What follows belongs to an exercise in optimizing a design on an open flow for small area and a short achievable clock period; a production flow would make more cautious choices.
At most, simulation tests tie the RTL to the original design; equivalence was not proved.
The series may have gaps, and a smaller design here may also do less where the tests do not look.
Function not checked in run 8: the RTL went through the layout flow alone.
Treat power and IR drop as tool artefacts here; the default activity estimate runs too high for this design.

==> flow/design.v <==
`timescale 1ns / 1ps
module simon_datapath_shiftreg(clk,data_in,data_rdy,key_in,cipher_out,round_counter,bit_counter);
input clk,data_in,key_in;
input [1:0] data_rdy;
input round_counter;
output cipher_out;
output [5:0] bit_counter;
reg [55:0] shifter1;
reg [63:0] shifter2;
reg shift_in1,shift_in2;
wire shift_out1,shift_out2;
reg shifter_enable1,shifter_enable2;
reg fifo_ff63,fifo_ff62,fifo_ff61,fifo_ff60,fifo_ff59,fifo_ff58,fifo_ff57,fifo_ff56;
reg lut_ff63,lut_ff62,lut_ff61,lut_ff60,lut_ff59,lut_ff58,lut_ff57,lut_ff56;
reg lut_ff_input,fifo_ff_input;
reg lut_rol1,lut_rol2,lut_rol8;
reg s1,s4,s5,s6,s7;
reg [1:0] s3;
reg [5:0] bit_counter;
wire lut_out;
always @(posedge clk)
begin
	if(shifter_enable1)
	begin
		shifter1 <= {shift_in1, shifter1[55:1]};
	end
end
assign shift_out1 = shifter1[0];
always @(posedge clk)
begin
	if(shifter_enable2)
	begin
		shifter2 <= {shift_in2, shifter2[63:1]};
	end
end
assign shift_out2 = shifter2[0];
always@(posedge clk)
begin
	if(shifter_enable1)
	begin
		fifo_ff63 <= fifo_ff_input;
		fifo_ff62 <= fifo_ff63;
		fifo_ff61 <= fifo_ff62;
		fifo_ff60 <= fifo_ff61;
		fifo_ff59 <= fifo_ff60;
		fifo_ff58 <= fifo_ff59;
		fifo_ff57 <= fifo_ff58;
		fifo_ff56 <= fifo_ff57;
	end
end
always@(posedge clk)
begin
	lut_ff63 <= lut_ff_input;
	lut_ff62 <= lut_ff63;
	lut_ff61 <= lut_ff62;
	lut_ff60 <= lut_ff61;
	lut_ff59 <= lut_ff60;
	lut_ff58 <= lut_ff59;
	lut_ff57 <= lut_ff58;
	lut_ff56 <= lut_ff57;
end
always@(*)
begin
		shift_in2 = shift_out1;
end
always@(*)
begin
	if(s1==0)
		shift_in1 = lut_ff56;
	else
		shift_in1 = fifo_ff56;
end
always@(*)
begin
	if(s3==0)
		fifo_ff_input = data_in;
	else if(s3==1)
		fifo_ff_input = shift_out1;
	else if(s3==2)
		fifo_ff_input = lut_out;
	else
		fifo_ff_input = 1'b0;  
end
always@(*)
begin
	if(s5==0)
		lut_ff_input = shift_out1;
	else
		lut_ff_input = lut_out;
end
always@(*)
begin
	if(s7==0)
		lut_rol1 = fifo_ff63;
	else
		lut_rol1 = lut_ff63;
	if(s4==0)
		lut_rol2 = fifo_ff62;
	else
		lut_rol2 = lut_ff62;
	if(s6==0)
		lut_rol8 = fifo_ff56;
	else
		lut_rol8 = lut_ff56;
end
always@(*)
begin
	if((round_counter==0 && bit_counter<8)||(round_counter==1 && bit_counter>7)||(data_rdy==1))
		s1 = 1;
	else 
		s1 = 0;
	if(data_rdy==1)  
		s3 = 0;
	else if(round_counter==0)  
		s3 = 1;
	else if(round_counter==1)  
		s3 = 2;
	else 
		s3 = 1'b0;  
	if(round_counter==0)  
		s6 = 0;
	else
		s6 = 1;
	s4 = s6;
	s7 = s6;
	s5 = ~s6;
end
always@(*)
begin
	if(data_rdy==1 || data_rdy==3)
	begin
		shifter_enable1 = 1;
		shifter_enable2 = 1;
	end
	else
	begin
		shifter_enable1 = 0;
		shifter_enable2 = 0;
	end
end
always@(posedge clk)
begin
	if(data_rdy==0)
		bit_counter <= 0;
	else if(data_rdy==3)
		bit_counter <= bit_counter + 1;
	else 
		bit_counter <= bit_counter;
end
assign lut_out = (lut_rol1 & lut_rol8) ^ shift_out2 ^ lut_rol2 ^ key_in;
assign cipher_out = lut_out;
endmodule
`timescale 1ns / 1ps
module simon_key_expansion_shiftreg(clk,data_in,key_out,data_rdy,bit_counter,round_counter_out);
input clk;
input data_in;
input [1:0] data_rdy;
input [5:0] bit_counter;
output key_out;
output round_counter_out;
reg [59:0] shifter1;
reg [63:0] shifter2;
reg shift_in1,shift_in2;
wire shift_out1,shift_out2;
reg shifter_enable1,shifter_enable2;
reg lut_ff_enable,fifo_ff_enable;
wire lut_out;
reg lut_in3;
reg s2,s3;
reg [1:0] s1;
reg [6:0] round_counter;
reg z_value;
reg fifo_ff0,fifo_ff1,fifo_ff2,fifo_ff3;
reg lut_ff0,lut_ff1,lut_ff2,lut_ff3;
localparam [0:127] Z = {68'b10101111011100000011010010011000101000010001111110010110110011101011, 60'b0};
reg c;
assign round_counter_out = round_counter[0];
always @(posedge clk)
begin
	if(shifter_enable1)
	begin
		shifter1 <= {shift_in1, shifter1[59:1]};
	end
end
assign shift_out1 = shifter1[0];
always @(posedge clk)
begin
	if(shifter_enable2)
	begin
		shifter2 <= {shift_in2, shifter2[63:1]};
	end
end
assign shift_out2 = shifter2[0];
always @(posedge clk)
begin
	if(fifo_ff_enable)
	begin
		fifo_ff3 <= shift_out1;
		fifo_ff2 <= fifo_ff3;
		fifo_ff1 <= fifo_ff2;
		fifo_ff0 <= fifo_ff1;
	end
end
always@(posedge clk)
begin
	if(lut_ff_enable)
	begin
		lut_ff3 <= lut_out;
		lut_ff2 <= lut_ff3;
		lut_ff1 <= lut_ff2;
		lut_ff0 <= lut_ff1;
	end
end
always@(*)
begin
	if(data_rdy==2)
		shift_in2 = fifo_ff0;
	else if(data_rdy==3 && (round_counter<1 || bit_counter>3))
		shift_in2 = fifo_ff0;
	else if(data_rdy==3 && bit_counter<4 && round_counter>0) 
		shift_in2 = lut_ff0; 
	else
		shift_in2 = 1'b0;
end
always@(*)
begin
	if(s2==0)
		lut_in3 = fifo_ff3;
	else
		lut_in3 = lut_ff3;
end
always@(*)
begin
	if(s1==0)
		shift_in1 = fifo_ff0;
	else if(s1==1)
		shift_in1 = data_in;
	else if(s1==2)
		shift_in1 = lut_out;
	else if(s1==3)
		shift_in1 = lut_ff0;
	else
		shift_in1 = 1'b0;
end
always@(*)
begin
	if(bit_counter==0 && round_counter!=0)
		s2 = 1;
	else
		s2 = 0;
end
always@(*)
begin
	if(data_rdy==2)
		s1 = 1;
	else if(data_rdy==3 && bit_counter<4 && round_counter==0)
		s1 = 0;
	else if(data_rdy==3 && bit_counter<4 && round_counter>0)
		s1 = 3;
	else
		s1 = 2;
end
always@(*)
begin
	if(data_rdy==3 && bit_counter<4)
		lut_ff_enable = 1;
	else
		lut_ff_enable = 0;
end
always@(*)
begin
	if(data_rdy==2 || data_rdy==3)
		fifo_ff_enable = 1;
	else
		fifo_ff_enable = 0;
end
always@(*)
begin
	if(data_rdy==2 || data_rdy==3)
		shifter_enable1 = 1;
	else
		shifter_enable1 = 0;
	if(data_rdy==2 || data_rdy==3)
		shifter_enable2 = 1;
	else
		shifter_enable2 = 0;
end
always@(posedge clk)
begin
	if(data_rdy==3 && bit_counter==63)
		round_counter <= round_counter + 1;
	else if(data_rdy==0)
		round_counter <= 0;
	else
		round_counter <= round_counter;
end
always @(*)
begin
	if(bit_counter==0)
		z_value = Z[round_counter];
	else
		z_value = 0;
end
always @(*)
begin
	if(bit_counter==0 || bit_counter==1)
		c = 0;
	else 
		c = 1;
end
assign lut_out = shift_out2 ^ lut_in3 ^ shift_out1 ^ z_value ^ c;
assign key_out = shift_out2;
endmodule
`timescale 1ns / 1ps
module top_module(clk,data_in,data_rdy,cipher_out);
input clk,data_in;
input [1:0] data_rdy;
output cipher_out;
wire key;
wire [5:0] bit_counter;
wire round_counter_out;
simon_datapath_shiftreg datapath(.clk(clk), .data_in(data_in), .data_rdy(data_rdy), .key_in(key), 
								 . cipher_out(cipher_out), .round_counter(round_counter_out), .bit_counter(bit_counter));
simon_key_expansion_shiftreg key_exp(.clk(clk), .data_in(data_in), .data_rdy(data_rdy), .key_out(key), .bit_counter(bit_counter), 
									 .round_counter_out(round_counter_out));
endmodule
==> flow/run.sh <==
#!/bin/bash
# synth_recipe.tcl (not shown) runs the flow's synth.tcl, then flattens the netlist and writes it again
# the make line also repeats each setting of config.mk as NAME=value (left out here)
make -C /OpenROAD-flow-scripts/flow DESIGN_CONFIG=/design/flow/config.mk WORK_HOME=/design/flow/orfs CLKGATE_MAP_FILE= SYNTH_SCRIPT=/design/flow/synth_recipe.tcl finish
==> flow/config.mk <==
export PLATFORM = sky130hd
export DESIGN_NAME = top_module
export DESIGN_NICKNAME = top_module
export VERILOG_FILES = /design/flow/design.v
export SDC_FILE = /design/flow/constraint.sdc
export NUM_CORES = 4
export LEC_CHECK = 0
export CAP_MARGIN = 20
export CORE_MARGIN = 2
export CORE_UTILIZATION = 40
export SLEW_MARGIN = 20
==> flow/constraint.sdc <==
create_clock -name core_clock -period 3.3 [get_ports {clk}]
set_input_delay 0.6600 -clock core_clock [delete_from_list [all_inputs] [get_ports {clk}]]
set_output_delay 0.6600 -clock core_clock [all_outputs]
set_load 0.01 [all_outputs]
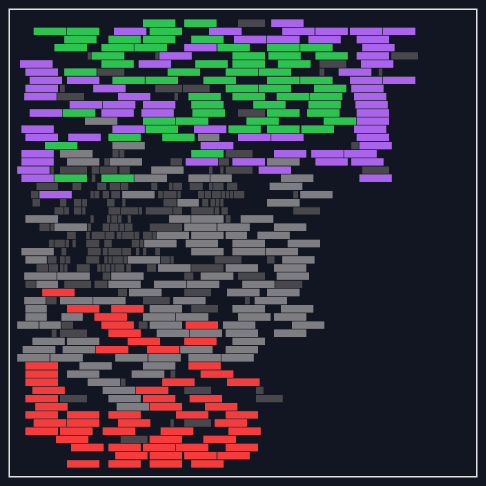
Fig. 1. Sequential cells grouped by signal name (run 1).
Drawn at 3 px/µm. Other sequential cells in the stronger gray, the rest of the logic in the fainter gray.
- red: `datapath.shifter1` (sequential cells 56)
- green: `key_exp.shifter1` (sequential cells 60)
- purple: `key_exp.shifter2` (sequential cells 64)
- not colored: 101
sequential cell area: 8300 µm²
proportion of cell area occupied by registers: 79.8%
final core area utilization: 46.1%

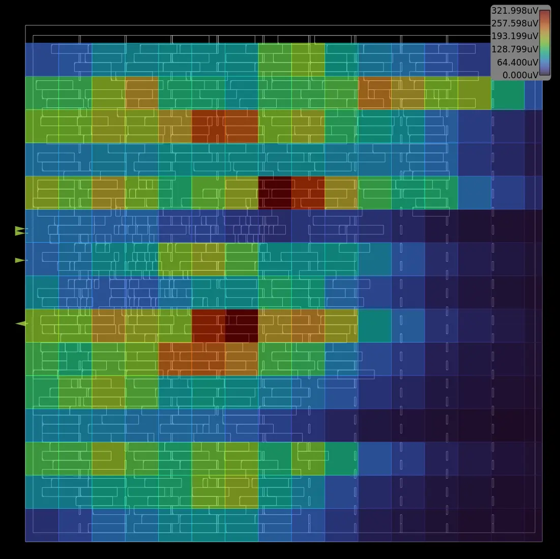
Fig. 2. IR drop over the die (run 1).

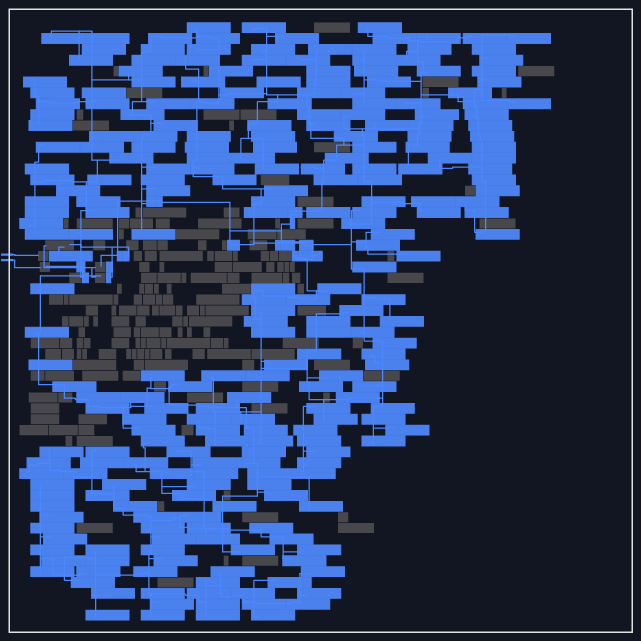
Fig. 3. Wires at chosen ports, followed through buffers (run 1).
Drawn at 4 px/µm.
- blue: `data_rdy` (direction input; edge west; end cells 274; buffers 5; wire 2070 µm)
total I/O pin count: 5
count of port buffers added during placement: 4

==> notes.md, run 1 <==
The endpoint identified for the worst register-to-register timing path is key_exp.shifter1[59]. The remaining antenna violation count after routing is 0. Counting flops and latches in the post-synthesis netlist gives 281. The run gives 0 ps as the setup TNS.

For the worst setup path, the data required time is 2640 ps. Headroom to the max-slew limit came out at 27.8%. The die width came out at 155 µm. The main flop type after synthesis is edfxtp_1. For the worst setup path, the data arrival time is 2300 ps.

CTS saw 281 sinks. Top-area cell type share of the netlist area: 87.5%. The type of the worst min-delay path was register to register. The tools report the final count of negative-setup-slack endpoints as 0.

The violation count after the first detailed-route iteration was 386. In this design, the stage delay of the slowest critical-path cell is 600 ps. The minimum setup slack in the final design is 340 ps. The run gives 22600 µm² as the area of the core. The worst setup path is captured at an output port. STA classifies the critical path startpoint as a register. The die covers 24100 µm². The run gives 1864 as the fill cell total of the finished layout. The commonest cells after synthesis are 267 x edfxtp_1, 15 x nor2_1, 14 x dfxtp_1. The share of flip-flops with an asynchronous set or reset after synthesis came out at 0%.

The initial antenna violation count was 0. The synthesized netlist occupies a cell area of 9160 µm². For hold timing, the worst endpoint is datapath.lut_ff57. The longest clock path from root to sink contains 3 buffers. After the flow finishes, the layout carries non-filler instances totaling 739. When the netlist entered floorplanning its net count stood at 420. The tools report the first element of the critical path as key_exp.round_counter[0].

For the pin with the worst max-slew slack, the measured transition is 1080 ps. The largest fanout on the critical path came out at 10. On the critical path, the stage with the largest delay is an instance of clkdlybuf4s50_1. The run gives 0 as the post-CTS setup buffer count. The worst hold path begins at datapath.lut_ff58. The average size of a mapped cell is 22.6 µm², and the area of placed instances is 9550 µm². The hold slack was 327 ps; the clock latency on the worst-skew pair was 520 ps. For the remaining routing DRC violations, the log shows 0. The worst hold path depth was 0. After clock tree synthesis, the clock-pin slew on the worst setup and hold paths is 60 ps. Of the synthesized area, sequential elements account for 90.6%. edfxtp_1 takes more of the synthesized area than any other cell.

The flow ran to the end and the layout has no timing, DRC or antenna violations. Ranked by total cell area, the synthesized netlist is headed by edfxtp_1 87%, dfxtp_1 3.1%, ha_1 1.4%, xnor2_1 0.76%, mux2i_1 0.66%. For this block, the routed nets add up to 11500 µm of wire. The number of hold violations in the final report was 0; the final clock period utilization by the worst path was 89.7%.

The floorplan step set the die height to 155 µm. Once detailed placement completed, the half-perimeter wirelength came to 5460 µm. TritonCTS built the clock tree. Buffers inserted during clock tree synthesis total 27. The final count of pins violating max slew is 0. Counting every instance in the synthesized netlist gives 406. Setup repair after global routing left no endpoint under its margin. Cell repeated most along the worst path: xnor2_1. At the end of routability-driven placement, the weighted congestion stood at 0.744. Traced cell by cell, the critical path runs through mux2i_1, xnor2_1, xnor2_1, clkdlybuf4s50_1. The finished cells cover 10400 µm². The detail-routed via count per cell works out to 4.74.

Synthesis-to-finish area growth: 13.4%. The count of cell types in the netlist was 37; the antenna diode count was 0. Entering global routing, the biggest net connects 142 pins. After the last flow step, the layout net total stands at 448. Timing would allow up to 0.338 GHz. After floorplanning, the core was divided into 55 placement rows.

In the final layout, the share of cells above drive strength 1 is 11.9%. The post-cts sizing count is 0. The global-route wire length before repair was 18500 µm. Counting flops with a built-in enable in the synthesized netlist gives 267. The worst setup skew after layout was 20.6 ps; the shortest clock period the worst path allows after layout was 2960 ps. Counting tap cells, the placed design contains a total of 690 instances. Across all register-to-register paths, the minimum setup slack is 790 ps. The clock root buffer was clkbuf_16. The tools report the leftover overflow at the end of global routing as 0. The startpoint identified for the worst register-to-register timing path is key_exp.round_counter[0]. The Yosys step of the flow raised 2 warnings. Max-cap violations in this run came to 0. In the final routed layout, each cell accounts on average for 15.5 µm. The logic depth of the worst register-to-register path works out to 8. The worst setup path is of the register to output port kind. The critical path ends at cipher_out.

Summing over every cut layer, the via total after detailed routing is 3505. The most numerous cell in the Yosys netlist is edfxtp_1. The initial standard-cell utilization of the core is 40.6%. The number of iterations in the first detailed-routing pass is 4, and the cts-stage hold buffer count is 0. The pre-CTS worst setup slack was 810 ps. The run gives 9.77% as the global-route usage over all layers. For the number of global-route vias before repair, the log shows 3383. The tools report the number of H-tree levels as 1.
## run 1: critical path, delay by kind of cell, from the launching register on
family | cells | cell delay [ps]
flip-flops | 1 | 560
XOR/XNOR | 2 | 370
multiplexers | 1 | 270
buffers and inverters | 1 | 600
## run 1: sequential cells by signal (all words and copies together), names as in the netlist, 6 cells and up
signal	flops
datapath.shifter2	64
key_exp.shifter2	64
key_exp.shifter1	60
datapath.shifter1	56
key_exp.round_counter	7
datapath.bit_counter	6
## run 1: cells by family (layout without fill, tap and decap cells)
kind of cell	after synthesis	count (layout)	synth area share, %
xor gates and xnor gates	15	15	1.52
muxes	9	9	1.02
and+or+nand+nor	51	51	2.98
AOI/OAI and AO/OA	22	22	1.75
DFF	281	281	90.6
buffers and inverters	18	66	0.819
adders and majority gates	10	10	1.37
## run 1: layer usage
layer | share of wire [%] | vias up | global-route usage (%)
met4 | 2.0 | 0 | 3.89
met3 | 5.0 | 20 | 2.28
met5 | 0 | - | 0
li1 | - | 1629 | -
met1 | 52 | 1793 | 15.7
met2 | 41 | 63 | 12.7
## run 1: cells in the final DEF, fill, tap and decap left out, drive strengths merged, types with 2 or more instances in the layout
master         count
and3               2
buf                5
mux2i              6
o311ai             3
a21oi              3
clkbuf            29
clkinvlp           3
or2b               2
clkinv            13
a211oi             2
a32o               2
nor2b              2
mux2               3
nand3              6
ha                10
and2               2
clkdlybuf4s50      2
xor2               6
xnor2              9
o21ai              7
nor3               3
nor2              15
bufinv             2
inv               12
nand4              2
nand2             11
dfxtp             14
edfxtp           267
## run 1: cell type report
| cell class | count | area (µm²) | area share, % |
|---|---|---|---|
| clock buffers | 29 | 683 | 6.57 |
| flip-flops and latches | 281 | 8300 | 79.8 |
| clock inverters | 20 | 159 | 1.53 |
| inverters | 10 | 37.5 | 0.361 |
| multi-input cells | 107 | 791 | 7.61 |
| well taps | 285 | 357 | 3.43 |
| repair buffers | 7 | 70.1 | 0.674 |
Fig. 4: run 1, signal wires on met2
Drawn at 3 px/µm.
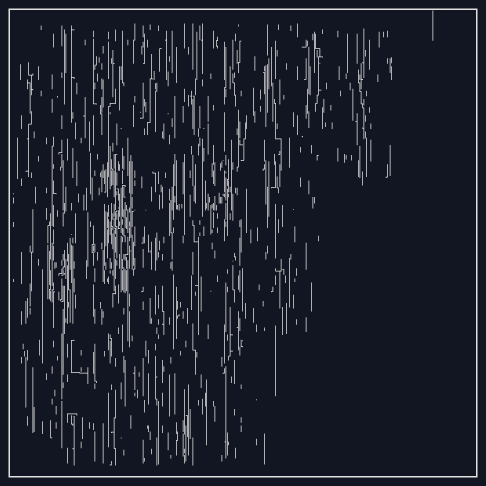

==> run 2, diff against run 1 <==
==> flow/design.v (replaced) <==
module simon_datapath_shiftreg(clk,load,load_in,key_in,bit_cnt,cipher_out);
input clk,load,load_in,key_in;
input [5:0] bit_cnt;
output cipher_out;
reg [127:0] d;
wire rol1 = (bit_cnt == 6'd0)   ? d[0] : d[64];
wire rol2 = (bit_cnt[5:1] == 0) ? d[1] : d[65];
wire rol8 = (bit_cnt[5:3] == 0) ? d[7] : d[71];
wire new_bit = d[127] ^ (rol1 & rol8) ^ rol2 ^ key_in;
always @(posedge clk)
	d <= {d[126:0], load ? load_in : new_bit};
assign cipher_out = d[0];
endmodule
module simon_key_expansion_shiftreg(clk,load,data_in,bit_cnt,z_value,key_out,tail_out);
input clk,load,data_in,z_value;
input [5:0] bit_cnt;
output key_out,tail_out;
reg [127:0] q;
wire ror3 = (bit_cnt > 6'd60) ? q[124] : q[60];
wire ror4 = (bit_cnt > 6'd59) ? q[123] : q[59];
wire cst  = (bit_cnt[5:1] != 0) ^ ((bit_cnt == 6'd0) & z_value);
wire new_bit = q[127] ^ ror3 ^ ror4 ^ cst;
always @(posedge clk)
	q <= {q[126:0], load ? data_in : new_bit};
assign key_out  = q[127];
assign tail_out = q[127];
endmodule
module top_module(clk,data_in,data_rdy,cipher_out);
input clk,data_in;
input [1:0] data_rdy;
output cipher_out;
wire load = data_rdy[0] ^ data_rdy[1];    
wire key_bit;
wire key_tail;
reg [5:0] bit_cnt;
reg       par;
reg [4:0] lfsr;     
always @(posedge clk)
begin
	if (load) begin
		bit_cnt <= 6'd0;
		par     <= 1'b0;
		lfsr    <= 5'b11111;
	end else begin
		bit_cnt <= bit_cnt + 6'd1;
		if (&bit_cnt) begin
			par  <= ~par;
			lfsr <= {lfsr[4] ^ lfsr[2] ^ lfsr[1] ^ lfsr[0], lfsr[4:1]};
		end
	end
end
wire z_value = lfsr[0] ^ par;
simon_datapath_shiftreg datapath(.clk(clk), .load(load), .load_in(key_tail), .key_in(key_bit),
                                 .bit_cnt(bit_cnt), .cipher_out(cipher_out));
simon_key_expansion_shiftreg key_exp(.clk(clk), .load(load), .data_in(data_in), .bit_cnt(bit_cnt),
                                     .z_value(z_value), .key_out(key_bit), .tail_out(key_tail));
endmodule
--- a/flow/config.mk
+++ b/flow/config.mk
@@ -8,4 +8,5 @@
 export CAP_MARGIN = 20
 export CORE_MARGIN = 2
-export CORE_UTILIZATION = 40
+export CORE_UTILIZATION = 60
+export SETUP_SLACK_MARGIN = 2.0
 export SLEW_MARGIN = 20
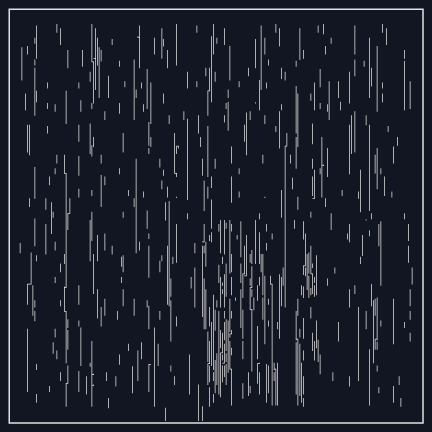
Fig. 5. Signal wires on met2 (run 2).
Drawn at 4 px/µm.
- wire length on this layer: 2490 µm
- share of all routed wire: 40%
- longest straight run: 40.3 µm
via total after detailed routing: 2267
total routed wirelength: 6200 µm
met2 Resource Use GR: 16.9%

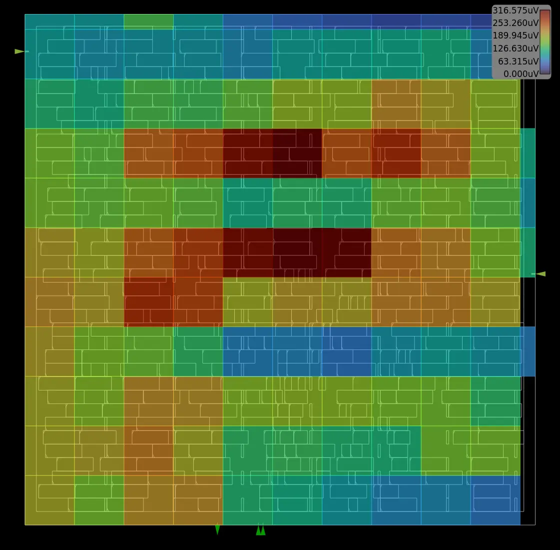
Fig. 6. IR drop over the die (run 2).

==> run 2 against run 1 <==
Count of clock-buffer cells in the layout grew 5. Die area shrank 56%. Synthesized area shrank 36%. Sequential share of layout area shrank 2.4 points. Worst hold slack lost 4.0 ps. Critical path type is now register to register. Synthesized cell count shrank 16%. Still clean.
==> notes.md, run 2 <==
The worst setup path is captured at a register. For this block, the initial DRC count from the detailed router was 46. In this run the horizontal extent of the chip is 103 µm.

The worst hold path begins at datapath.d[93]. For the clock sink count, the log shows 268. The share of synthesized area in the top cell type comes to 91.1%. The global-route usage over all layers is 12.2%. The longest clock path from root to sink contains 3 buffers. The first detailed-routing pass took 3 iterations.

Setup repair after global routing could not meet its margin everywhere. The final count of negative-setup-slack endpoints came out at 0.

The synthesized netlist contains 33 unique library cells. Summing every instance area after synthesis gives 5890 µm². The largest registers in the layout are datapath.d (128), key_exp.q (128), bit_cnt (6). The main flop type after synthesis is dfxtp_1. The fraction of final layout cells sized beyond drive strength 1 is 15.9%, and the number of hold violations in the final report is 0. The worst path in the final design needs a cycle of 1820 ps, including I/O delays and setup. The flow ran to the end and the layout has no timing, DRC or antenna violations. Leftover overflow at the end of global routing: 0. Worst reg2reg path startpoint: bit_cnt[3]. At the worst endpoint, the required time is 3790 ps. TritonCTS built the clock tree.

The library cells used most frequently in the layout, excluding fill and tap cells, are 262 x dfxtp_1, 21 x clkbuf_16, 9 x nor2_1. The logs give 0 for the remaining antenna violation count after routing and 340 for the gate count of the mapped netlist. The run gives 346 as the net count after synthesis.

The synthesis-to-finish area growth was 18.0%; the met1 track demand over resource in global routing was 18.2%. For the final count of pins violating max slew, the log shows 0. Measured against its own limit, the worst slew margin works out to 71.9%. The Yosys step of the flow raised 3 warnings.

The final layout contains 382 nets.

The number of buffers and inverters on the critical path was 0; the combined area of the multi-input logic cells was 579 µm². In this run, CTS created clock tree buffers numbering 24. The average size of a mapped cell is 17.3 µm², and the number of maximum-capacitance constraint violations is 0.

In this run the count of I/O pins placed on the die edge is 5. The number of flops mapped to enable cells by yosys is 0. The y dimension of the die was 103 µm. In the routed layout, each cell is associated on average with a via count of 4.33.

Data arrives at the worst endpoint at 2310 ps. The type of the worst min-delay path is register to register. In the routed design, unresolved DRC markers number 0.

The most critical setup path has its startpoint at bit_cnt[3]. The tools report the initial antenna violation count as 0. The global routing's busiest layer is met1. Yosys attributes the largest share of cell area to dfxtp_1 91%, xor2_1 1.0%, mux2i_1 1.0%, xnor2_1 0.74%, nor2_1 0.57%. For the pin with the worst max-slew slack, the measured transition is 418 ps.

The clock latency on the worst-skew pair was 560 ps; the share of flip-flops with an asynchronous set or reset after synthesis was 0%. On the critical path the largest part of the delay comes from simple AND/OR/NAND/NOR gates. For the area of the core, the log shows 9640 µm². The worst setup path is launched from a register.

The most common library cell in the layout ignoring fill and taps was dfxtp_1. Dividing the detail-routed wire length by the instance count gives 11.8 µm. The fill cell total of the finished layout was 671. Clock skew on the completed layout was measured at 7.96 ps. The floorplan has 36 rows.

The tools report the last weighted congestion value of the routability-driven placer as 0.709. Traced cell by cell, the critical path runs through or4_4, o22ai_4, nand2_2, or4_1, nand4_1. Along the worst path, the maximum fanout reaches 4. The clock transition time at the flip-flop clock pins of the worst setup and hold paths was 60 ps. Port buffering added 4 buffers.

Synthesis inferred 268 register bits. Timing would allow up to 0.550 GHz. The repair_antennas step left the layout with diodes totalling 0. The area taken by flip-flops and latches came out at 5380 µm². Counting instances, the worst hold path has a depth of 0.

Path type of the worst setup path: register to register. The cell sitting at the root of the clock tree is a clkbuf_8. The number of global-route vias before repair came out at 2198. Of all cell types, the one taking the most synthesized area is dfxtp_1. The hold slack came out at 323 ps. The logs give 61.1% for the initial standard-cell utilization of the core and 3090 µm for the detailed placement HPWL.

For the number of H-tree levels, the log shows 1. Worst-path cell with the longest stage delay: or4_4. In the global route stage, met3 resource usage came out at 3.66%. The tools report the area of the die as 10600 µm². The largest single stage delay on the critical path is 560 ps.

The tools report the maximum number of pins on one net before global-route repair as 16. dfxtp_1 is the most common cell in the netlist. Ranked by instance count, the synthesized netlist is headed by 268 x dfxtp_1, 9 x nor2_1, 7 x xor2_1. The number of cells on the critical path is 5, and the setup TNS is 0 ps. For this run, the register share of the synthesized area comes to 91.1%. The first global-routing pass estimated 10200 µm of wire. The logic depth of the worst register-to-register path is 5. After layout, the worst path uses 55.1% of the clock period.
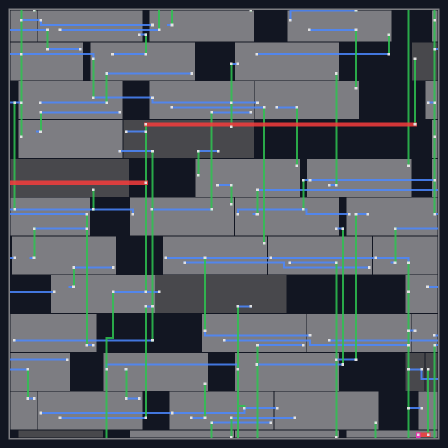
Fig. 7. Close-up of the layout (run 2).
Region (62, 62) to (92, 92) µm. Cells in gray, sequential cells in the stronger gray; small squares are vias.
- magenta: M4
- green: M2
- red: M3
- blue: M1
- sequential cells in the window: 30
- netlist names of flops here include: `key_exp.q` (30)
- most frequent: dfxtp_1 (30), clkbuf_16 (3), clkbuf_1 (1)
- cells with their middle in the window: 34

-- run 2: what timing repair did --
action,CTS,global route
pin swaps,2,2
setup endpoints to repair,14,14
hold buffers,0,0
setup buffers,5,2
resized for setup,16,8
-- run 2: cell type report --
cell class / instances / area share, %
Multi-Input combinational cell: 68 / 8.34
Inverter: 3 / 0.162
Clock buffer: 34 / 9.42
Clock inverter: 6 / 0.684
Tap cell: 133 / 2.40
Timing Repair Buffer: 11 / 1.59
Sequential cell: 268 / 77.4
-- run 2: logic make-up (layout without fill, tap and decap cells) --
kind of cell / Yosys count / in the layout / synth area share, %
adders and majority gates: 2 / 2 / 0.425
DFF: 268 / 268 / 91.1
buffers and inverters: 4 / 54 / 0.319
AOI/OAI and AO/OA: 10 / 10 / 1.40
muxes: 7 / 7 / 1.21
and+or+nand+nor: 36 / 36 / 3.34
xor gates and xnor gates: 13 / 13 / 2.17
-- run 2: metrics by stage --
step,utilization (%),setup slack (ps),cells,instance area [µm²]
final,72.1,1480,523,6950
after global routing,72.1,1410,523,6950
after CTS,71.6,1480,521,6900
after detailed placement,63.2,810,476,6090
after global placement,63.2,859,476,6090
after floorplan,-,1550,340,5890
-- run 2: final timing paths --
| check | end | slack (ps) |
|---|---|---|
| setup / recovery | datapath.d[0] | 1480 |
| hold / removal | datapath.d[94] | 320 |
| setup reg to reg | datapath.d[0] | 1480 |
| hold reg to reg | datapath.d[94] | 320 |
-- run 2: per-layer routing --
| metal | up-vias | part of all wire [%] |
|---|---|---|
| li1 | 1161 | - |
| met1 | 1080 | 56 |
| met2 | 21 | 40 |
| met3 | 5 | 2.9 |
| met4 | 0 | 1.3 |
| met5 | - | 0 |
Fig. 8: run 2, wires at chosen ports, followed through buffers
Drawn at 6 px/µm.
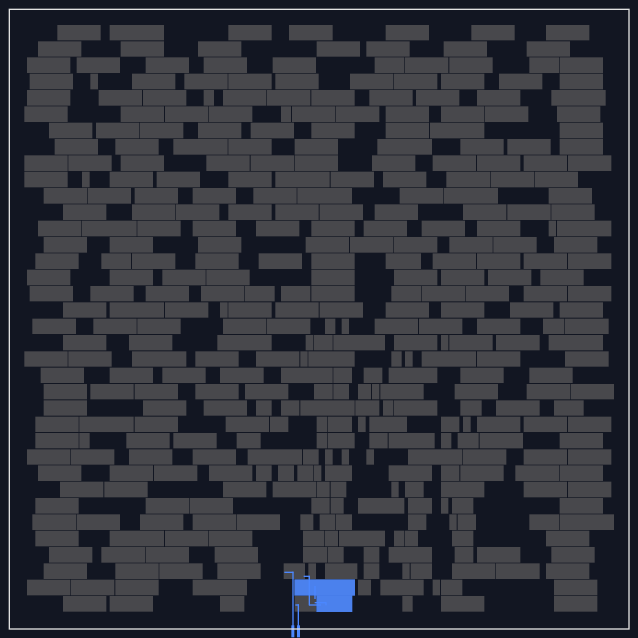

==> run 3, diff against run 2 <==
--- a/flow/config.mk
+++ b/flow/config.mk
@@ -8,5 +8,4 @@
 export CAP_MARGIN = 20
 export CORE_MARGIN = 2
-export CORE_UTILIZATION = 60
-export SETUP_SLACK_MARGIN = 2.0
+export CORE_UTILIZATION = 40
 export SLEW_MARGIN = 20
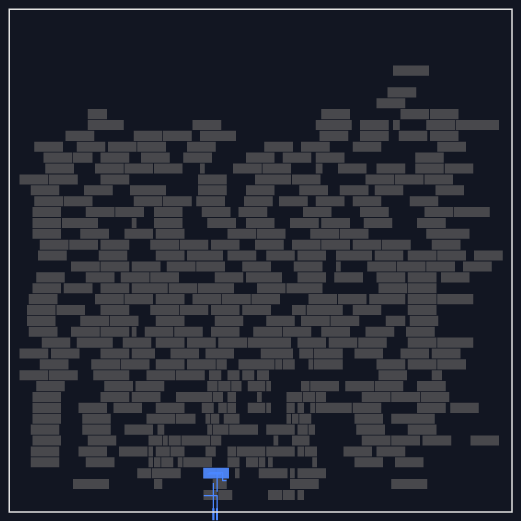
Fig. 9. Wires at chosen ports, followed through buffers (run 3).
Drawn at 4 px/µm.
- blue: `data_rdy` (direction input; edge south; end cells 2; buffers 2; wire 27.2 µm)

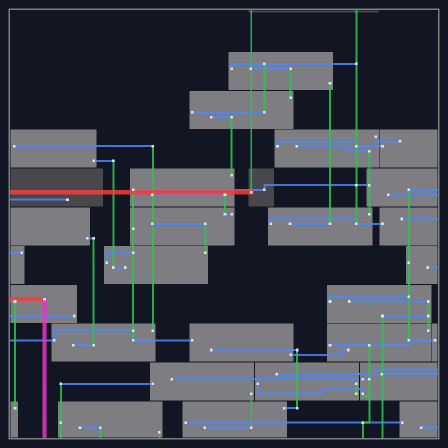
Fig. 10. Close-up of the layout (run 3).
Region (79, 79) to (109, 109) µm. Cells in gray, sequential cells in the stronger gray; small squares are vias.
- red: M3
- blue: M1
- magenta: M4
- green: M2
- sequential cells in the window: 22
- most frequent: dfxtp_1 (22), clkbuf_16 (1), clkinv_2 (1)
- netlist names of flops here include: `key_exp.q` (21), `datapath.d` (1)
- cells with their middle in the window: 24

==> run 3 against run 2 <==
Still clean. Flip-flop and latch count stayed put. Final area is 0.86% higher. Register-to-register slack worse by 150 ps. Worst setup slack worse by 270 ps. Synthesized area stayed put. Final cell count is 8.8% higher. Maximum frequency is 13% lower. Critical path type is now register to output port. Highest routed layer unchanged.
==> notes.md, run 3 <==
Clock sink count: 268. The type of the worst min-delay path was register to register. The count of cell types in the netlist is 33. The area growth from synthesis to layout is 19.0%. The average size of a mapped cell is 17.3 µm². At the end of the flow, the number of nets in the layout was 375. The number of port buffers works out to 4.

Grouping stages by cell kind, the critical path spends the most delay in buffers and inverters. Summed over all layers, the global routing overflow is 0. The main flop type after synthesis was dfxtp_1. After synthesis, the most frequently instantiated cells are 268 x dfxtp_1, 9 x nor2_1, 7 x xor2_1. In this run the vertical extent of the chip is 125 µm.

Global routing used 8.43% of the available tracks. The maximum number of pins on one net before global-route repair is 17. Leaving out fill and tap cells, the most frequent cells in the layout are 268 x dfxtp_1, 25 x clkbuf_16, 9 x nor2_1. Kind of capture point of the worst setup path: an output port.

Setup violations remaining at the end of the flow were counted as 0. The tree is rooted in a clkbuf_16. The initial antenna violation count is 0, and the share of flip-flops with an asynchronous set or reset after synthesis is 0%. In the global route stage, met2 resource usage came out at 11.7%. The slowest stage of the critical path belongs to the cell clkdlybuf4s50_1. For the area of the core, the log shows 14500 µm². The met1 track demand over resource in global routing is 11.9%, and the setup TNS is 0 ps. The fraction of final layout cells sized beyond drive strength 1 came out at 11.7%. 0 antenna diodes ended up in the layout. The number of maximum-capacitance constraint violations was 0. The run gives 0 as the final count of pins violating max slew. dfxtp_1 takes more of the synthesized area than any other cell. The tools report the timing-limited maximum frequency as 0.479 GHz.

Number of buffers and inverters on the critical path: 1. Traced cell by cell, the critical path runs through clkdlybuf4s50_1. The design area was 7010 µm². In this run the remaining antenna-violating nets after routing total 0. The cts-stage hold buffer count is 0. The last weighted congestion value of the routability-driven placer is 0.732.

The routed length per instance was 11.4 µm. The logs give 340 for the gate count of the mapped netlist and 3 for the maximum buffer depth of the clock tree. Clock transition time at the flip-flop clock pins of the worst setup and hold paths: 60 ps. After synthesis, the cell types taking the most area are dfxtp_1 91%, xor2_1 1.0%, mux2i_1 1.0%, xnor2_1 0.74%, nor2_1 0.57%. For this run, the share of the core covered by cells in the final layout is 48.4%.

The first global-routing pass estimated 11000 µm of wire. By instance count, the leading cell after synthesis is dfxtp_1. The flow ran to the end and the layout has no timing, DRC or antenna violations. The global routing stage identified its most utilized layer as met1.

For this run, the slowest stage of the critical path takes 550 ps. After synthesis, the largest area contributor takes up 91.1% of total cell area. The die width was 125 µm; the via count was 2246. The combined area of all synthesized cells was 5890 µm²; the slew at the pin closest to its max-slew limit was 813 ps. The tools report the area of placed instances as 6150 µm². The tools report the number of top-level pins as 5. Path type of the worst setup path: register to output port. For the worst setup path, the data required time is 2640 ps.

On the final layout, the worst clock skew is 14.1 ps. The initial standard-cell utilization of the core was 40.7%; the tightest slew margin relative to the limit was 45.6%. Shortest clock period the worst path allows after layout: 2090 ps. Leaving out fill and tap cells, the most frequent cell in the layout is dfxtp_1. Net count after synthesis: 346.

Setup repair after global routing left no endpoint under its margin. Number of hold violations in the final report: 0. STA puts the critical path data arrival time at 1430 ps. Of all nets on the critical path, the largest fanout is 3. In this run, the number of DRC markers left after iteration 0 of detailed routing was 95. Post-CTS repair changed the size of 0 cells.

The final clock period utilization by the worst path was 63.3%. The worst setup path is launched from a register. TritonCTS created 24 clock buffers. TritonCTS built the clock tree. The post-CTS setup buffer count came out at 0.

The total wire length after detailed routing was 6490 µm. The sequential fraction of the synthesis area is 91.1%. The number of H-tree levels came out at 1. After floorplanning, the core was divided into 44 placement rows. The number of iterations in the first detailed-routing pass is 3. Global routing used 2.78% of the available met3 tracks. Yosys mapped a number of flops with a built-in enable equal to 0.

The post-synthesis sequential element count was 268. For the area of the die, the log shows 15700 µm². Dividing the detail-routed via count by the number of cells gives 3.95. Detailed placement ended at an HPWL of 3290 µm. Yosys printed 3 warnings.

The later pin in the worst-skew pair is clocked with a latency of 490 ps. The logs give 311 ps for the hold slack and 2305 for the number of global-route vias before repair. The run gives 0 as the remaining routing DRC violations. The largest registers in the layout are datapath.d (128), key_exp.q (128), bit_cnt (6).
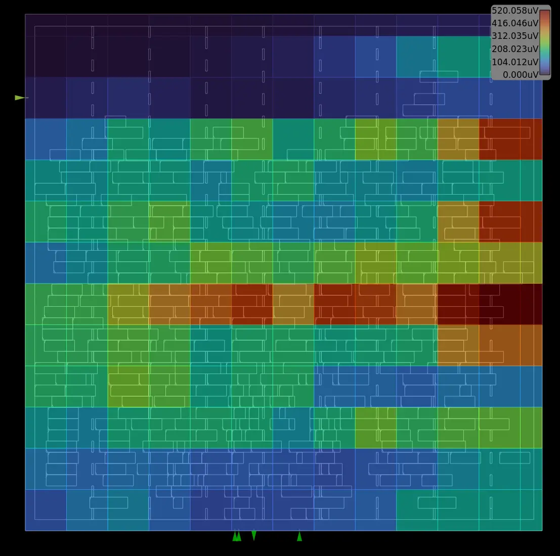
Fig. 11. IR drop over the die (run 3).

run 3: area by class of cell:
class,instances,area [µm²]
fillers,1216,7470
flip-flops and latches,268,5370
clock buffers,33,696
multi-input cells,68,503
well taps,184,230
clock inverters,9,161
repair buffers,4,40.0
inverters,3,11.3
run 3: per-layer routing:
metal	share of wire (%)	routed length (µm)
met1	53	3470
met2	40	2580
met3	4.2	275
met4	2.6	168
met5	0	0
run 3: path summary, 6_finish.rpt:
path | slack [ps] | endpoint | depth (start not counted) | from
hold reg to reg | 310 | datapath.d[6] | 0 | datapath.d[5]
setup / recovery | 1210 | cipher_out | 1 | datapath.d[0]
setup reg to reg | 1330 | datapath.d[0] | 5 | bit_cnt[3]
hold / removal | 310 | datapath.d[6] | 0 | datapath.d[5]
run 3: kinds of logic after synthesis:
kind of cell               count (synthesis)  synth area share [%]
AOI/OAI and AO/OA                         10                  1.40
xor gates and xnor gates                  13                  2.17
adders and majority gates                  2                 0.425
buffers and inverters                      4                 0.319
DFF                                      268                  91.1
muxes                                      7                  1.21
and+or+nand+nor                           36                  3.34
run 3: per-stage QoR:
stage / cells / setup WS, ps
2_1_floorplan: 340 / 1540
3_3_place_gp: 527 / 894
6_report: 569 / 1210
4_1_cts: 569 / 1190
3_5_place_dp: 527 / 769
5_1_grt: 569 / 1120
Fig. 12: run 3, signal wires on met2
Drawn at 4 px/µm.
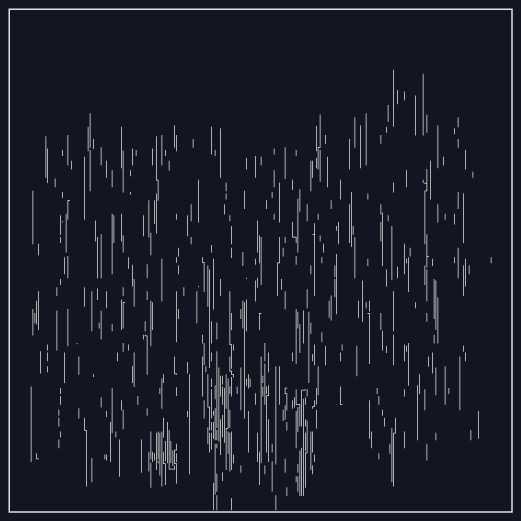

==> run 4, diff against run 3 <==
==> flow/design.v (replaced) <==
module simon_datapath_shiftreg(clk,load,load_in,key_in,j_0,j_lt2,j_lt8,cipher_out);
input clk,load,load_in,key_in;
input j_0,j_lt2,j_lt8;
output cipher_out;
reg [127:0] d;
wire rol1 = j_0   ? d[0] : d[64];
wire rol2 = j_lt2 ? d[1] : d[65];
wire rol8 = j_lt8 ? d[7] : d[71];
wire new_bit = d[127] ^ (rol1 & rol8) ^ rol2 ^ key_in;
always @(posedge clk)
	d <= {d[126:0], load ? load_in : new_bit};
assign cipher_out = d[0];
endmodule
module simon_key_expansion_shiftreg(clk,load,data_in,j_gt59,j_gt60,cst,key_out,tail_out);
input clk,load,data_in;
input j_gt59,j_gt60,cst;
output key_out,tail_out;
reg [127:0] q;
wire ror3 = j_gt60 ? q[124] : q[60];
wire ror4 = j_gt59 ? q[123] : q[59];
wire new_bit = q[127] ^ ror3 ^ ror4 ^ cst;
always @(posedge clk)
	q <= {q[126:0], load ? data_in : new_bit};
assign key_out  = q[127];
assign tail_out = q[127];
endmodule
module top_module(clk,data_in,data_rdy,cipher_out);
input clk,data_in;
input [1:0] data_rdy;
output cipher_out;
wire load = data_rdy[0] ^ data_rdy[1];    
wire key_bit;
wire key_tail;
reg [5:0] bit_cnt;
reg       par;
reg [4:0] lfsr;     
reg j_0, j_lt2, j_lt8, j_gt59, j_gt60;
reg cst;
wire last = &bit_cnt;
always @(posedge clk)
begin
	if (load) begin
		bit_cnt <= 6'd0;
		par     <= 1'b0;
		lfsr    <= 5'b11111;
	end else begin
		bit_cnt <= bit_cnt + 6'd1;
		if (last) begin
			par  <= ~par;
			lfsr <= {lfsr[4] ^ lfsr[2] ^ lfsr[1] ^ lfsr[0], lfsr[4:1]};
		end
	end
end
always @(posedge clk)
begin
	j_0    <= load | last;
	j_lt2  <= load | last | j_0;
	j_lt8  <= load | last | (bit_cnt[5:3] == 3'd0 && bit_cnt[2:0] != 3'd7);
	j_gt59 <= ~load & (bit_cnt == 6'd59 || (bit_cnt[5:2] == 4'hF && !last));
	j_gt60 <= ~load & (bit_cnt[5:2] == 4'hF && !last);
	cst    <= load | (last ? lfsr[1] ^ ~par : bit_cnt != 6'd0);
end
simon_datapath_shiftreg datapath(.clk(clk), .load(load), .load_in(key_tail), .key_in(key_bit),
                                 .j_0(j_0), .j_lt2(j_lt2), .j_lt8(j_lt8), .cipher_out(cipher_out));
simon_key_expansion_shiftreg key_exp(.clk(clk), .load(load), .data_in(data_in),
                                     .j_gt59(j_gt59), .j_gt60(j_gt60), .cst(cst),
                                     .key_out(key_bit), .tail_out(key_tail));
endmodule
--- a/flow/config.mk
+++ b/flow/config.mk
@@ -6,6 +6,11 @@
 export NUM_CORES = 4
 export LEC_CHECK = 0
+export ABC_CLOCK_PERIOD_IN_PS = 1000
 export CAP_MARGIN = 20
 export CORE_MARGIN = 2
-export CORE_UTILIZATION = 40
+export CORE_UTILIZATION = 60
+export CTS_BUF_LIST = sky130_fd_sc_hd__clkbuf_16
+export CTS_CLUSTER_DIAMETER = 60
+export CTS_CLUSTER_SIZE = 30
+export SETUP_SLACK_MARGIN = 2.0
 export SLEW_MARGIN = 20
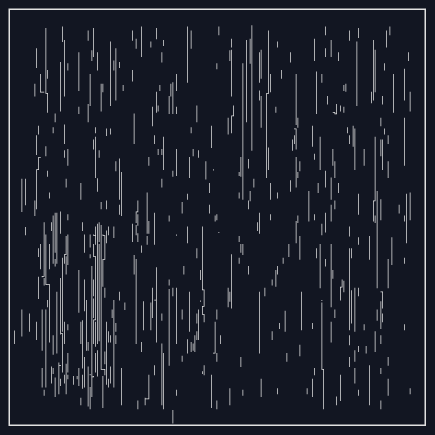
Fig. 13. Signal wires on met2 (run 4).
Drawn at 4 px/µm.
- longest straight run: 36.0 µm
- main direction: vertical
- nets with wire on the layer: 323
- wire length on this layer: 2300 µm
met2 Resource Use GR: 14.8%
via total after detailed routing: 2170
total routed wirelength: 6000 µm

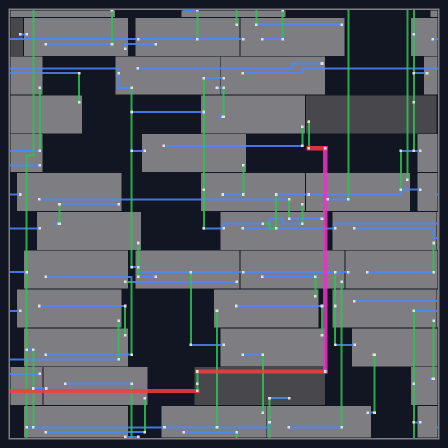
Fig. 14. Close-up of the layout (run 4).
Region (63, 63) to (93, 93) µm. Cells in gray, sequential cells in the stronger gray; small squares are vias.
- green: M2
- magenta: M4
- blue: M1
- red: M3
- sequential cells in the window: 28
- netlist names of flops here include: `key_exp.q` (17), `datapath.d` (11)
- cells with their middle in the window: 30
- most frequent: dfxtp_1 (28), clkbuf_16 (2)

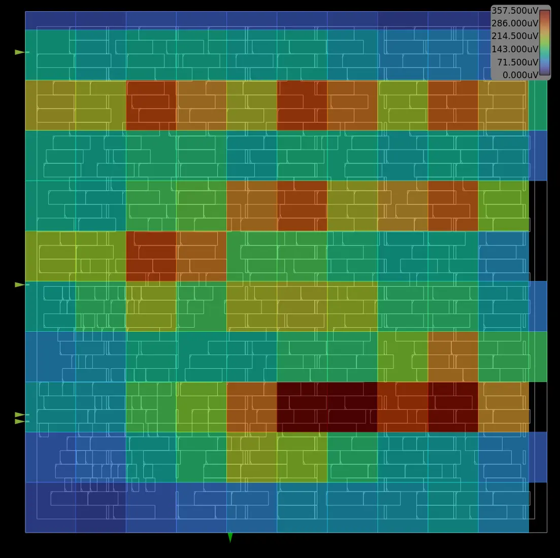
Fig. 15. IR drop over the die (run 4).

==> run 4 against run 3 <==
Critical path depth is the same. Wire length shrank 7.6%. Worst hold slack gained 12 ps. Synthesized cell count grew 0.59%. Worst setup slack gained 530 ps. Global-route usage grew 3.0 points. Clock skew is essentially flat. Synthesized area grew 1.2%. Maximum frequency grew 34%. Largest cell class unchanged. Via count shrank 3.4%. Count of clock-buffer cells in the layout shrank 18.
==> notes.md, run 4 <==
The clock net in this run drives a total of 274 sinks. The share of flip-flops with an asynchronous set or reset after synthesis is 0%. The average size of a mapped cell was 17.4 µm².

Between clock sinks in the finished design, the worst skew comes to 14.4 ps. The die width came out at 104 µm. Subtracting the final worst setup slack from the clock period gives 1560 ps.

After detailed routing, the number of vias per cell comes to 4.30. The final count of pins violating max slew was 0; the clock transition time at the flip-flop clock pins of the worst setup and hold paths was 100 ps. The worst-path cell with the longest stage delay is dfxtp_2.

Summing all placed instances gives a cell area of 6200 µm². In the layout the commonest cells are 267 x dfxtp_1, 15 x clkbuf_16, 8 x nand2_1, 8 x o21ai_0, 7 x xnor2_1. The routed length per instance works out to 11.9 µm. The flow ran to the end and the layout has no timing, DRC or antenna violations. The violation count after the first detailed-route iteration came out at 49. TritonCTS built the clock tree. The data required time at the worst endpoint was 2640 ps.

Setup repair after global routing could not meet its margin everywhere. The y dimension of the die is 104 µm. The path type of the worst setup path is register to output port.

Maximum buffer depth of the clock tree: 3. Number of maximum-capacitance constraint violations: 0. The initial utilization of the core area, before any placement, comes to 61.5%.

The synthesized design spends more area on one cell type than any other, namely dfxtp_1. In the synthesized netlist the dominant register cell turns out to be dfxtp_1. Traced cell by cell, the critical path runs through buf_6. Fill cells in the final layout number 649. The number of standard cells in the layout, taps in and fillers out was 505. Number of flops mapped to enable cells by yosys: 0. The global-route usage over all layers was 11.4%; the number of port buffers was 4. The number of hold violations in the final report was 0; the number of warnings reported in the yosys synthesis log was 3.

After detailed placement, the design holds a cell count of 479. The worst setup path is captured at an output port. In the synthesized netlist, the cells that appear most often are 274 x dfxtp_1, 9 x nand2_1, 8 x o21ai_0.

Headroom to the max-slew limit came out at 79.3%. The startpoint type of the worst setup path is a register. In this run, synthesis produced a sequential element count of 274. The number of H-tree levels was 1. The gate count of the mapped netlist was 342; the area of the core was 9680 µm². For the setup TNS, the log shows 0 ps. On the worst path, the slowest cell contributes a delay of 340 ps. At the end of the flow the core is filled with cells to 69.7%. For the combined area of all synthesized cells, the log shows 5960 µm².

The logs give 470 ps for the clock latency on the worst-skew pair and 10700 µm² for the area of the die. The run gives 349 as the net count after synthesis. The leftover overflow at the end of global routing was 0; the number of top-level pins was 5. The tools report the remaining routing DRC violations as 0.

At the end of the flow, the number of nets in the layout was 374. Cells with a size suffix above 1 make up 12.4% of the layout. Once detail routing completed, the nets flagged for antenna violations numbered 0. The slew at the pin closest to its max-slew limit is 311 ps, and the top-area cell type share of the netlist area is 92.1%.

For the initial antenna violation count, the log shows 0. After synthesis, the netlist uses 23 different library cells. The kind of cell adding the most delay to the critical path is flip-flops.

The largest registers in the layout are datapath.d (128), key_exp.q (128), bit_cnt (6). The min-delay analysis places its worst path in the category register to register. From synthesis to final layout, the design area changed by 13.3%.

Along the worst path, the maximum fanout reaches 2. The global-route wire length before repair is 9910 µm, and the number of buffers and inverters on the critical path is 1. In the final layout, the multi-input gates occupy 549 µm². Summed over all nets, the half-perimeter wirelength after detailed placement is 2860 µm. Static timing analysis puts the maximum clock frequency at 0.641 GHz.

Of the synthesized area, sequential elements account for 92.1%. The tools report the final count of negative-setup-slack endpoints as 0. The last weighted congestion value of the routability-driven placer is 0.721, and the floorplan row count is 36. The tree is rooted in a clkbuf_16. The maximum number of pins on one net before global-route repair is 31, and the number of global-route vias before repair is 2036. Yosys instantiated no cell more often than dfxtp_1. The CTS buffer count came out at 14. The design area is 6750 µm².

The tools report the antenna diode count as 0. Data on the critical path arrives at its endpoint at 900 ps. After synthesis, the cell types taking the most area are dfxtp_1 92%, xnor2_1 1.0%, mux2i_1 1.0%, o21ai_0 0.67%, ha_1 0.63%. Registers take 5500 µm².

The final clock period utilization by the worst path was 47.3%; the number of iterations in the first detailed-routing pass was 4. The library cell used most frequently in the layout, excluding fill and tap cells, is dfxtp_1.
==> run 4: cell type report <==
cell class | instances | share of cell area (%)
clock buffer | 15 | 5.56
clock inverter | 6 | 1.33
inverter | 2 | 0.111
multi-input combinational | 67 | 8.14
sequential | 274 | 81.5
tap | 133 | 2.47
timing repair buffer | 8 | 0.908
==> run 4: cells by family (layout without fill, tap and decap cells) <==
kind of cell | Yosys count | in the layout | synth area share [%]
flip-flops | 274 | 274 | 92.1
AND/OR/NAND/NOR | 32 | 33 | 2.67
XOR/XNOR | 14 | 14 | 2.54
AO/OA/AOI/OAI | 11 | 11 | 0.966
multiplexers | 6 | 6 | 1.01
adder cells (fa/ha/maj) | 3 | 3 | 0.630
buffers and inverters | 2 | 31 | 0.126
==> run 4: path summary, 6_finish.rpt <==
kind	from	to	depth (start not counted)	slack, ps
worst max-delay path	datapath.d[0]	cipher_out	1	1740
worst min-delay path	datapath.d[72]	datapath.d[73]	0	320
worst max register to register	lfsr[2]	lfsr[4]	4	2050
worst min register to register	datapath.d[72]	datapath.d[73]	0	320
==> run 4: what timing repair did <==
action                     in CTS  in global routing
buffers inserted                1                  3
setup endpoints to repair      21                  4
hold buffers                    0                  0
pin swaps                       0                  6
gates resized for setup        22                  9
gates cloned                    0                  1
==> run 4: layer usage <==
metal / global-route usage [%] / vias up / routed length [µm] / share of wire, %
met5: 0 / - / 0 / 0
met4: 4.83 / 0 / 140 / 2.3
met3: 2.96 / 11 / 231 / 3.9
met2: 14.8 / 24 / 2300 / 38
met1: 18.1 / 1010 / 3320 / 55
li1: - / 1125 / - / -
==> run 4: stage by stage <==
| step | hold slack (ps) | worst slack [ps] |
|---|---|---|
| 2_1_floorplan | 310 | 1800 |
| 3_3_place_gp | 311 | 1070 |
| 3_5_place_dp | 312 | 1050 |
| 4_1_cts | 325 | 1720 |
| 5_1_grt | 325 | 1710 |
| 6_report | 322 | 1740 |
Fig. 16: run 4, wires at chosen ports, followed through buffers
Drawn at 6 px/µm.
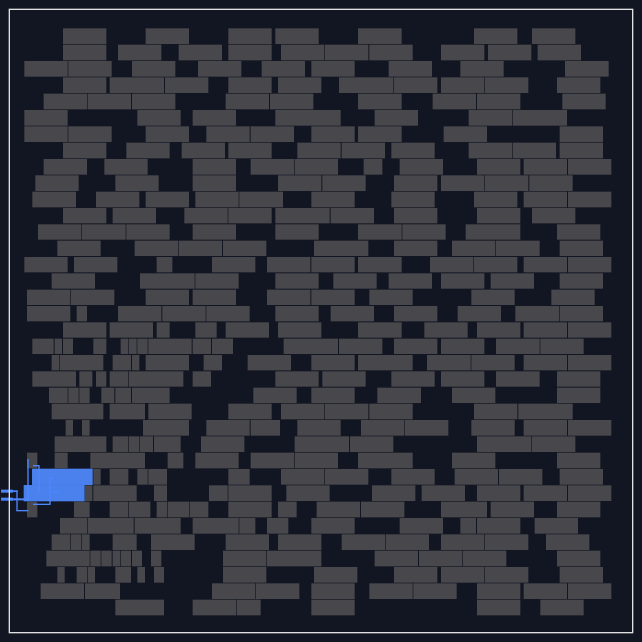

==> run 5, diff against run 4 <==
==> flow/config.mk (replaced) <==
export PLATFORM = sky130hd
export DESIGN_NAME = top_module
export DESIGN_NICKNAME = top_module
export VERILOG_FILES = /design/flow/design.v
export SDC_FILE = /design/flow/constraint.sdc
export NUM_CORES = 4
export LEC_CHECK = 0
export CAP_MARGIN = 20
export CORE_MARGIN = 2
export CORE_UTILIZATION = 60
export SETUP_SLACK_MARGIN = 2.0
export SLEW_MARGIN = 20
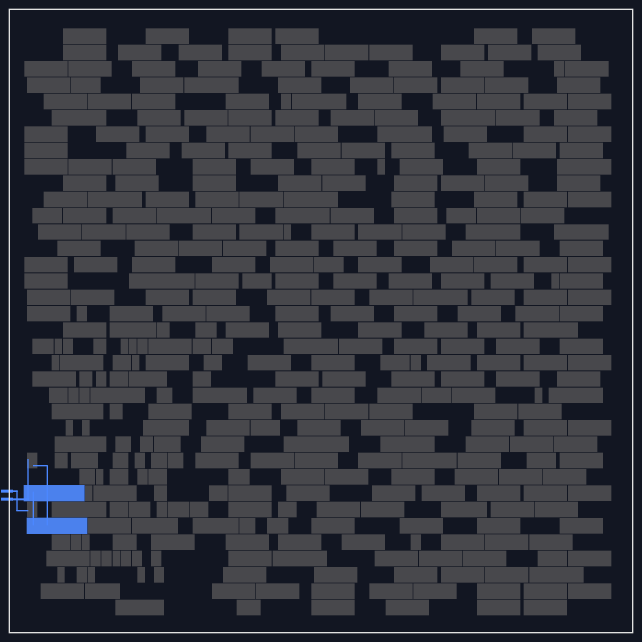
Fig. 17. Wires at chosen ports, followed through buffers (run 5).
Drawn at 6 px/µm.
- blue: `data_rdy` (direction input; edge west; end cells 2; buffers 2; wire 32.5 µm)

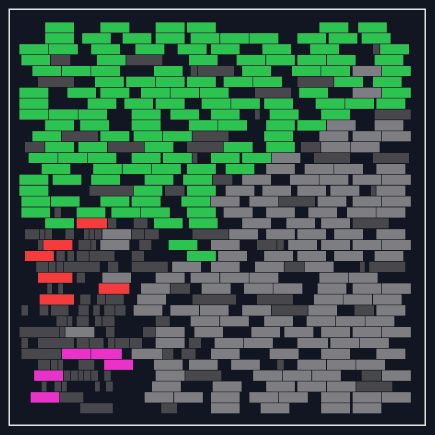
Fig. 18. Sequential cells grouped by signal name (run 5).
Drawn at 4 px/µm. Other sequential cells in the stronger gray, the rest of the logic in the fainter gray.
- magenta: `lfsr` (sequential cells 5; where south-west)
- green: `key_exp.q` (sequential cells 128)
- red: `bit_cnt` (sequential cells 6)
- not colored: 135
final core area utilization: 72.9%

==> run 5 against run 4 <==
Largest cell class unchanged. Synthesized cell count unchanged. Via count increased by 3.5%. Count of clock-buffer cells in the layout grew 20. Highest routed layer unchanged. Critical endpoint unchanged.
==> notes.md, run 5 <==
The timing-limited maximum frequency is 0.605 GHz, and the leftover overflow at the end of global routing is 0. The floorplan step defined a die boundary enclosing 10700 µm². For this configuration, the core starts out at a cell density of 61.5%.

By count the netlist is led by 274 x dfxtp_1, 9 x nand2_1, 8 x o21ai_0. The core region is 9680 µm². Setup slack on the critical path of the routed design comes to 1650 ps.

The number of port buffers came out at 4. Largest fanout on the critical path: 2. The largest individual stage delay along the critical path comes from the cell dfxtp_2.

The final critical path takes up 50.1% of the cycle. Summed over all layers, the routed wires come to 6230 µm. Clock latency on the worst-skew pair: 560 ps.

By area the synthesized netlist is led by dfxtp_1 92%, xnor2_1 1.0%, mux2i_1 1.0%, o21ai_0 0.67%, ha_1 0.63%. By startpoint and endpoint, the worst setup path is classified as register to output port. Timing analysis after detailed placement gives a worst setup slack of 1050 ps. In this run, synthesis produced a sequential element count of 274. Clock-pin slew was measured on the worst setup and hold paths at 60 ps. In this run the biggest area consumer among cell types represents 92.1% of the synthesized area. Hold repair after CTS inserted 0 buffers.

Setup violations remaining at the end of the flow were counted as 0. The via count was 2247; the fraction of final layout cells sized beyond drive strength 1 was 16.0%. For the worst setup skew after layout, the log shows 12.7 ps. CTS placed an instance of clkbuf_8 at the clock tree root.

The detail route stage leaves a number of antenna-violating nets equal to 0. The run gives 10600 µm as the global-route wire length before repair. At the pin with the least slew margin, the transition time is 288 ps.

The library cell used most frequently in the layout, excluding fill and tap cells, is dfxtp_1. The signal on the critical path passes through buf_6. The top cell type by total area after synthesis was dfxtp_1. In the layout the commonest cells are 267 x dfxtp_1, 22 x clkbuf_16, 9 x clkbuf_8. The number of clock buffers added by TritonCTS is 24.

The tools report the last weighted congestion value of the routability-driven placer as 0.721. On the worst path, the slowest cell contributes a delay of 320 ps. The data required time at the worst endpoint is 2640 ps. The share of the Yosys chip area taken by registers is 92.1%.

In the routed design, unresolved DRC markers number 0. The detailed placement HPWL is 2860 µm, and the adder and majority gate portion of the synthesized area is 0.630%. The minimum setup slack among reg-to-reg paths was 2070 ps; the number of top-level pins was 5.

The arrival time at the worst endpoint is 990 ps. The number of flops mapped to enable cells by yosys is 0. The flow ran to the end and the layout has no timing, DRC or antenna violations. Adding up every negative setup slack in the final design gives 0 ps.

The routed length per instance was 11.8 µm; the maximum number of pins on one net before global-route repair was 16. Clock tree synthesis found a total of 274 sinks. The mux cell area share after synthesis is 1.01%, and the tightest slew margin relative to the limit is 80.8%. The final count of pins violating max slew is 0. The net count of the finished layout is 384. In the final layout, the registers with the most flip-flops are datapath.d (128), key_exp.q (128), bit_cnt (6).

The logs give 2194 for the number of global-route vias before repair and 1 for the number of H-tree levels. The area growth from synthesis to layout is 18.5%. The shortest clock period the worst path allows after layout is 1650 ps.

The most common cell in the synthesized netlist is dfxtp_1. Main flop type after synthesis: dfxtp_1. The initial antenna violation count is 0, and the antenna diode count is 0. The count of cell types in the netlist came out at 23. The number of hold violations in the final report was 0; the detail-routed via count per cell was 4.27. The global-route usage over all layers came out at 12.1%.

During synthesis, Yosys emitted a total of 3 warnings. The synthesized netlist devotes 2.67% of its cell area to simple gates. The kind of capture point of the worst setup path is an output port. The average size of a mapped cell was 17.4 µm²; the maximum buffer depth of the clock tree was 3.

The worst hold path belongs to the class register to register. Across the run, the number of max-cap violations was 0. The synthesized netlist devotes 0.966% of its cell area to compound gates. Setup repair after global routing could not meet its margin everywhere.

Before antenna repair, the detailed router went through 4 iterations. The cell area that synthesis handed to floorplanning was 5960 µm². The y dimension of the die came out at 104 µm.

For this block, the initial DRC count from the detailed router was 56. The tools report the gate count of the mapped netlist as 342. The number of nets in the synthesized netlist is 349. The worst setup path is launched from a register. In this design, the largest share of critical-path delay is due to flip-flops. Floorplan row count: 36. TritonCTS built the clock tree. Of all flip-flops after synthesis, the portion carrying an async set or reset was 0%.

Of the total synthesized cell area, the portion taken by XOR and XNOR cells is 2.54%. Number of buffers and inverters on the critical path: 1. After synthesis, the largest family of logic cells by area is simple AND/OR/NAND/NOR gates.

From left edge to right edge, the die measures 104 µm.
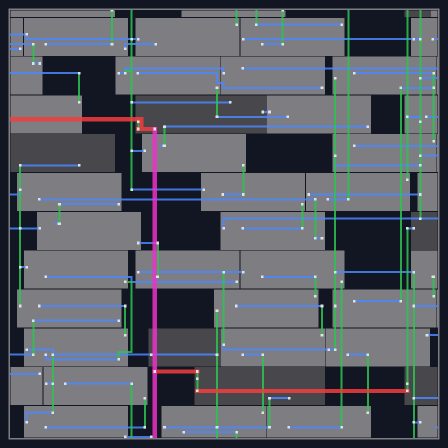
Fig. 19. Close-up of the layout (run 5).
Region (63, 63) to (93, 93) µm. Cells in gray, sequential cells in the stronger gray; small squares are vias.
- blue: M1
- green: M2
- red: M3
- magenta: M4
- sequential cells in the window: 28
- cells with their middle in the window: 32
- netlist names of flops here include: `key_exp.q` (17), `datapath.d` (11)
- most frequent: dfxtp_1 (28), clkbuf_16 (3), clkbuf_8 (1)

-- run 5: cell counts after synthesis --
No cell type changed its count.
-- run 5: per-layer routing --
metal,vias up,global-route usage [%],part of all wire (%)
li1,1152,-,-
met1,1056,18.2,54
met2,27,16.0,40
met3,12,3.52,3.9
met4,0,5.60,2.3
met5,-,0,0
-- run 5: kinds of logic (layout without fill, tap and decap cells) --
logic type	Yosys count	after routing
simple gates	32	33
fa+ha+maj	3	3
buf+inv	2	52
mux	6	6
compound gates	11	11
flops	274	274
xor+xnor	14	14
-- run 5: what timing repair did --
action,CTS,global route
buffers inserted,1,3
gates resized for setup,18,13
cloned,0,1
endpoints found under the setup margin,13,4
pin swaps,0,3
-- run 5: stage by stage --
stage / util [%] / instance area, µm² / hold WS (ps) / std cells
after floorplan: - / 5990 / 310 / 342
after global placement: 64.0 / 6200 / 311 / 479
after detailed placement: 64.0 / 6200 / 312 / 479
after CTS: 72.5 / 7020 / 326 / 522
after global routing: 72.9 / 7060 / 329 / 526
final: 72.9 / 7060 / 322 / 526
-- run 5: final timing paths --
check	startpoint	to	cells after the start
setup reg to reg	datapath.d[0]	datapath.d[0]	5
hold reg to reg	datapath.d[82]	datapath.d[83]	0
hold / removal	datapath.d[82]	datapath.d[83]	0
setup / recovery	datapath.d[0]	cipher_out	1
-- run 5: final cells by class --
class	instances	area (µm²)
Clock buffer	35	689
Clock inverter	7	87.6
Fill cell	615	2620
Inverter	2	7.51
Multi-Input combinational cell	67	549
Sequential cell	274	5500
Tap cell	133	166
Timing Repair Buffer	8	61.3
Fig. 20: run 5, signal wires on met2
Drawn at 4 px/µm.
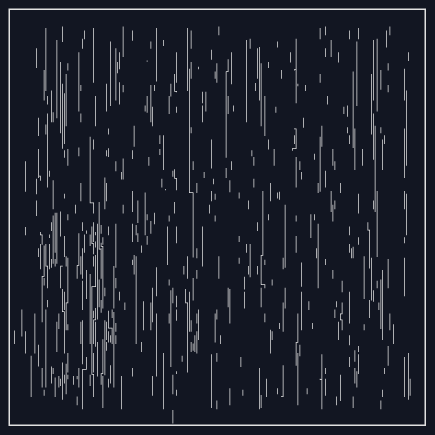

==> run 6, diff against run 5 <==
--- a/flow/config.mk
+++ b/flow/config.mk
@@ -6,7 +6,11 @@
 export NUM_CORES = 4
 export LEC_CHECK = 0
+export ABC_CLOCK_PERIOD_IN_PS = 1000
 export CAP_MARGIN = 20
 export CORE_MARGIN = 2
 export CORE_UTILIZATION = 60
-export SETUP_SLACK_MARGIN = 2.0
+export CTS_BUF_LIST = sky130_fd_sc_hd__clkbuf_16
+export CTS_CLUSTER_DIAMETER = 80
+export CTS_CLUSTER_SIZE = 35
+export SETUP_SLACK_MARGIN = 1.8
 export SLEW_MARGIN = 20
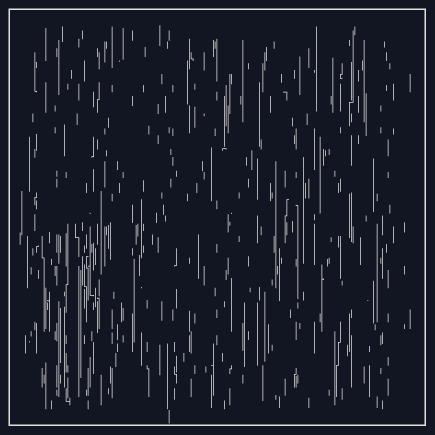
Fig. 21. Signal wires on met2 (run 6).
Drawn at 4 px/µm.
- longest straight run: 32.6 µm
- wire length on this layer: 2080 µm
- main direction: vertical
- nets with wire on the layer: 308
- share of all routed wire: 37%
via total after detailed routing: 2082
total routed wirelength: 5680 µm
met2 Resource Use GR: 15.0%

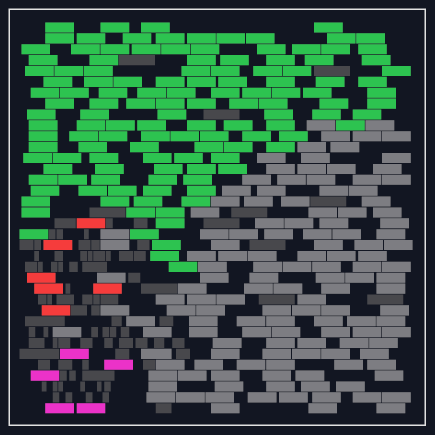
Fig. 22. Sequential cells grouped by signal name (run 6).
Drawn at 4 px/µm. Other sequential cells in the stronger gray, the rest of the logic in the fainter gray.
- red: `bit_cnt` (sequential cells 6)
- green: `key_exp.q` (sequential cells 128)
- magenta: `lfsr` (sequential cells 5; where south-west)
- not colored: 135
proportion of cell area occupied by registers: 84.4%
final core area utilization: 67.1%
sequential cell area: 5490 µm²

==> run 6 against run 5 <==
Global-route usage shrank 0.74 points. Wire length shrank 8.8%. Synthesized area is the same. Register-to-register slack lost 170 ps. Final cell count shrank 6.5%. Count of clock-buffer cells in the layout shrank 24. First-iteration DRC count grew 14%. Critical endpoint unchanged. Highest routed layer unchanged.
==> notes.md, run 6 <==
The flow ran to the end and the layout has no timing, DRC or antenna violations. The number of warnings reported in the yosys synthesis log was 3; the clock sink count was 274. The end of the worst register-to-register path was lfsr[4].

Setup repair after global routing could not meet its margin everywhere. For this run, the slowest stage of the critical path takes 340 ps. Clock latency on the worst-skew pair, taken at its later pin, is 450 ps. Among all cell types in the netlist, the one instantiated most often is dfxtp_1.

In this run the horizontal extent of the chip is 104 µm. After the last flow step, the layout net total stands at 367. The setup check on the worst reg-to-reg path leaves a slack of 1900 ps. Routability-driven placement finished with a final weighted congestion of 0.728. The post-route netlist has 6.69% of its cells at a drive strength greater than 1.

The maximum number of pins on one net before global-route repair is 36. In the layout the commonest cells are 273 x dfxtp_1, 11 x clkbuf_16, 9 x nand2_1. The worst register-to-register path begins at bit_cnt[0].

The setup TNS was 0 ps; the number of port buffers was 4. For the number of global-route vias before repair, the log shows 2031. After clock tree synthesis, the clock-pin slew on the worst setup and hold paths is 110 ps. The initial utilization of the core area, before any placement, comes to 61.5%. 5 I/O pins were placed.

The number of flops mapped to enable cells by yosys was 0. Clock root buffer: clkbuf_16. The tools report the final count of pins violating max slew as 0. On the final layout, the worst hold slack is 328 ps. The slew at the pin closest to its max-slew limit is 403 ps. The main flop type after synthesis is dfxtp_1.

Along the worst hold path, the cell count comes to 0. The final count of negative-setup-slack endpoints is 0. Timing-limited maximum frequency: 0.641 GHz. The first TritonRoute pass finished after 3 iterations. The post-synthesis sequential element count was 274; the shortest clock period the worst path allows after layout was 1560 ps.

The logs give 1 for the number of H-tree levels and 0 for the number of maximum-capacitance constraint violations. The area of the die is 10700 µm². Number of buffers and inverters on the critical path: 1. The synthesized design spends more area on one cell type than any other, namely dfxtp_1. The setup path with the least slack is of type register to output port. By area the synthesized netlist is led by dfxtp_1 92%, xnor2_1 1.0%, mux2i_1 1.0%, o21ai_0 0.67%, ha_1 0.63%. Initial antenna violation count: 0. Walking the worst path, the cells encountered are buf_6. Startpoint type of the worst setup path: a register. After synthesis the cells add up to 5960 µm². Data on the critical path arrives at its endpoint at 900 ps.

The worst pin sits at a relative slew slack of 73.1%. The run gives 9680 µm² as the area of the core. The first routing iteration left 64 violations. The first global-routing pass estimated 9960 µm of wire. TritonCTS built the clock tree. The kind of capture point of the worst setup path was an output port. The tools report the remaining routing DRC violations as 0.

Along the worst path, the maximum fanout reaches 2. Sorting the synthesized cells by how often they occur yields 274 x dfxtp_1, 9 x nand2_1, 8 x o21ai_0. The synthesized design devotes to its leading area cell type 92.1% of total area. The CTS buffer count is 11. Detailed placement ended at an HPWL of 2840 µm. A synthesized cell averages 17.4 µm². When the netlist entered floorplanning its net count stood at 349. The repair_antennas step left the layout with diodes totalling 0. The detail route stage leaves a number of antenna-violating nets equal to 0. The logic depth of the worst register-to-register path is 5.

The number of different library cells used by synthesis comes to 23. The logs give 11.3% for the global-route usage over all layers and 3 for the maximum buffer depth of the clock tree. The cell family contributing the most delay on the critical path is flip-flops. The data required time at the worst endpoint is 2640 ps. In this run the most critical hold path is launched from datapath.d[98]. In the final layout, the registers with the most flip-flops are datapath.d (128), key_exp.q (128), bit_cnt (6). The most common library cell in the layout ignoring fill and taps was dfxtp_1. The worst-path cell with the longest stage delay is dfxtp_2. The number of hold violations in the final report was 0; the detail-routed via count per cell was 4.23. The tightest min-delay check is of the register to register type. The floorplan row count was 36; the y dimension of the die was 104 µm. Synthesis produced 342 cells. In the finished design, the share of the clock period the worst path needs comes to 47.3%.

Sequential cells were found to cover 92.1% of the synthesized design area. From synthesis to final layout, the design area changed by 9.09%. The worst hold path terminates at datapath.d[99].

In the final routed layout, each cell accounts on average for 11.6 µm. The worst setup skew after layout was 10.9 ps; the leftover overflow at the end of global routing was 0. Of all flip-flops after synthesis, the portion carrying an async set or reset was 0%.
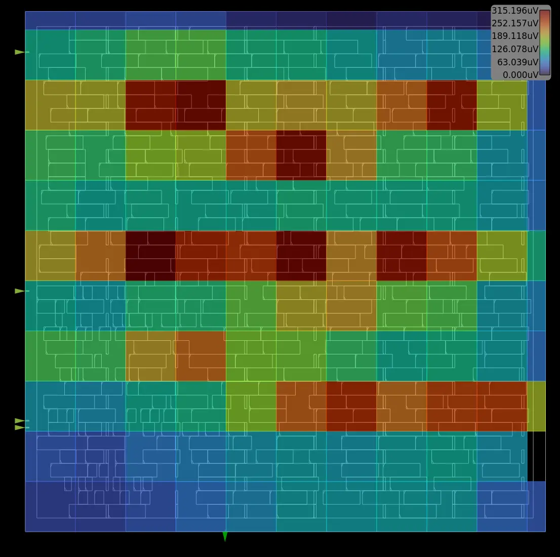
Fig. 23. IR drop over the die (run 6).

## run 6: cell counts after synthesis
No cell type changed its count.
## run 6: worst max-delay path by stage
stage / from / endpoint / slack, ps / cells after the start
6_report: datapath.d[0] / cipher_out / 1740 / 1
5_1_grt: datapath.d[0] / cipher_out / 1700 / 1
4_1_cts: datapath.d[0] / cipher_out / 1720 / 1
3_5_place_dp: data_rdy[1] / j_lt2 / 1060 / 4
3_3_place_gp: data_rdy[1] / j_lt2 / 1100 / 4
2_1_floorplan: data_rdy[1] / datapath.d[0] / 1800 / 4
## run 6: kinds of logic (layout without fill, tap and decap cells)
group | after synthesis | count (layout) | share of synthesized area (%)
adders and majority gates | 3 | 3 | 0.630
and+or+nand+nor | 32 | 32 | 2.67
AOI/OAI and AO/OA | 11 | 11 | 0.966
buffers and inverters | 2 | 19 | 0.126
DFF | 274 | 274 | 92.1
muxes | 6 | 6 | 1.01
xor gates and xnor gates | 14 | 14 | 2.54
## run 6: cell type report
type	instances	area [µm²]
fillers	685	3180
flip-flops and latches	274	5490
multi-input cells	66	510
repair buffers	5	45.0
inverters	2	7.51
clock inverters	1	8.76
well taps	133	166
clock buffers	11	275
## run 6: what timing repair did
action,CTS,global route
gates resized for setup,13,5
pin swaps,0,0
buffers inserted,1,0
endpoints found under the setup margin,6,6
hold buffers,0,0
## run 6: layer usage
metal / up-vias / routed length [µm] / GRT usage [%]
met5: - / 0 / 0
met4: 0 / 81 / 2.99
met3: 6 / 212 / 3.08
met2: 14 / 2080 / 15.0
met1: 962 / 3310 / 18.2
li1: 1100 / - / -
## run 6: through the flow
stage	setup slack, ps	cells	instance area, µm²
finish	1740	492	6500
global route	1700	492	6500
CTS	1720	492	6490
detailed placement	1060	479	6180
global placement	1100	479	6180
floorplan	1800	342	5970
Fig. 24: run 6, wires at chosen ports, followed through buffers
Drawn at 6 px/µm.
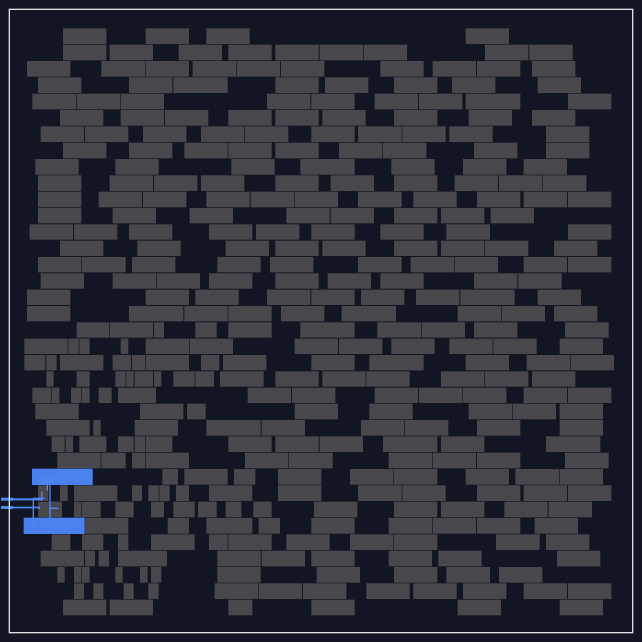

==> run 7, diff against run 6 <==
--- a/flow/config.mk
+++ b/flow/config.mk
@@ -9,8 +9,8 @@
 export CAP_MARGIN = 20
 export CORE_MARGIN = 2
-export CORE_UTILIZATION = 60
+export CORE_UTILIZATION = 70
 export CTS_BUF_LIST = sky130_fd_sc_hd__clkbuf_16
-export CTS_CLUSTER_DIAMETER = 80
-export CTS_CLUSTER_SIZE = 35
+export CTS_CLUSTER_DIAMETER = 50
+export CTS_CLUSTER_SIZE = 25
 export SETUP_SLACK_MARGIN = 1.8
 export SLEW_MARGIN = 20
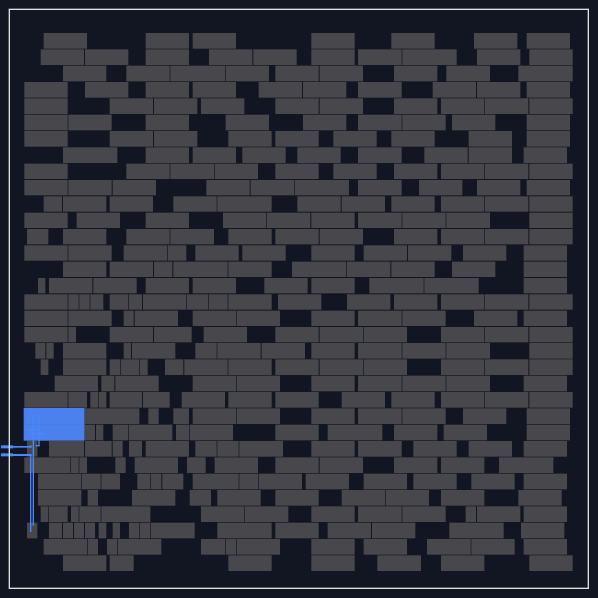
Fig. 25. Wires at chosen ports, followed through buffers (run 7).
Drawn at 6 px/µm.
- blue: `data_rdy` (direction input; edge west; end cells 2; buffers 2; wire 46.7 µm)

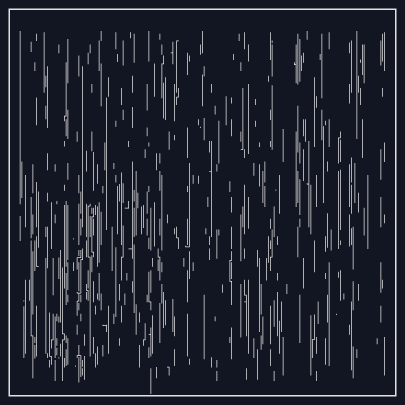
Fig. 26. Signal wires on met2 (run 7).
Drawn at 4 px/µm.
- nets with wire on the layer: 314
- longest straight run: 43.2 µm
- share of all routed wire: 41%
- wire length on this layer: 2860 µm
total routed wirelength: 6910 µm
met2 Resource Use GR: 22.5%

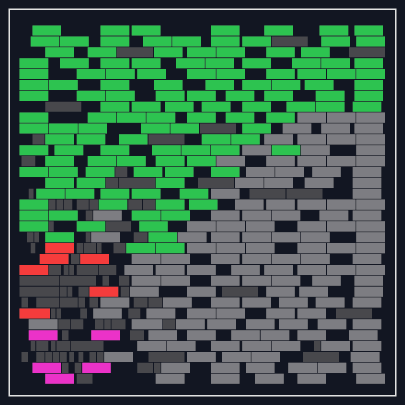
Fig. 27. Sequential cells grouped by signal name (run 7).
Drawn at 4 px/µm. Other sequential cells in the stronger gray, the rest of the logic in the fainter gray.
- magenta: `lfsr` (sequential cells 5; where south-west)
- red: `bit_cnt` (sequential cells 6)
- green: `key_exp.q` (sequential cells 128)
proportion of cell area occupied by registers: 83.3%
final core area utilization: 80.2%
sequential cell area: 5490 µm²

==> run 7 against run 6 <==
Non-clock buffer count shrank 1. Utilization grew 13 points. Critical path depth is the same. Count of clock-buffer cells in the layout grew 4. Register-to-register slack gained 60 ps. Final area grew 1.3%. Sequential share of layout area shrank 1.1 points. Via count grew 3.6%. Maximum frequency shrank 1.2%.
==> notes.md, run 7 <==
The run finished with no timing, DRC or antenna violations. The worst hold path depth is 0, and the slew at the pin closest to its max-slew limit is 400 ps. dfxtp_1 is the most common cell in the netlist.

The launch point of the worst hold path is key_exp.q[10]. Total number of nets in the final design: 370. Worst-path cell with the longest stage delay: dfxtp_2. Number of H-tree levels: 1. TritonCTS built the clock tree. By area the synthesized netlist is led by dfxtp_1 92%, xnor2_1 1.0%, mux2i_1 1.0%, o21ai_0 0.67%, ha_1 0.63%.

The critical path is of the register to output port type. In this run, placement finished with an instance count of 451. The clock transition time at the flip-flop clock pins of the worst setup and hold paths is 90 ps, and the setup TNS is 0 ps. STA classifies the critical path startpoint as a register.

The detail route stage leaves a number of antenna-violating nets equal to 0. The kind of capture point of the worst setup path was an output port. The tools report the global-route usage over all layers as 15.7%. The logs give 471 for the number of standard cells in the layout, taps in and fillers out and 92.1% for the sequential fraction of the synthesis area. After synthesis the netlist holds a flip-flop and latch count of 274.

For this run the aggregate overflow at the end of global routing stands at 0. Clock root buffer: clkbuf_16. Final count of pins violating max slew: 0. The synthesized design devotes to its leading area cell type 92.1% of total area. On the critical path the largest part of the delay comes from flip-flops.

The number of maximum-capacitance constraint violations was 0; the combined area of all synthesized cells was 5960 µm². In the routed design, unresolved DRC markers number 0. Net count after synthesis: 349. The number of buffers and inverters on the critical path is 1. The violation count after the first detailed-route iteration came out at 35.

The area of the core came out at 8220 µm². Hold-critical path endpoint: key_exp.q[11]. The tools report the number of hold violations in the final report as 0.

The min-delay analysis places its worst path in the category register to register. The data required time at the worst endpoint was 2640 ps; the antenna diode count was 0. The first global-routing pass estimated 11000 µm of wire.

The logic depth of the worst register-to-register path was 5; the number of port buffers was 4. Derived from the worst setup path, the maximum achievable clock frequency is 0.633 GHz. A synthesized cell averages 17.4 µm².

In the synthesized netlist the async set-or-reset flop fraction comes to 0%. The final clock period utilization by the worst path came out at 47.9%. The area of the die was 9270 µm².

In the final layout, the registers with the most flip-flops are datapath.d (128), key_exp.q (128), bit_cnt (6). The HPWL after detailed placement is 2930 µm. Leaving out fill and tap cells, the most frequent cell in the layout is dfxtp_1. The arrival time at the worst endpoint was 920 ps. In this run, synthesis inferred 0 flip-flops with an integrated enable.

For the initial antenna violation count, the log shows 0. Of the cells placed in the final design, the portion with a size suffix greater than 1 is 8.74%. The number of top-level pins came out at 5. For the floorplan row count, the log shows 33. The clock drives 274 sinks.

The worst path needs 1580 ps of the cycle, external delays included. Clock skew on the completed layout was measured at 11.4 ps. Tightest slew margin relative to the limit: 73.3%.

In the synthesized netlist, the number of instances is 342. Buffers added to address setup during post-CTS repair amount to 0. The tools report the minimum setup slack among reg-to-reg paths as 1960 ps. Setup repair after global routing could not meet its margin everywhere.

Via count: 2157. Among all flip-flop cells after synthesis, the most frequent one is dfxtp_1. In the final routed layout, each cell accounts on average for 14.7 µm. The longest individual stage delay on the worst path was 340 ps; the largest fanout on the critical path was 3. Clock latency on the worst-skew pair: 470 ps. The library cells used most frequently in the layout, excluding fill and tap cells, are 272 x dfxtp_1, 15 x clkbuf_16, 9 x nand2_1. At the end of routability-driven placement, the weighted congestion stood at 0.739. Measured along the y axis, the die boundary spans 96.3 µm.

In this run the critical register-to-register path is captured at lfsr[4]. Counting the buffers created by CTS gives 15. The run gives 3 as the number of warnings reported in the yosys synthesis log. Setup violations remaining at the end of the flow were counted as 0.

The detail-routed via count per cell came out at 4.58. For the number of global-route vias before repair, the log shows 2196. The first TritonRoute pass finished after 4 iterations. Relative to the synthesized area, the layout overhead comes to 10.6%.

The worst register-to-register path begins at bit_cnt[1]. The commonest cells after synthesis are 274 x dfxtp_1, 9 x nand2_1, 8 x o21ai_0. The synthesized design spends more area on one cell type than any other, namely dfxtp_1. Traced cell by cell, the critical path runs through buf_6. The die width is 96.3 µm, and the initial standard-cell utilization of the core is 72.5%. Counting along the longest clock path gives a buffer depth of 3.

The number of different library cells used by synthesis comes to 23. Maximum number of pins on one net before global-route repair: 26.
[run 7: cell counts after synthesis]
Identical to the previous run, type by type.
[run 7: cell type report]
type	instances	area [µm²]
Sequential cell	274	5490
Multi-Input combinational cell	66	510
Clock buffer	15	375
Clock inverter	5	43.8
Tap cell	105	131
Timing Repair Buffer	4	31.3
Inverter	2	7.51
Fill cell	418	1630
[run 7: how the worst max path moves through the flow]
stage,start,end,slack [ps],cells after the start
floorplan,data_rdy[1],datapath.d[0],1800,4
global placement,data_rdy[1],j_lt2,1120,4
detailed placement,data_rdy[1],j_lt2,1060,4
CTS,datapath.d[0],cipher_out,1570,1
global route,datapath.d[0],cipher_out,1690,1
finish,datapath.d[0],cipher_out,1720,1
[run 7: cell families after synthesis]
| family | after synthesis | share of synthesized area (%) |
|---|---|---|
| buffers and inverters | 2 | 0.126 |
| multiplexers | 6 | 1.01 |
| flip-flops | 274 | 92.1 |
| AND/OR/NAND/NOR | 32 | 2.67 |
| XOR/XNOR | 14 | 2.54 |
| adder cells (fa/ha/maj) | 3 | 0.630 |
| AO/OA/AOI/OAI | 11 | 0.966 |
[run 7: per-stage QoR]
stage / setup slack [ps] / hold WS, ps / instance area [µm²]
after floorplan: 1800 / 310 / 5970
after global placement: 1120 / 310 / 6140
after detailed placement: 1060 / 312 / 6140
after CTS: 1570 / 323 / 6590
after global routing: 1690 / 331 / 6590
final: 1720 / 322 / 6590
[run 7: layer usage]
layer | GRT usage, % | vias to the layer above | wire [µm]
li1 | - | 1115 | -
met1 | 23.2 | 995 | 3630
met2 | 22.5 | 27 | 2860
met3 | 3.52 | 20 | 198
met4 | 6.31 | 0 | 223
met5 | 0 | - | 0
[run 7: worst register-to-register path, delay by kind of cell (launching register included)]
kind / cells / cell delay (ps)
simple gates: 3 / 440
flops: 1 / 380
fa+ha+maj: 1 / 260
xor+xnor: 1 / 140
[run 7: repair_timing]
action,in CTS,in global routing
gates resized for setup,10,9
endpoints found under the setup margin,8,4
gates cloned,0,0
hold buffers,0,0
Fig. 28: run 7, close-up of the layout
Region (57, 57) to (87, 87) µm. Cells in gray, sequential cells in the stronger gray; small squares are vias.
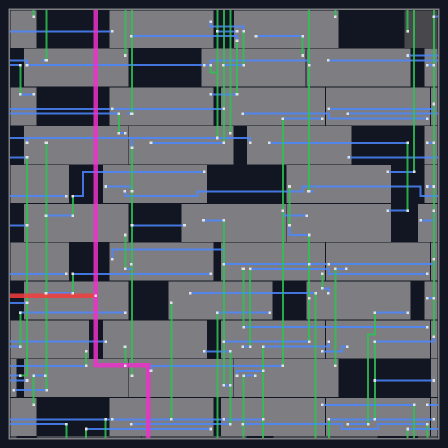

==> run 8, diff against run 7 <==
--- a/flow/design.v
+++ b/flow/design.v
@@ -35,7 +35,4 @@
 reg       par;
 reg [4:0] lfsr;     
-reg j_0, j_lt2, j_lt8, j_gt59, j_gt60;
-reg cst;
-wire last = &bit_cnt;
 always @(posedge clk)
 begin
@@ -46,5 +43,5 @@
 	end else begin
 		bit_cnt <= bit_cnt + 6'd1;
-		if (last) begin
+		if (&bit_cnt) begin
 			par  <= ~par;
 			lfsr <= {lfsr[4] ^ lfsr[2] ^ lfsr[1] ^ lfsr[0], lfsr[4:1]};
@@ -52,17 +49,13 @@
 	end
 end
-always @(posedge clk)
-begin
-	j_0    <= load | last;
-	j_lt2  <= load | last | j_0;
-	j_lt8  <= load | last | (bit_cnt[5:3] == 3'd0 && bit_cnt[2:0] != 3'd7);
-	j_gt59 <= ~load & (bit_cnt == 6'd59 || (bit_cnt[5:2] == 4'hF && !last));
-	j_gt60 <= ~load & (bit_cnt[5:2] == 4'hF && !last);
-	cst    <= load | (last ? lfsr[1] ^ ~par : bit_cnt != 6'd0);
-end
+wire z_value = lfsr[0] ^ par;
+wire j_0    = bit_cnt == 6'd0;
+wire j_lt2  = bit_cnt[5:1] == 5'd0;
+wire j_lt8  = bit_cnt[5:3] == 3'd0;
+wire j_gt59 = &bit_cnt[5:2];
+wire j_gt60 = j_gt59 & (bit_cnt[1] | bit_cnt[0]);
+wire cst    = ~j_lt2 ^ (j_0 & z_value);
 simon_datapath_shiftreg datapath(.clk(clk), .load(load), .load_in(key_tail), .key_in(key_bit),
                                  .j_0(j_0), .j_lt2(j_lt2), .j_lt8(j_lt8), .cipher_out(cipher_out));
-simon_key_expansion_shiftreg key_exp(.clk(clk), .load(load), .data_in(data_in),
-                                     .j_gt59(j_gt59), .j_gt60(j_gt60), .cst(cst),
-                                     .key_out(key_bit), .tail_out(key_tail));
+simon_key_expansion_shiftreg key_exp(.clk(clk), .load(load), .data_in(data_in), .j_gt59(j_gt59), .j_gt60(j_gt60), .cst(cst), .key_out(key_bit), .tail_out(key_tail));
 endmodule
--- a/flow/config.mk
+++ b/flow/config.mk
@@ -9,8 +9,8 @@
 export CAP_MARGIN = 20
 export CORE_MARGIN = 2
-export CORE_UTILIZATION = 70
+export CORE_UTILIZATION = 60
 export CTS_BUF_LIST = sky130_fd_sc_hd__clkbuf_16
-export CTS_CLUSTER_DIAMETER = 50
-export CTS_CLUSTER_SIZE = 25
-export SETUP_SLACK_MARGIN = 1.8
+export CTS_CLUSTER_DIAMETER = 60
+export CTS_CLUSTER_SIZE = 30
+export SETUP_SLACK_MARGIN = 2.0
 export SLEW_MARGIN = 20
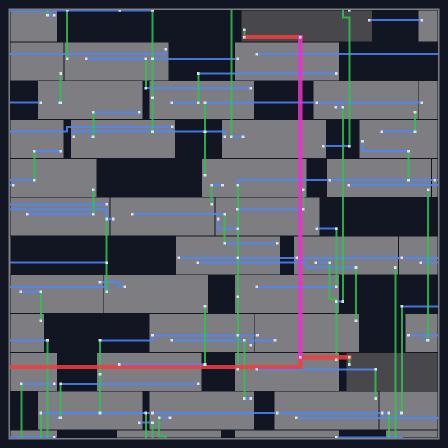
Fig. 29. Close-up of the layout (run 8).
Region (62, 62) to (92, 92) µm. Cells in gray, sequential cells in the stronger gray; small squares are vias.
- green: M2
- blue: M1
- magenta: M4
- red: M3
- sequential cells in the window: 29
- netlist names of flops here include: `datapath.d` (19), `key_exp.q` (10)
- most frequent: dfxtp_1 (29), clkbuf_16 (2)
- cells with their middle in the window: 31

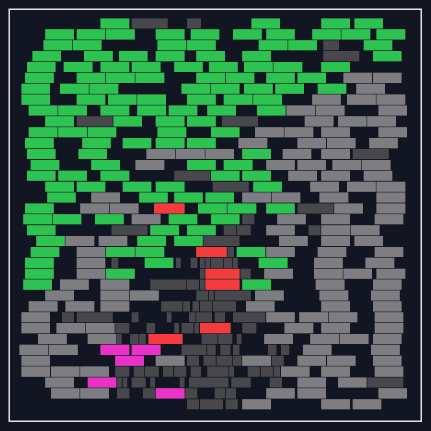
Fig. 30. Sequential cells grouped by signal name (run 8).
Drawn at 4 px/µm. Other sequential cells in the stronger gray, the rest of the logic in the fainter gray.
- red: `bit_cnt` (sequential cells 6)
- magenta: `lfsr` (sequential cells 5)
- green: `key_exp.q` (sequential cells 128)
final core area utilization: 68.5%
proportion of cell area occupied by registers: 81.9%
sequential cell area: 5380 µm²

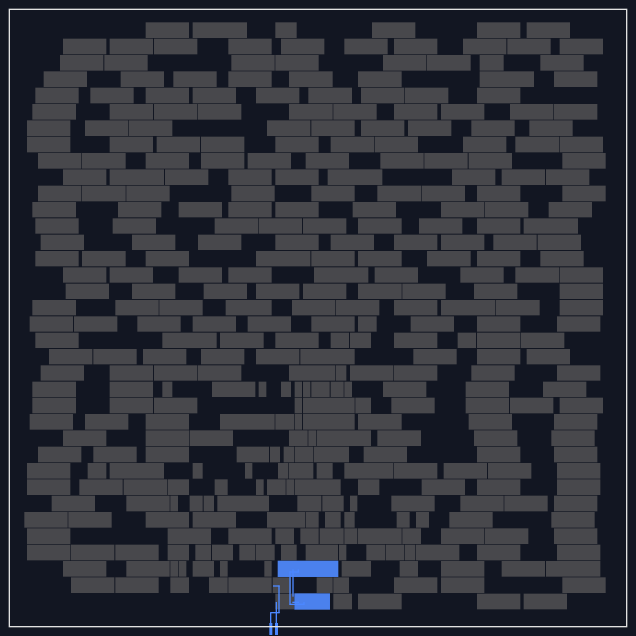
Fig. 31. Wires at chosen ports, followed through buffers (run 8).
Drawn at 6 px/µm.
- blue: `data_rdy` (direction input; edge south; end cells 2; buffers 2; wire 27.3 µm)

==> run 8 against run 7 <==
Worst setup slack lost 200 ps. Flip-flop and latch count shrank 6. First-iteration DRC count grew 71%.
==> notes.md, run 8 <==
The global-route wire length before repair came out at 9410 µm. Based on the critical path, the design can be clocked at up to 0.562 GHz. After the last flow step, the layout net total stands at 368.

The area of the die was 10500 µm². In this run the critical register-to-register path is captured at datapath.d[0]. The fraction of final layout cells sized beyond drive strength 1 was 12.1%; the leftover overflow at the end of global routing was 0. In this run, the number of DRC markers left after iteration 0 of detailed routing was 60. The synthesis-to-finish area growth is 12.5%. In this run the worst setup path terminates at datapath.d[0].

The remaining routing DRC violations is 0, and the design area is 6570 µm². The path type of the worst setup path was register to register. In this run the worst hold path is classified as register to register. In the final routed layout, each cell accounts on average for 11.7 µm. The maximum number of pins on one net before global-route repair was 31. The number of port buffers was 4. The tools report the startpoint type of the worst setup path as a register. Clock latency on the worst-skew pair, taken at its later pin, is 460 ps. The shortest clock period the worst path allows after layout was 1780 ps; the gate count of the mapped netlist was 336. After synthesis, the share of flip-flops with an asynchronous set or reset is 0%. Before antenna repair, the detailed router went through 4 iterations. 0 antenna diodes ended up in the layout. The data required time at the worst endpoint was 3650 ps.

The die width is 103 µm, and the area of placed instances is 6040 µm². The clock transition time at the flip-flop clock pins of the worst setup and hold paths was 100 ps.

Counting flops and latches in the post-synthesis netlist gives 268. Routability-driven placement finished with a final weighted congestion of 0.722. The total area inside the core boundary comes to 9590 µm².

After filler insertion, the fill cell instance count of the layout stands at 681. The run gives 0 ps as the setup TNS. The run gives 12.2 ps as the worst setup skew after layout. The number of different library cells used by synthesis comes to 24.

Setup violations remaining at the end of the flow were counted as 0. STA classifies the critical path endpoint as a register. The most common library cell in the layout ignoring fill and taps was dfxtp_1. The flow ran to the end and the layout has no timing, DRC or antenna violations. In the synthesized netlist the dominant register cell turns out to be dfxtp_1. Once the floorplan was initialized, standard cells occupied 60.9% of the core. After detailed routing, the total wire length is 5830 µm.

In this run the count of I/O pins placed on the die edge is 5. The number of maximum-capacitance constraint violations was 0; the remaining antenna violation count after routing was 0. The biggest area contributor in the post-synthesis netlist is dfxtp_1. In this run the worst path has a maximum fanout of 3.

For the pin with the worst max-slew slack, the measured transition is 332 ps. In the post-synthesis netlist, the biggest area contributors are dfxtp_1 92%, xor2_1 1.3%, mux2i_1 0.86%, xnor2_1 0.75%, nand3_1 0.60%. The startpoint identified for the worst hold timing path is datapath.d[18]. The tools report the worst reg2reg path startpoint as bit_cnt[4]. In the routed layout, each cell is associated on average with a via count of 4.24. Synthesis produced a netlist with a net count of 342. After layout, the worst path uses 53.9% of the clock period.

Measured along the y axis, the die boundary spans 103 µm. The run gives 0 as the cts-stage hold buffer count. TritonCTS built the clock tree. Data arrives at the worst endpoint at 2130 ps. Once detailed placement completed, the half-perimeter wirelength came to 2850 µm. Sequential cells were found to cover 91.9% of the synthesized design area. The largest registers in the layout are datapath.d (128), key_exp.q (128), bit_cnt (6). Setup repair after global routing could not meet its margin everywhere. The logs give 0 for the number of hold violations in the final report and 36 for the floorplan row count.

Number of H-tree levels: 1. Clock tree synthesis selected as its root buffer the cell clkbuf_16. The logs give 5840 µm² for the combined area of all synthesized cells and 0 for the initial antenna violation count.

The CTS buffer count was 13. The top-area cell type share of the netlist area is 91.9%, and the number of warnings reported in the yosys synthesis log is 3. For the number of global-route vias before repair, the log shows 1963.

The most numerous cell in the Yosys netlist was dfxtp_1. The library cells used most frequently in the layout, excluding fill and tap cells, are 262 x dfxtp_1, 13 x clkbuf_16, 8 x xor2_1, 8 x buf_4. The maximum buffer depth of the clock tree was 3; the logic depth of the worst register-to-register path was 5. For the final count of pins violating max slew, the log shows 0. Counting flops with a built-in enable in the synthesized netlist gives 0. For this run, the total global-route usage over all layers was measured as 11.4%. Clock sink count: 268. The average size of a mapped cell is 17.4 µm², and the tightest slew margin relative to the limit is 77.8%. By count the netlist is led by 268 x dfxtp_1, 9 x xor2_1, 7 x nand2_1, 7 x nand3_1, 7 x nor2_1. The first element of the critical path is bit_cnt[4].

The worst register-to-register path has a setup slack of 1520 ps. The final route contains 2110 vias.
-- run 8: cell count changes after synthesis, moves of 3 or more --
cell,delta
dfxtp_1,-6
nand2b_1,+3
o21ai_0,-5
xor2_1,+5
-- run 8: worst min-delay path by stage --
| stage | to | slack (ps) | cells past startpoint |
|---|---|---|---|
| 3_5_place_dp | datapath.d[11] | 310 | 0 |
| 6_report | datapath.d[19] | 320 | 0 |
| 4_1_cts | datapath.d[27] | 320 | 0 |
| 3_3_place_gp | datapath.d[44] | 310 | 0 |
| 2_1_floorplan | datapath.d[100] | 310 | 0 |
| 5_1_grt | datapath.d[27] | 320 | 0 |
-- run 8: area by class of cell --
class                           count  area (µm²)  share of cell area [%]
Multi-Input combinational cell     65         554                    8.44
Tap cell                          133         166                    2.53
Clock inverter                      5        37.5                   0.572
Timing Repair Buffer               12        96.3                    1.47
Sequential cell                   268        5380                    81.9
Clock buffer                       13         325                    4.95
Inverter                            2        7.51                   0.114
-- run 8: worst max-delay path: stages (launching register included) --
cell	delay (ps)
dfxtp_4	360
or3_4	400
or3_4	340
and4_1	180
mux2_4	260
xor2_1	140
-- run 8: kinds of logic after synthesis --
kind of cell / synth area share [%]
mux: 1.11
compound gates: 0.514
xor+xnor: 2.49
simple gates: 3.39
fa+ha+maj: 0.428
flops: 91.9
buf+inv: 0.193
-- run 8: stage by stage --
step                      setup WS, ps  hold slack (ps)  std cells  utilization [%]
after floorplan                   1560              310        336                -
after global placement             996              311        472             63.0
after detailed placement           975              312        472             63.0
after CTS                         1510              320        493             67.5
after global routing              1470              320        498             68.5
final                             1520              323        498             68.5
-- run 8: timing repair --
item / CTS / global route
setup endpoints to repair: 15 / 4
cloned: 0 / 0
pin swaps: 1 / 6
setup buffers: 3 / 5
gates resized for setup: 14 / 12
-- run 8: layer usage --
metal	vias to the layer above	share of wire, %	GRT usage, %	wire length, µm
met4	0	1.8	4.00	104
li1	1109	-	-	-
met2	17	39	15.4	2250
met1	973	56	18.0	3250
met5	-	0	0	0
met3	11	3.8	2.78	222

==> screenshots <==
Sequential cells grouped by signal name.
Drawn at 4 px/µm. Other sequential cells in the stronger gray, the rest of the logic in the fainter gray.
Plate I
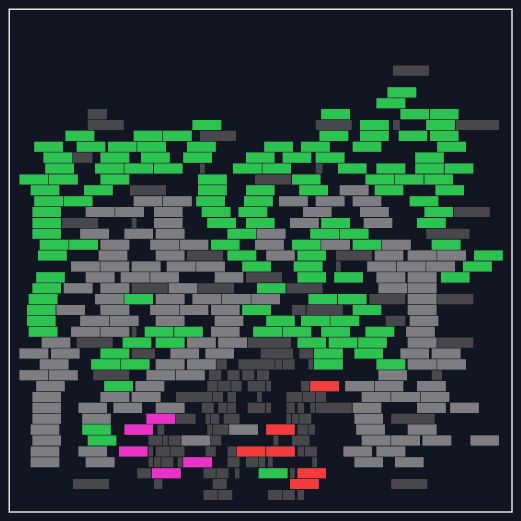
Plate II
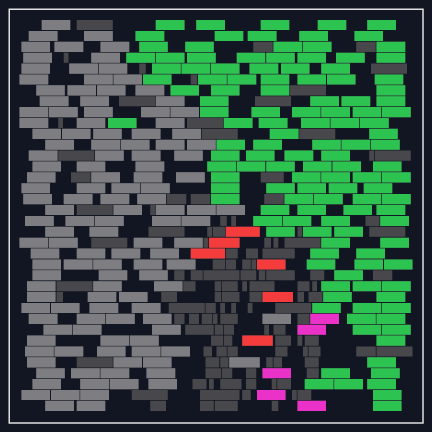
Plate III
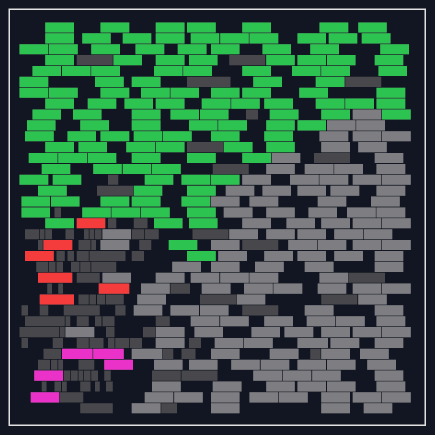
- Plate II = run 2
- Plate I = run 3
- Plate III = run 4
Of these, largest die: Plate I

Key to Plate I:
- red: `bit_cnt` (sequential cells 6; where south)
- green: `key_exp.q` (sequential cells 128)
- magenta: `lfsr` (sequential cells 5)


==> screenshots <==
IR drop over the die.
(a)
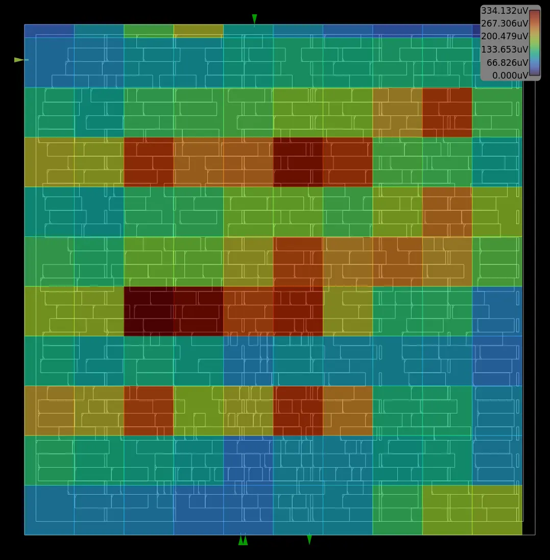
(b)
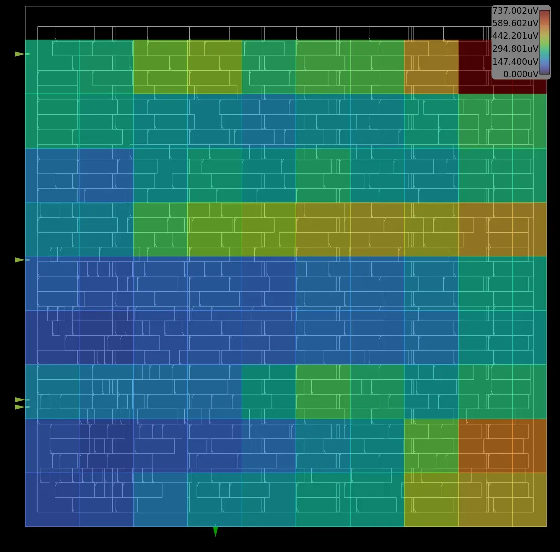
(c)
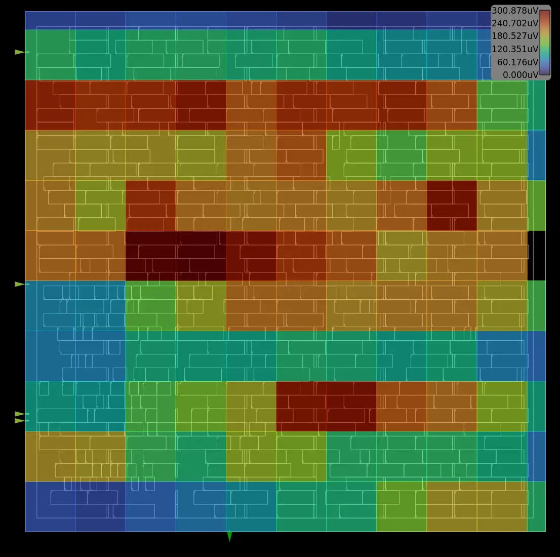
| from | picture |
|---|---|
| run 5 | (c) |
| run 7 | (b) |
| run 8 | (a) |

## static timing again, ports no longer ideal
No port has a modelled driver above. Below, the same layouts with a new extraction and two added sets of constraints.
Step 1 (the two cells are an assumption about what drives the block):
set clk [get_ports {clk}]
set_driving_cell -lib_cell sky130_fd_sc_hd__clkbuf_16 $clk
set_driving_cell -lib_cell sky130_fd_sc_hd__buf_2 [delete_from_list [all_inputs] $clk]
Step 2 times the ports against the registers' clock, not the clock port: input delays grow and output delays shrink by t, the midpoint of the rising clock arrivals with the driver on.
Slacks: no drivers / after step 1 / after step 2; pairs: no drivers / after step 1.
run	t, ns	slack for setup (ns)	worst slew at a driven data input, ns	cell pins on the clock port's net
run 1	0.557	0.340 / 0.296 / 0.790	0.03	1
run 2	0.585	1.481 / 1.481 / 1.185	0.03	1
run 3	0.522	1.213 / 1.175 / 0.745	0.03	1
run 4	0.495	1.739 / 1.703 / 1.587	0.03	1
run 5	0.585	1.648 / 1.617 / 1.546	0.03	1
run 6	0.482	1.739 / 1.701 / 1.426	0.03	1
run 7	0.499	1.720 / 1.685 / 1.511	0.03	1
run 8	0.484	1.522 / 1.511 / 1.384	0.03	1
After both steps every run listed still meets setup and hold. For run 3, which loses most, drivers alone change the setup slack by -0.038 ns; drivers and shift together by -0.468 ns.
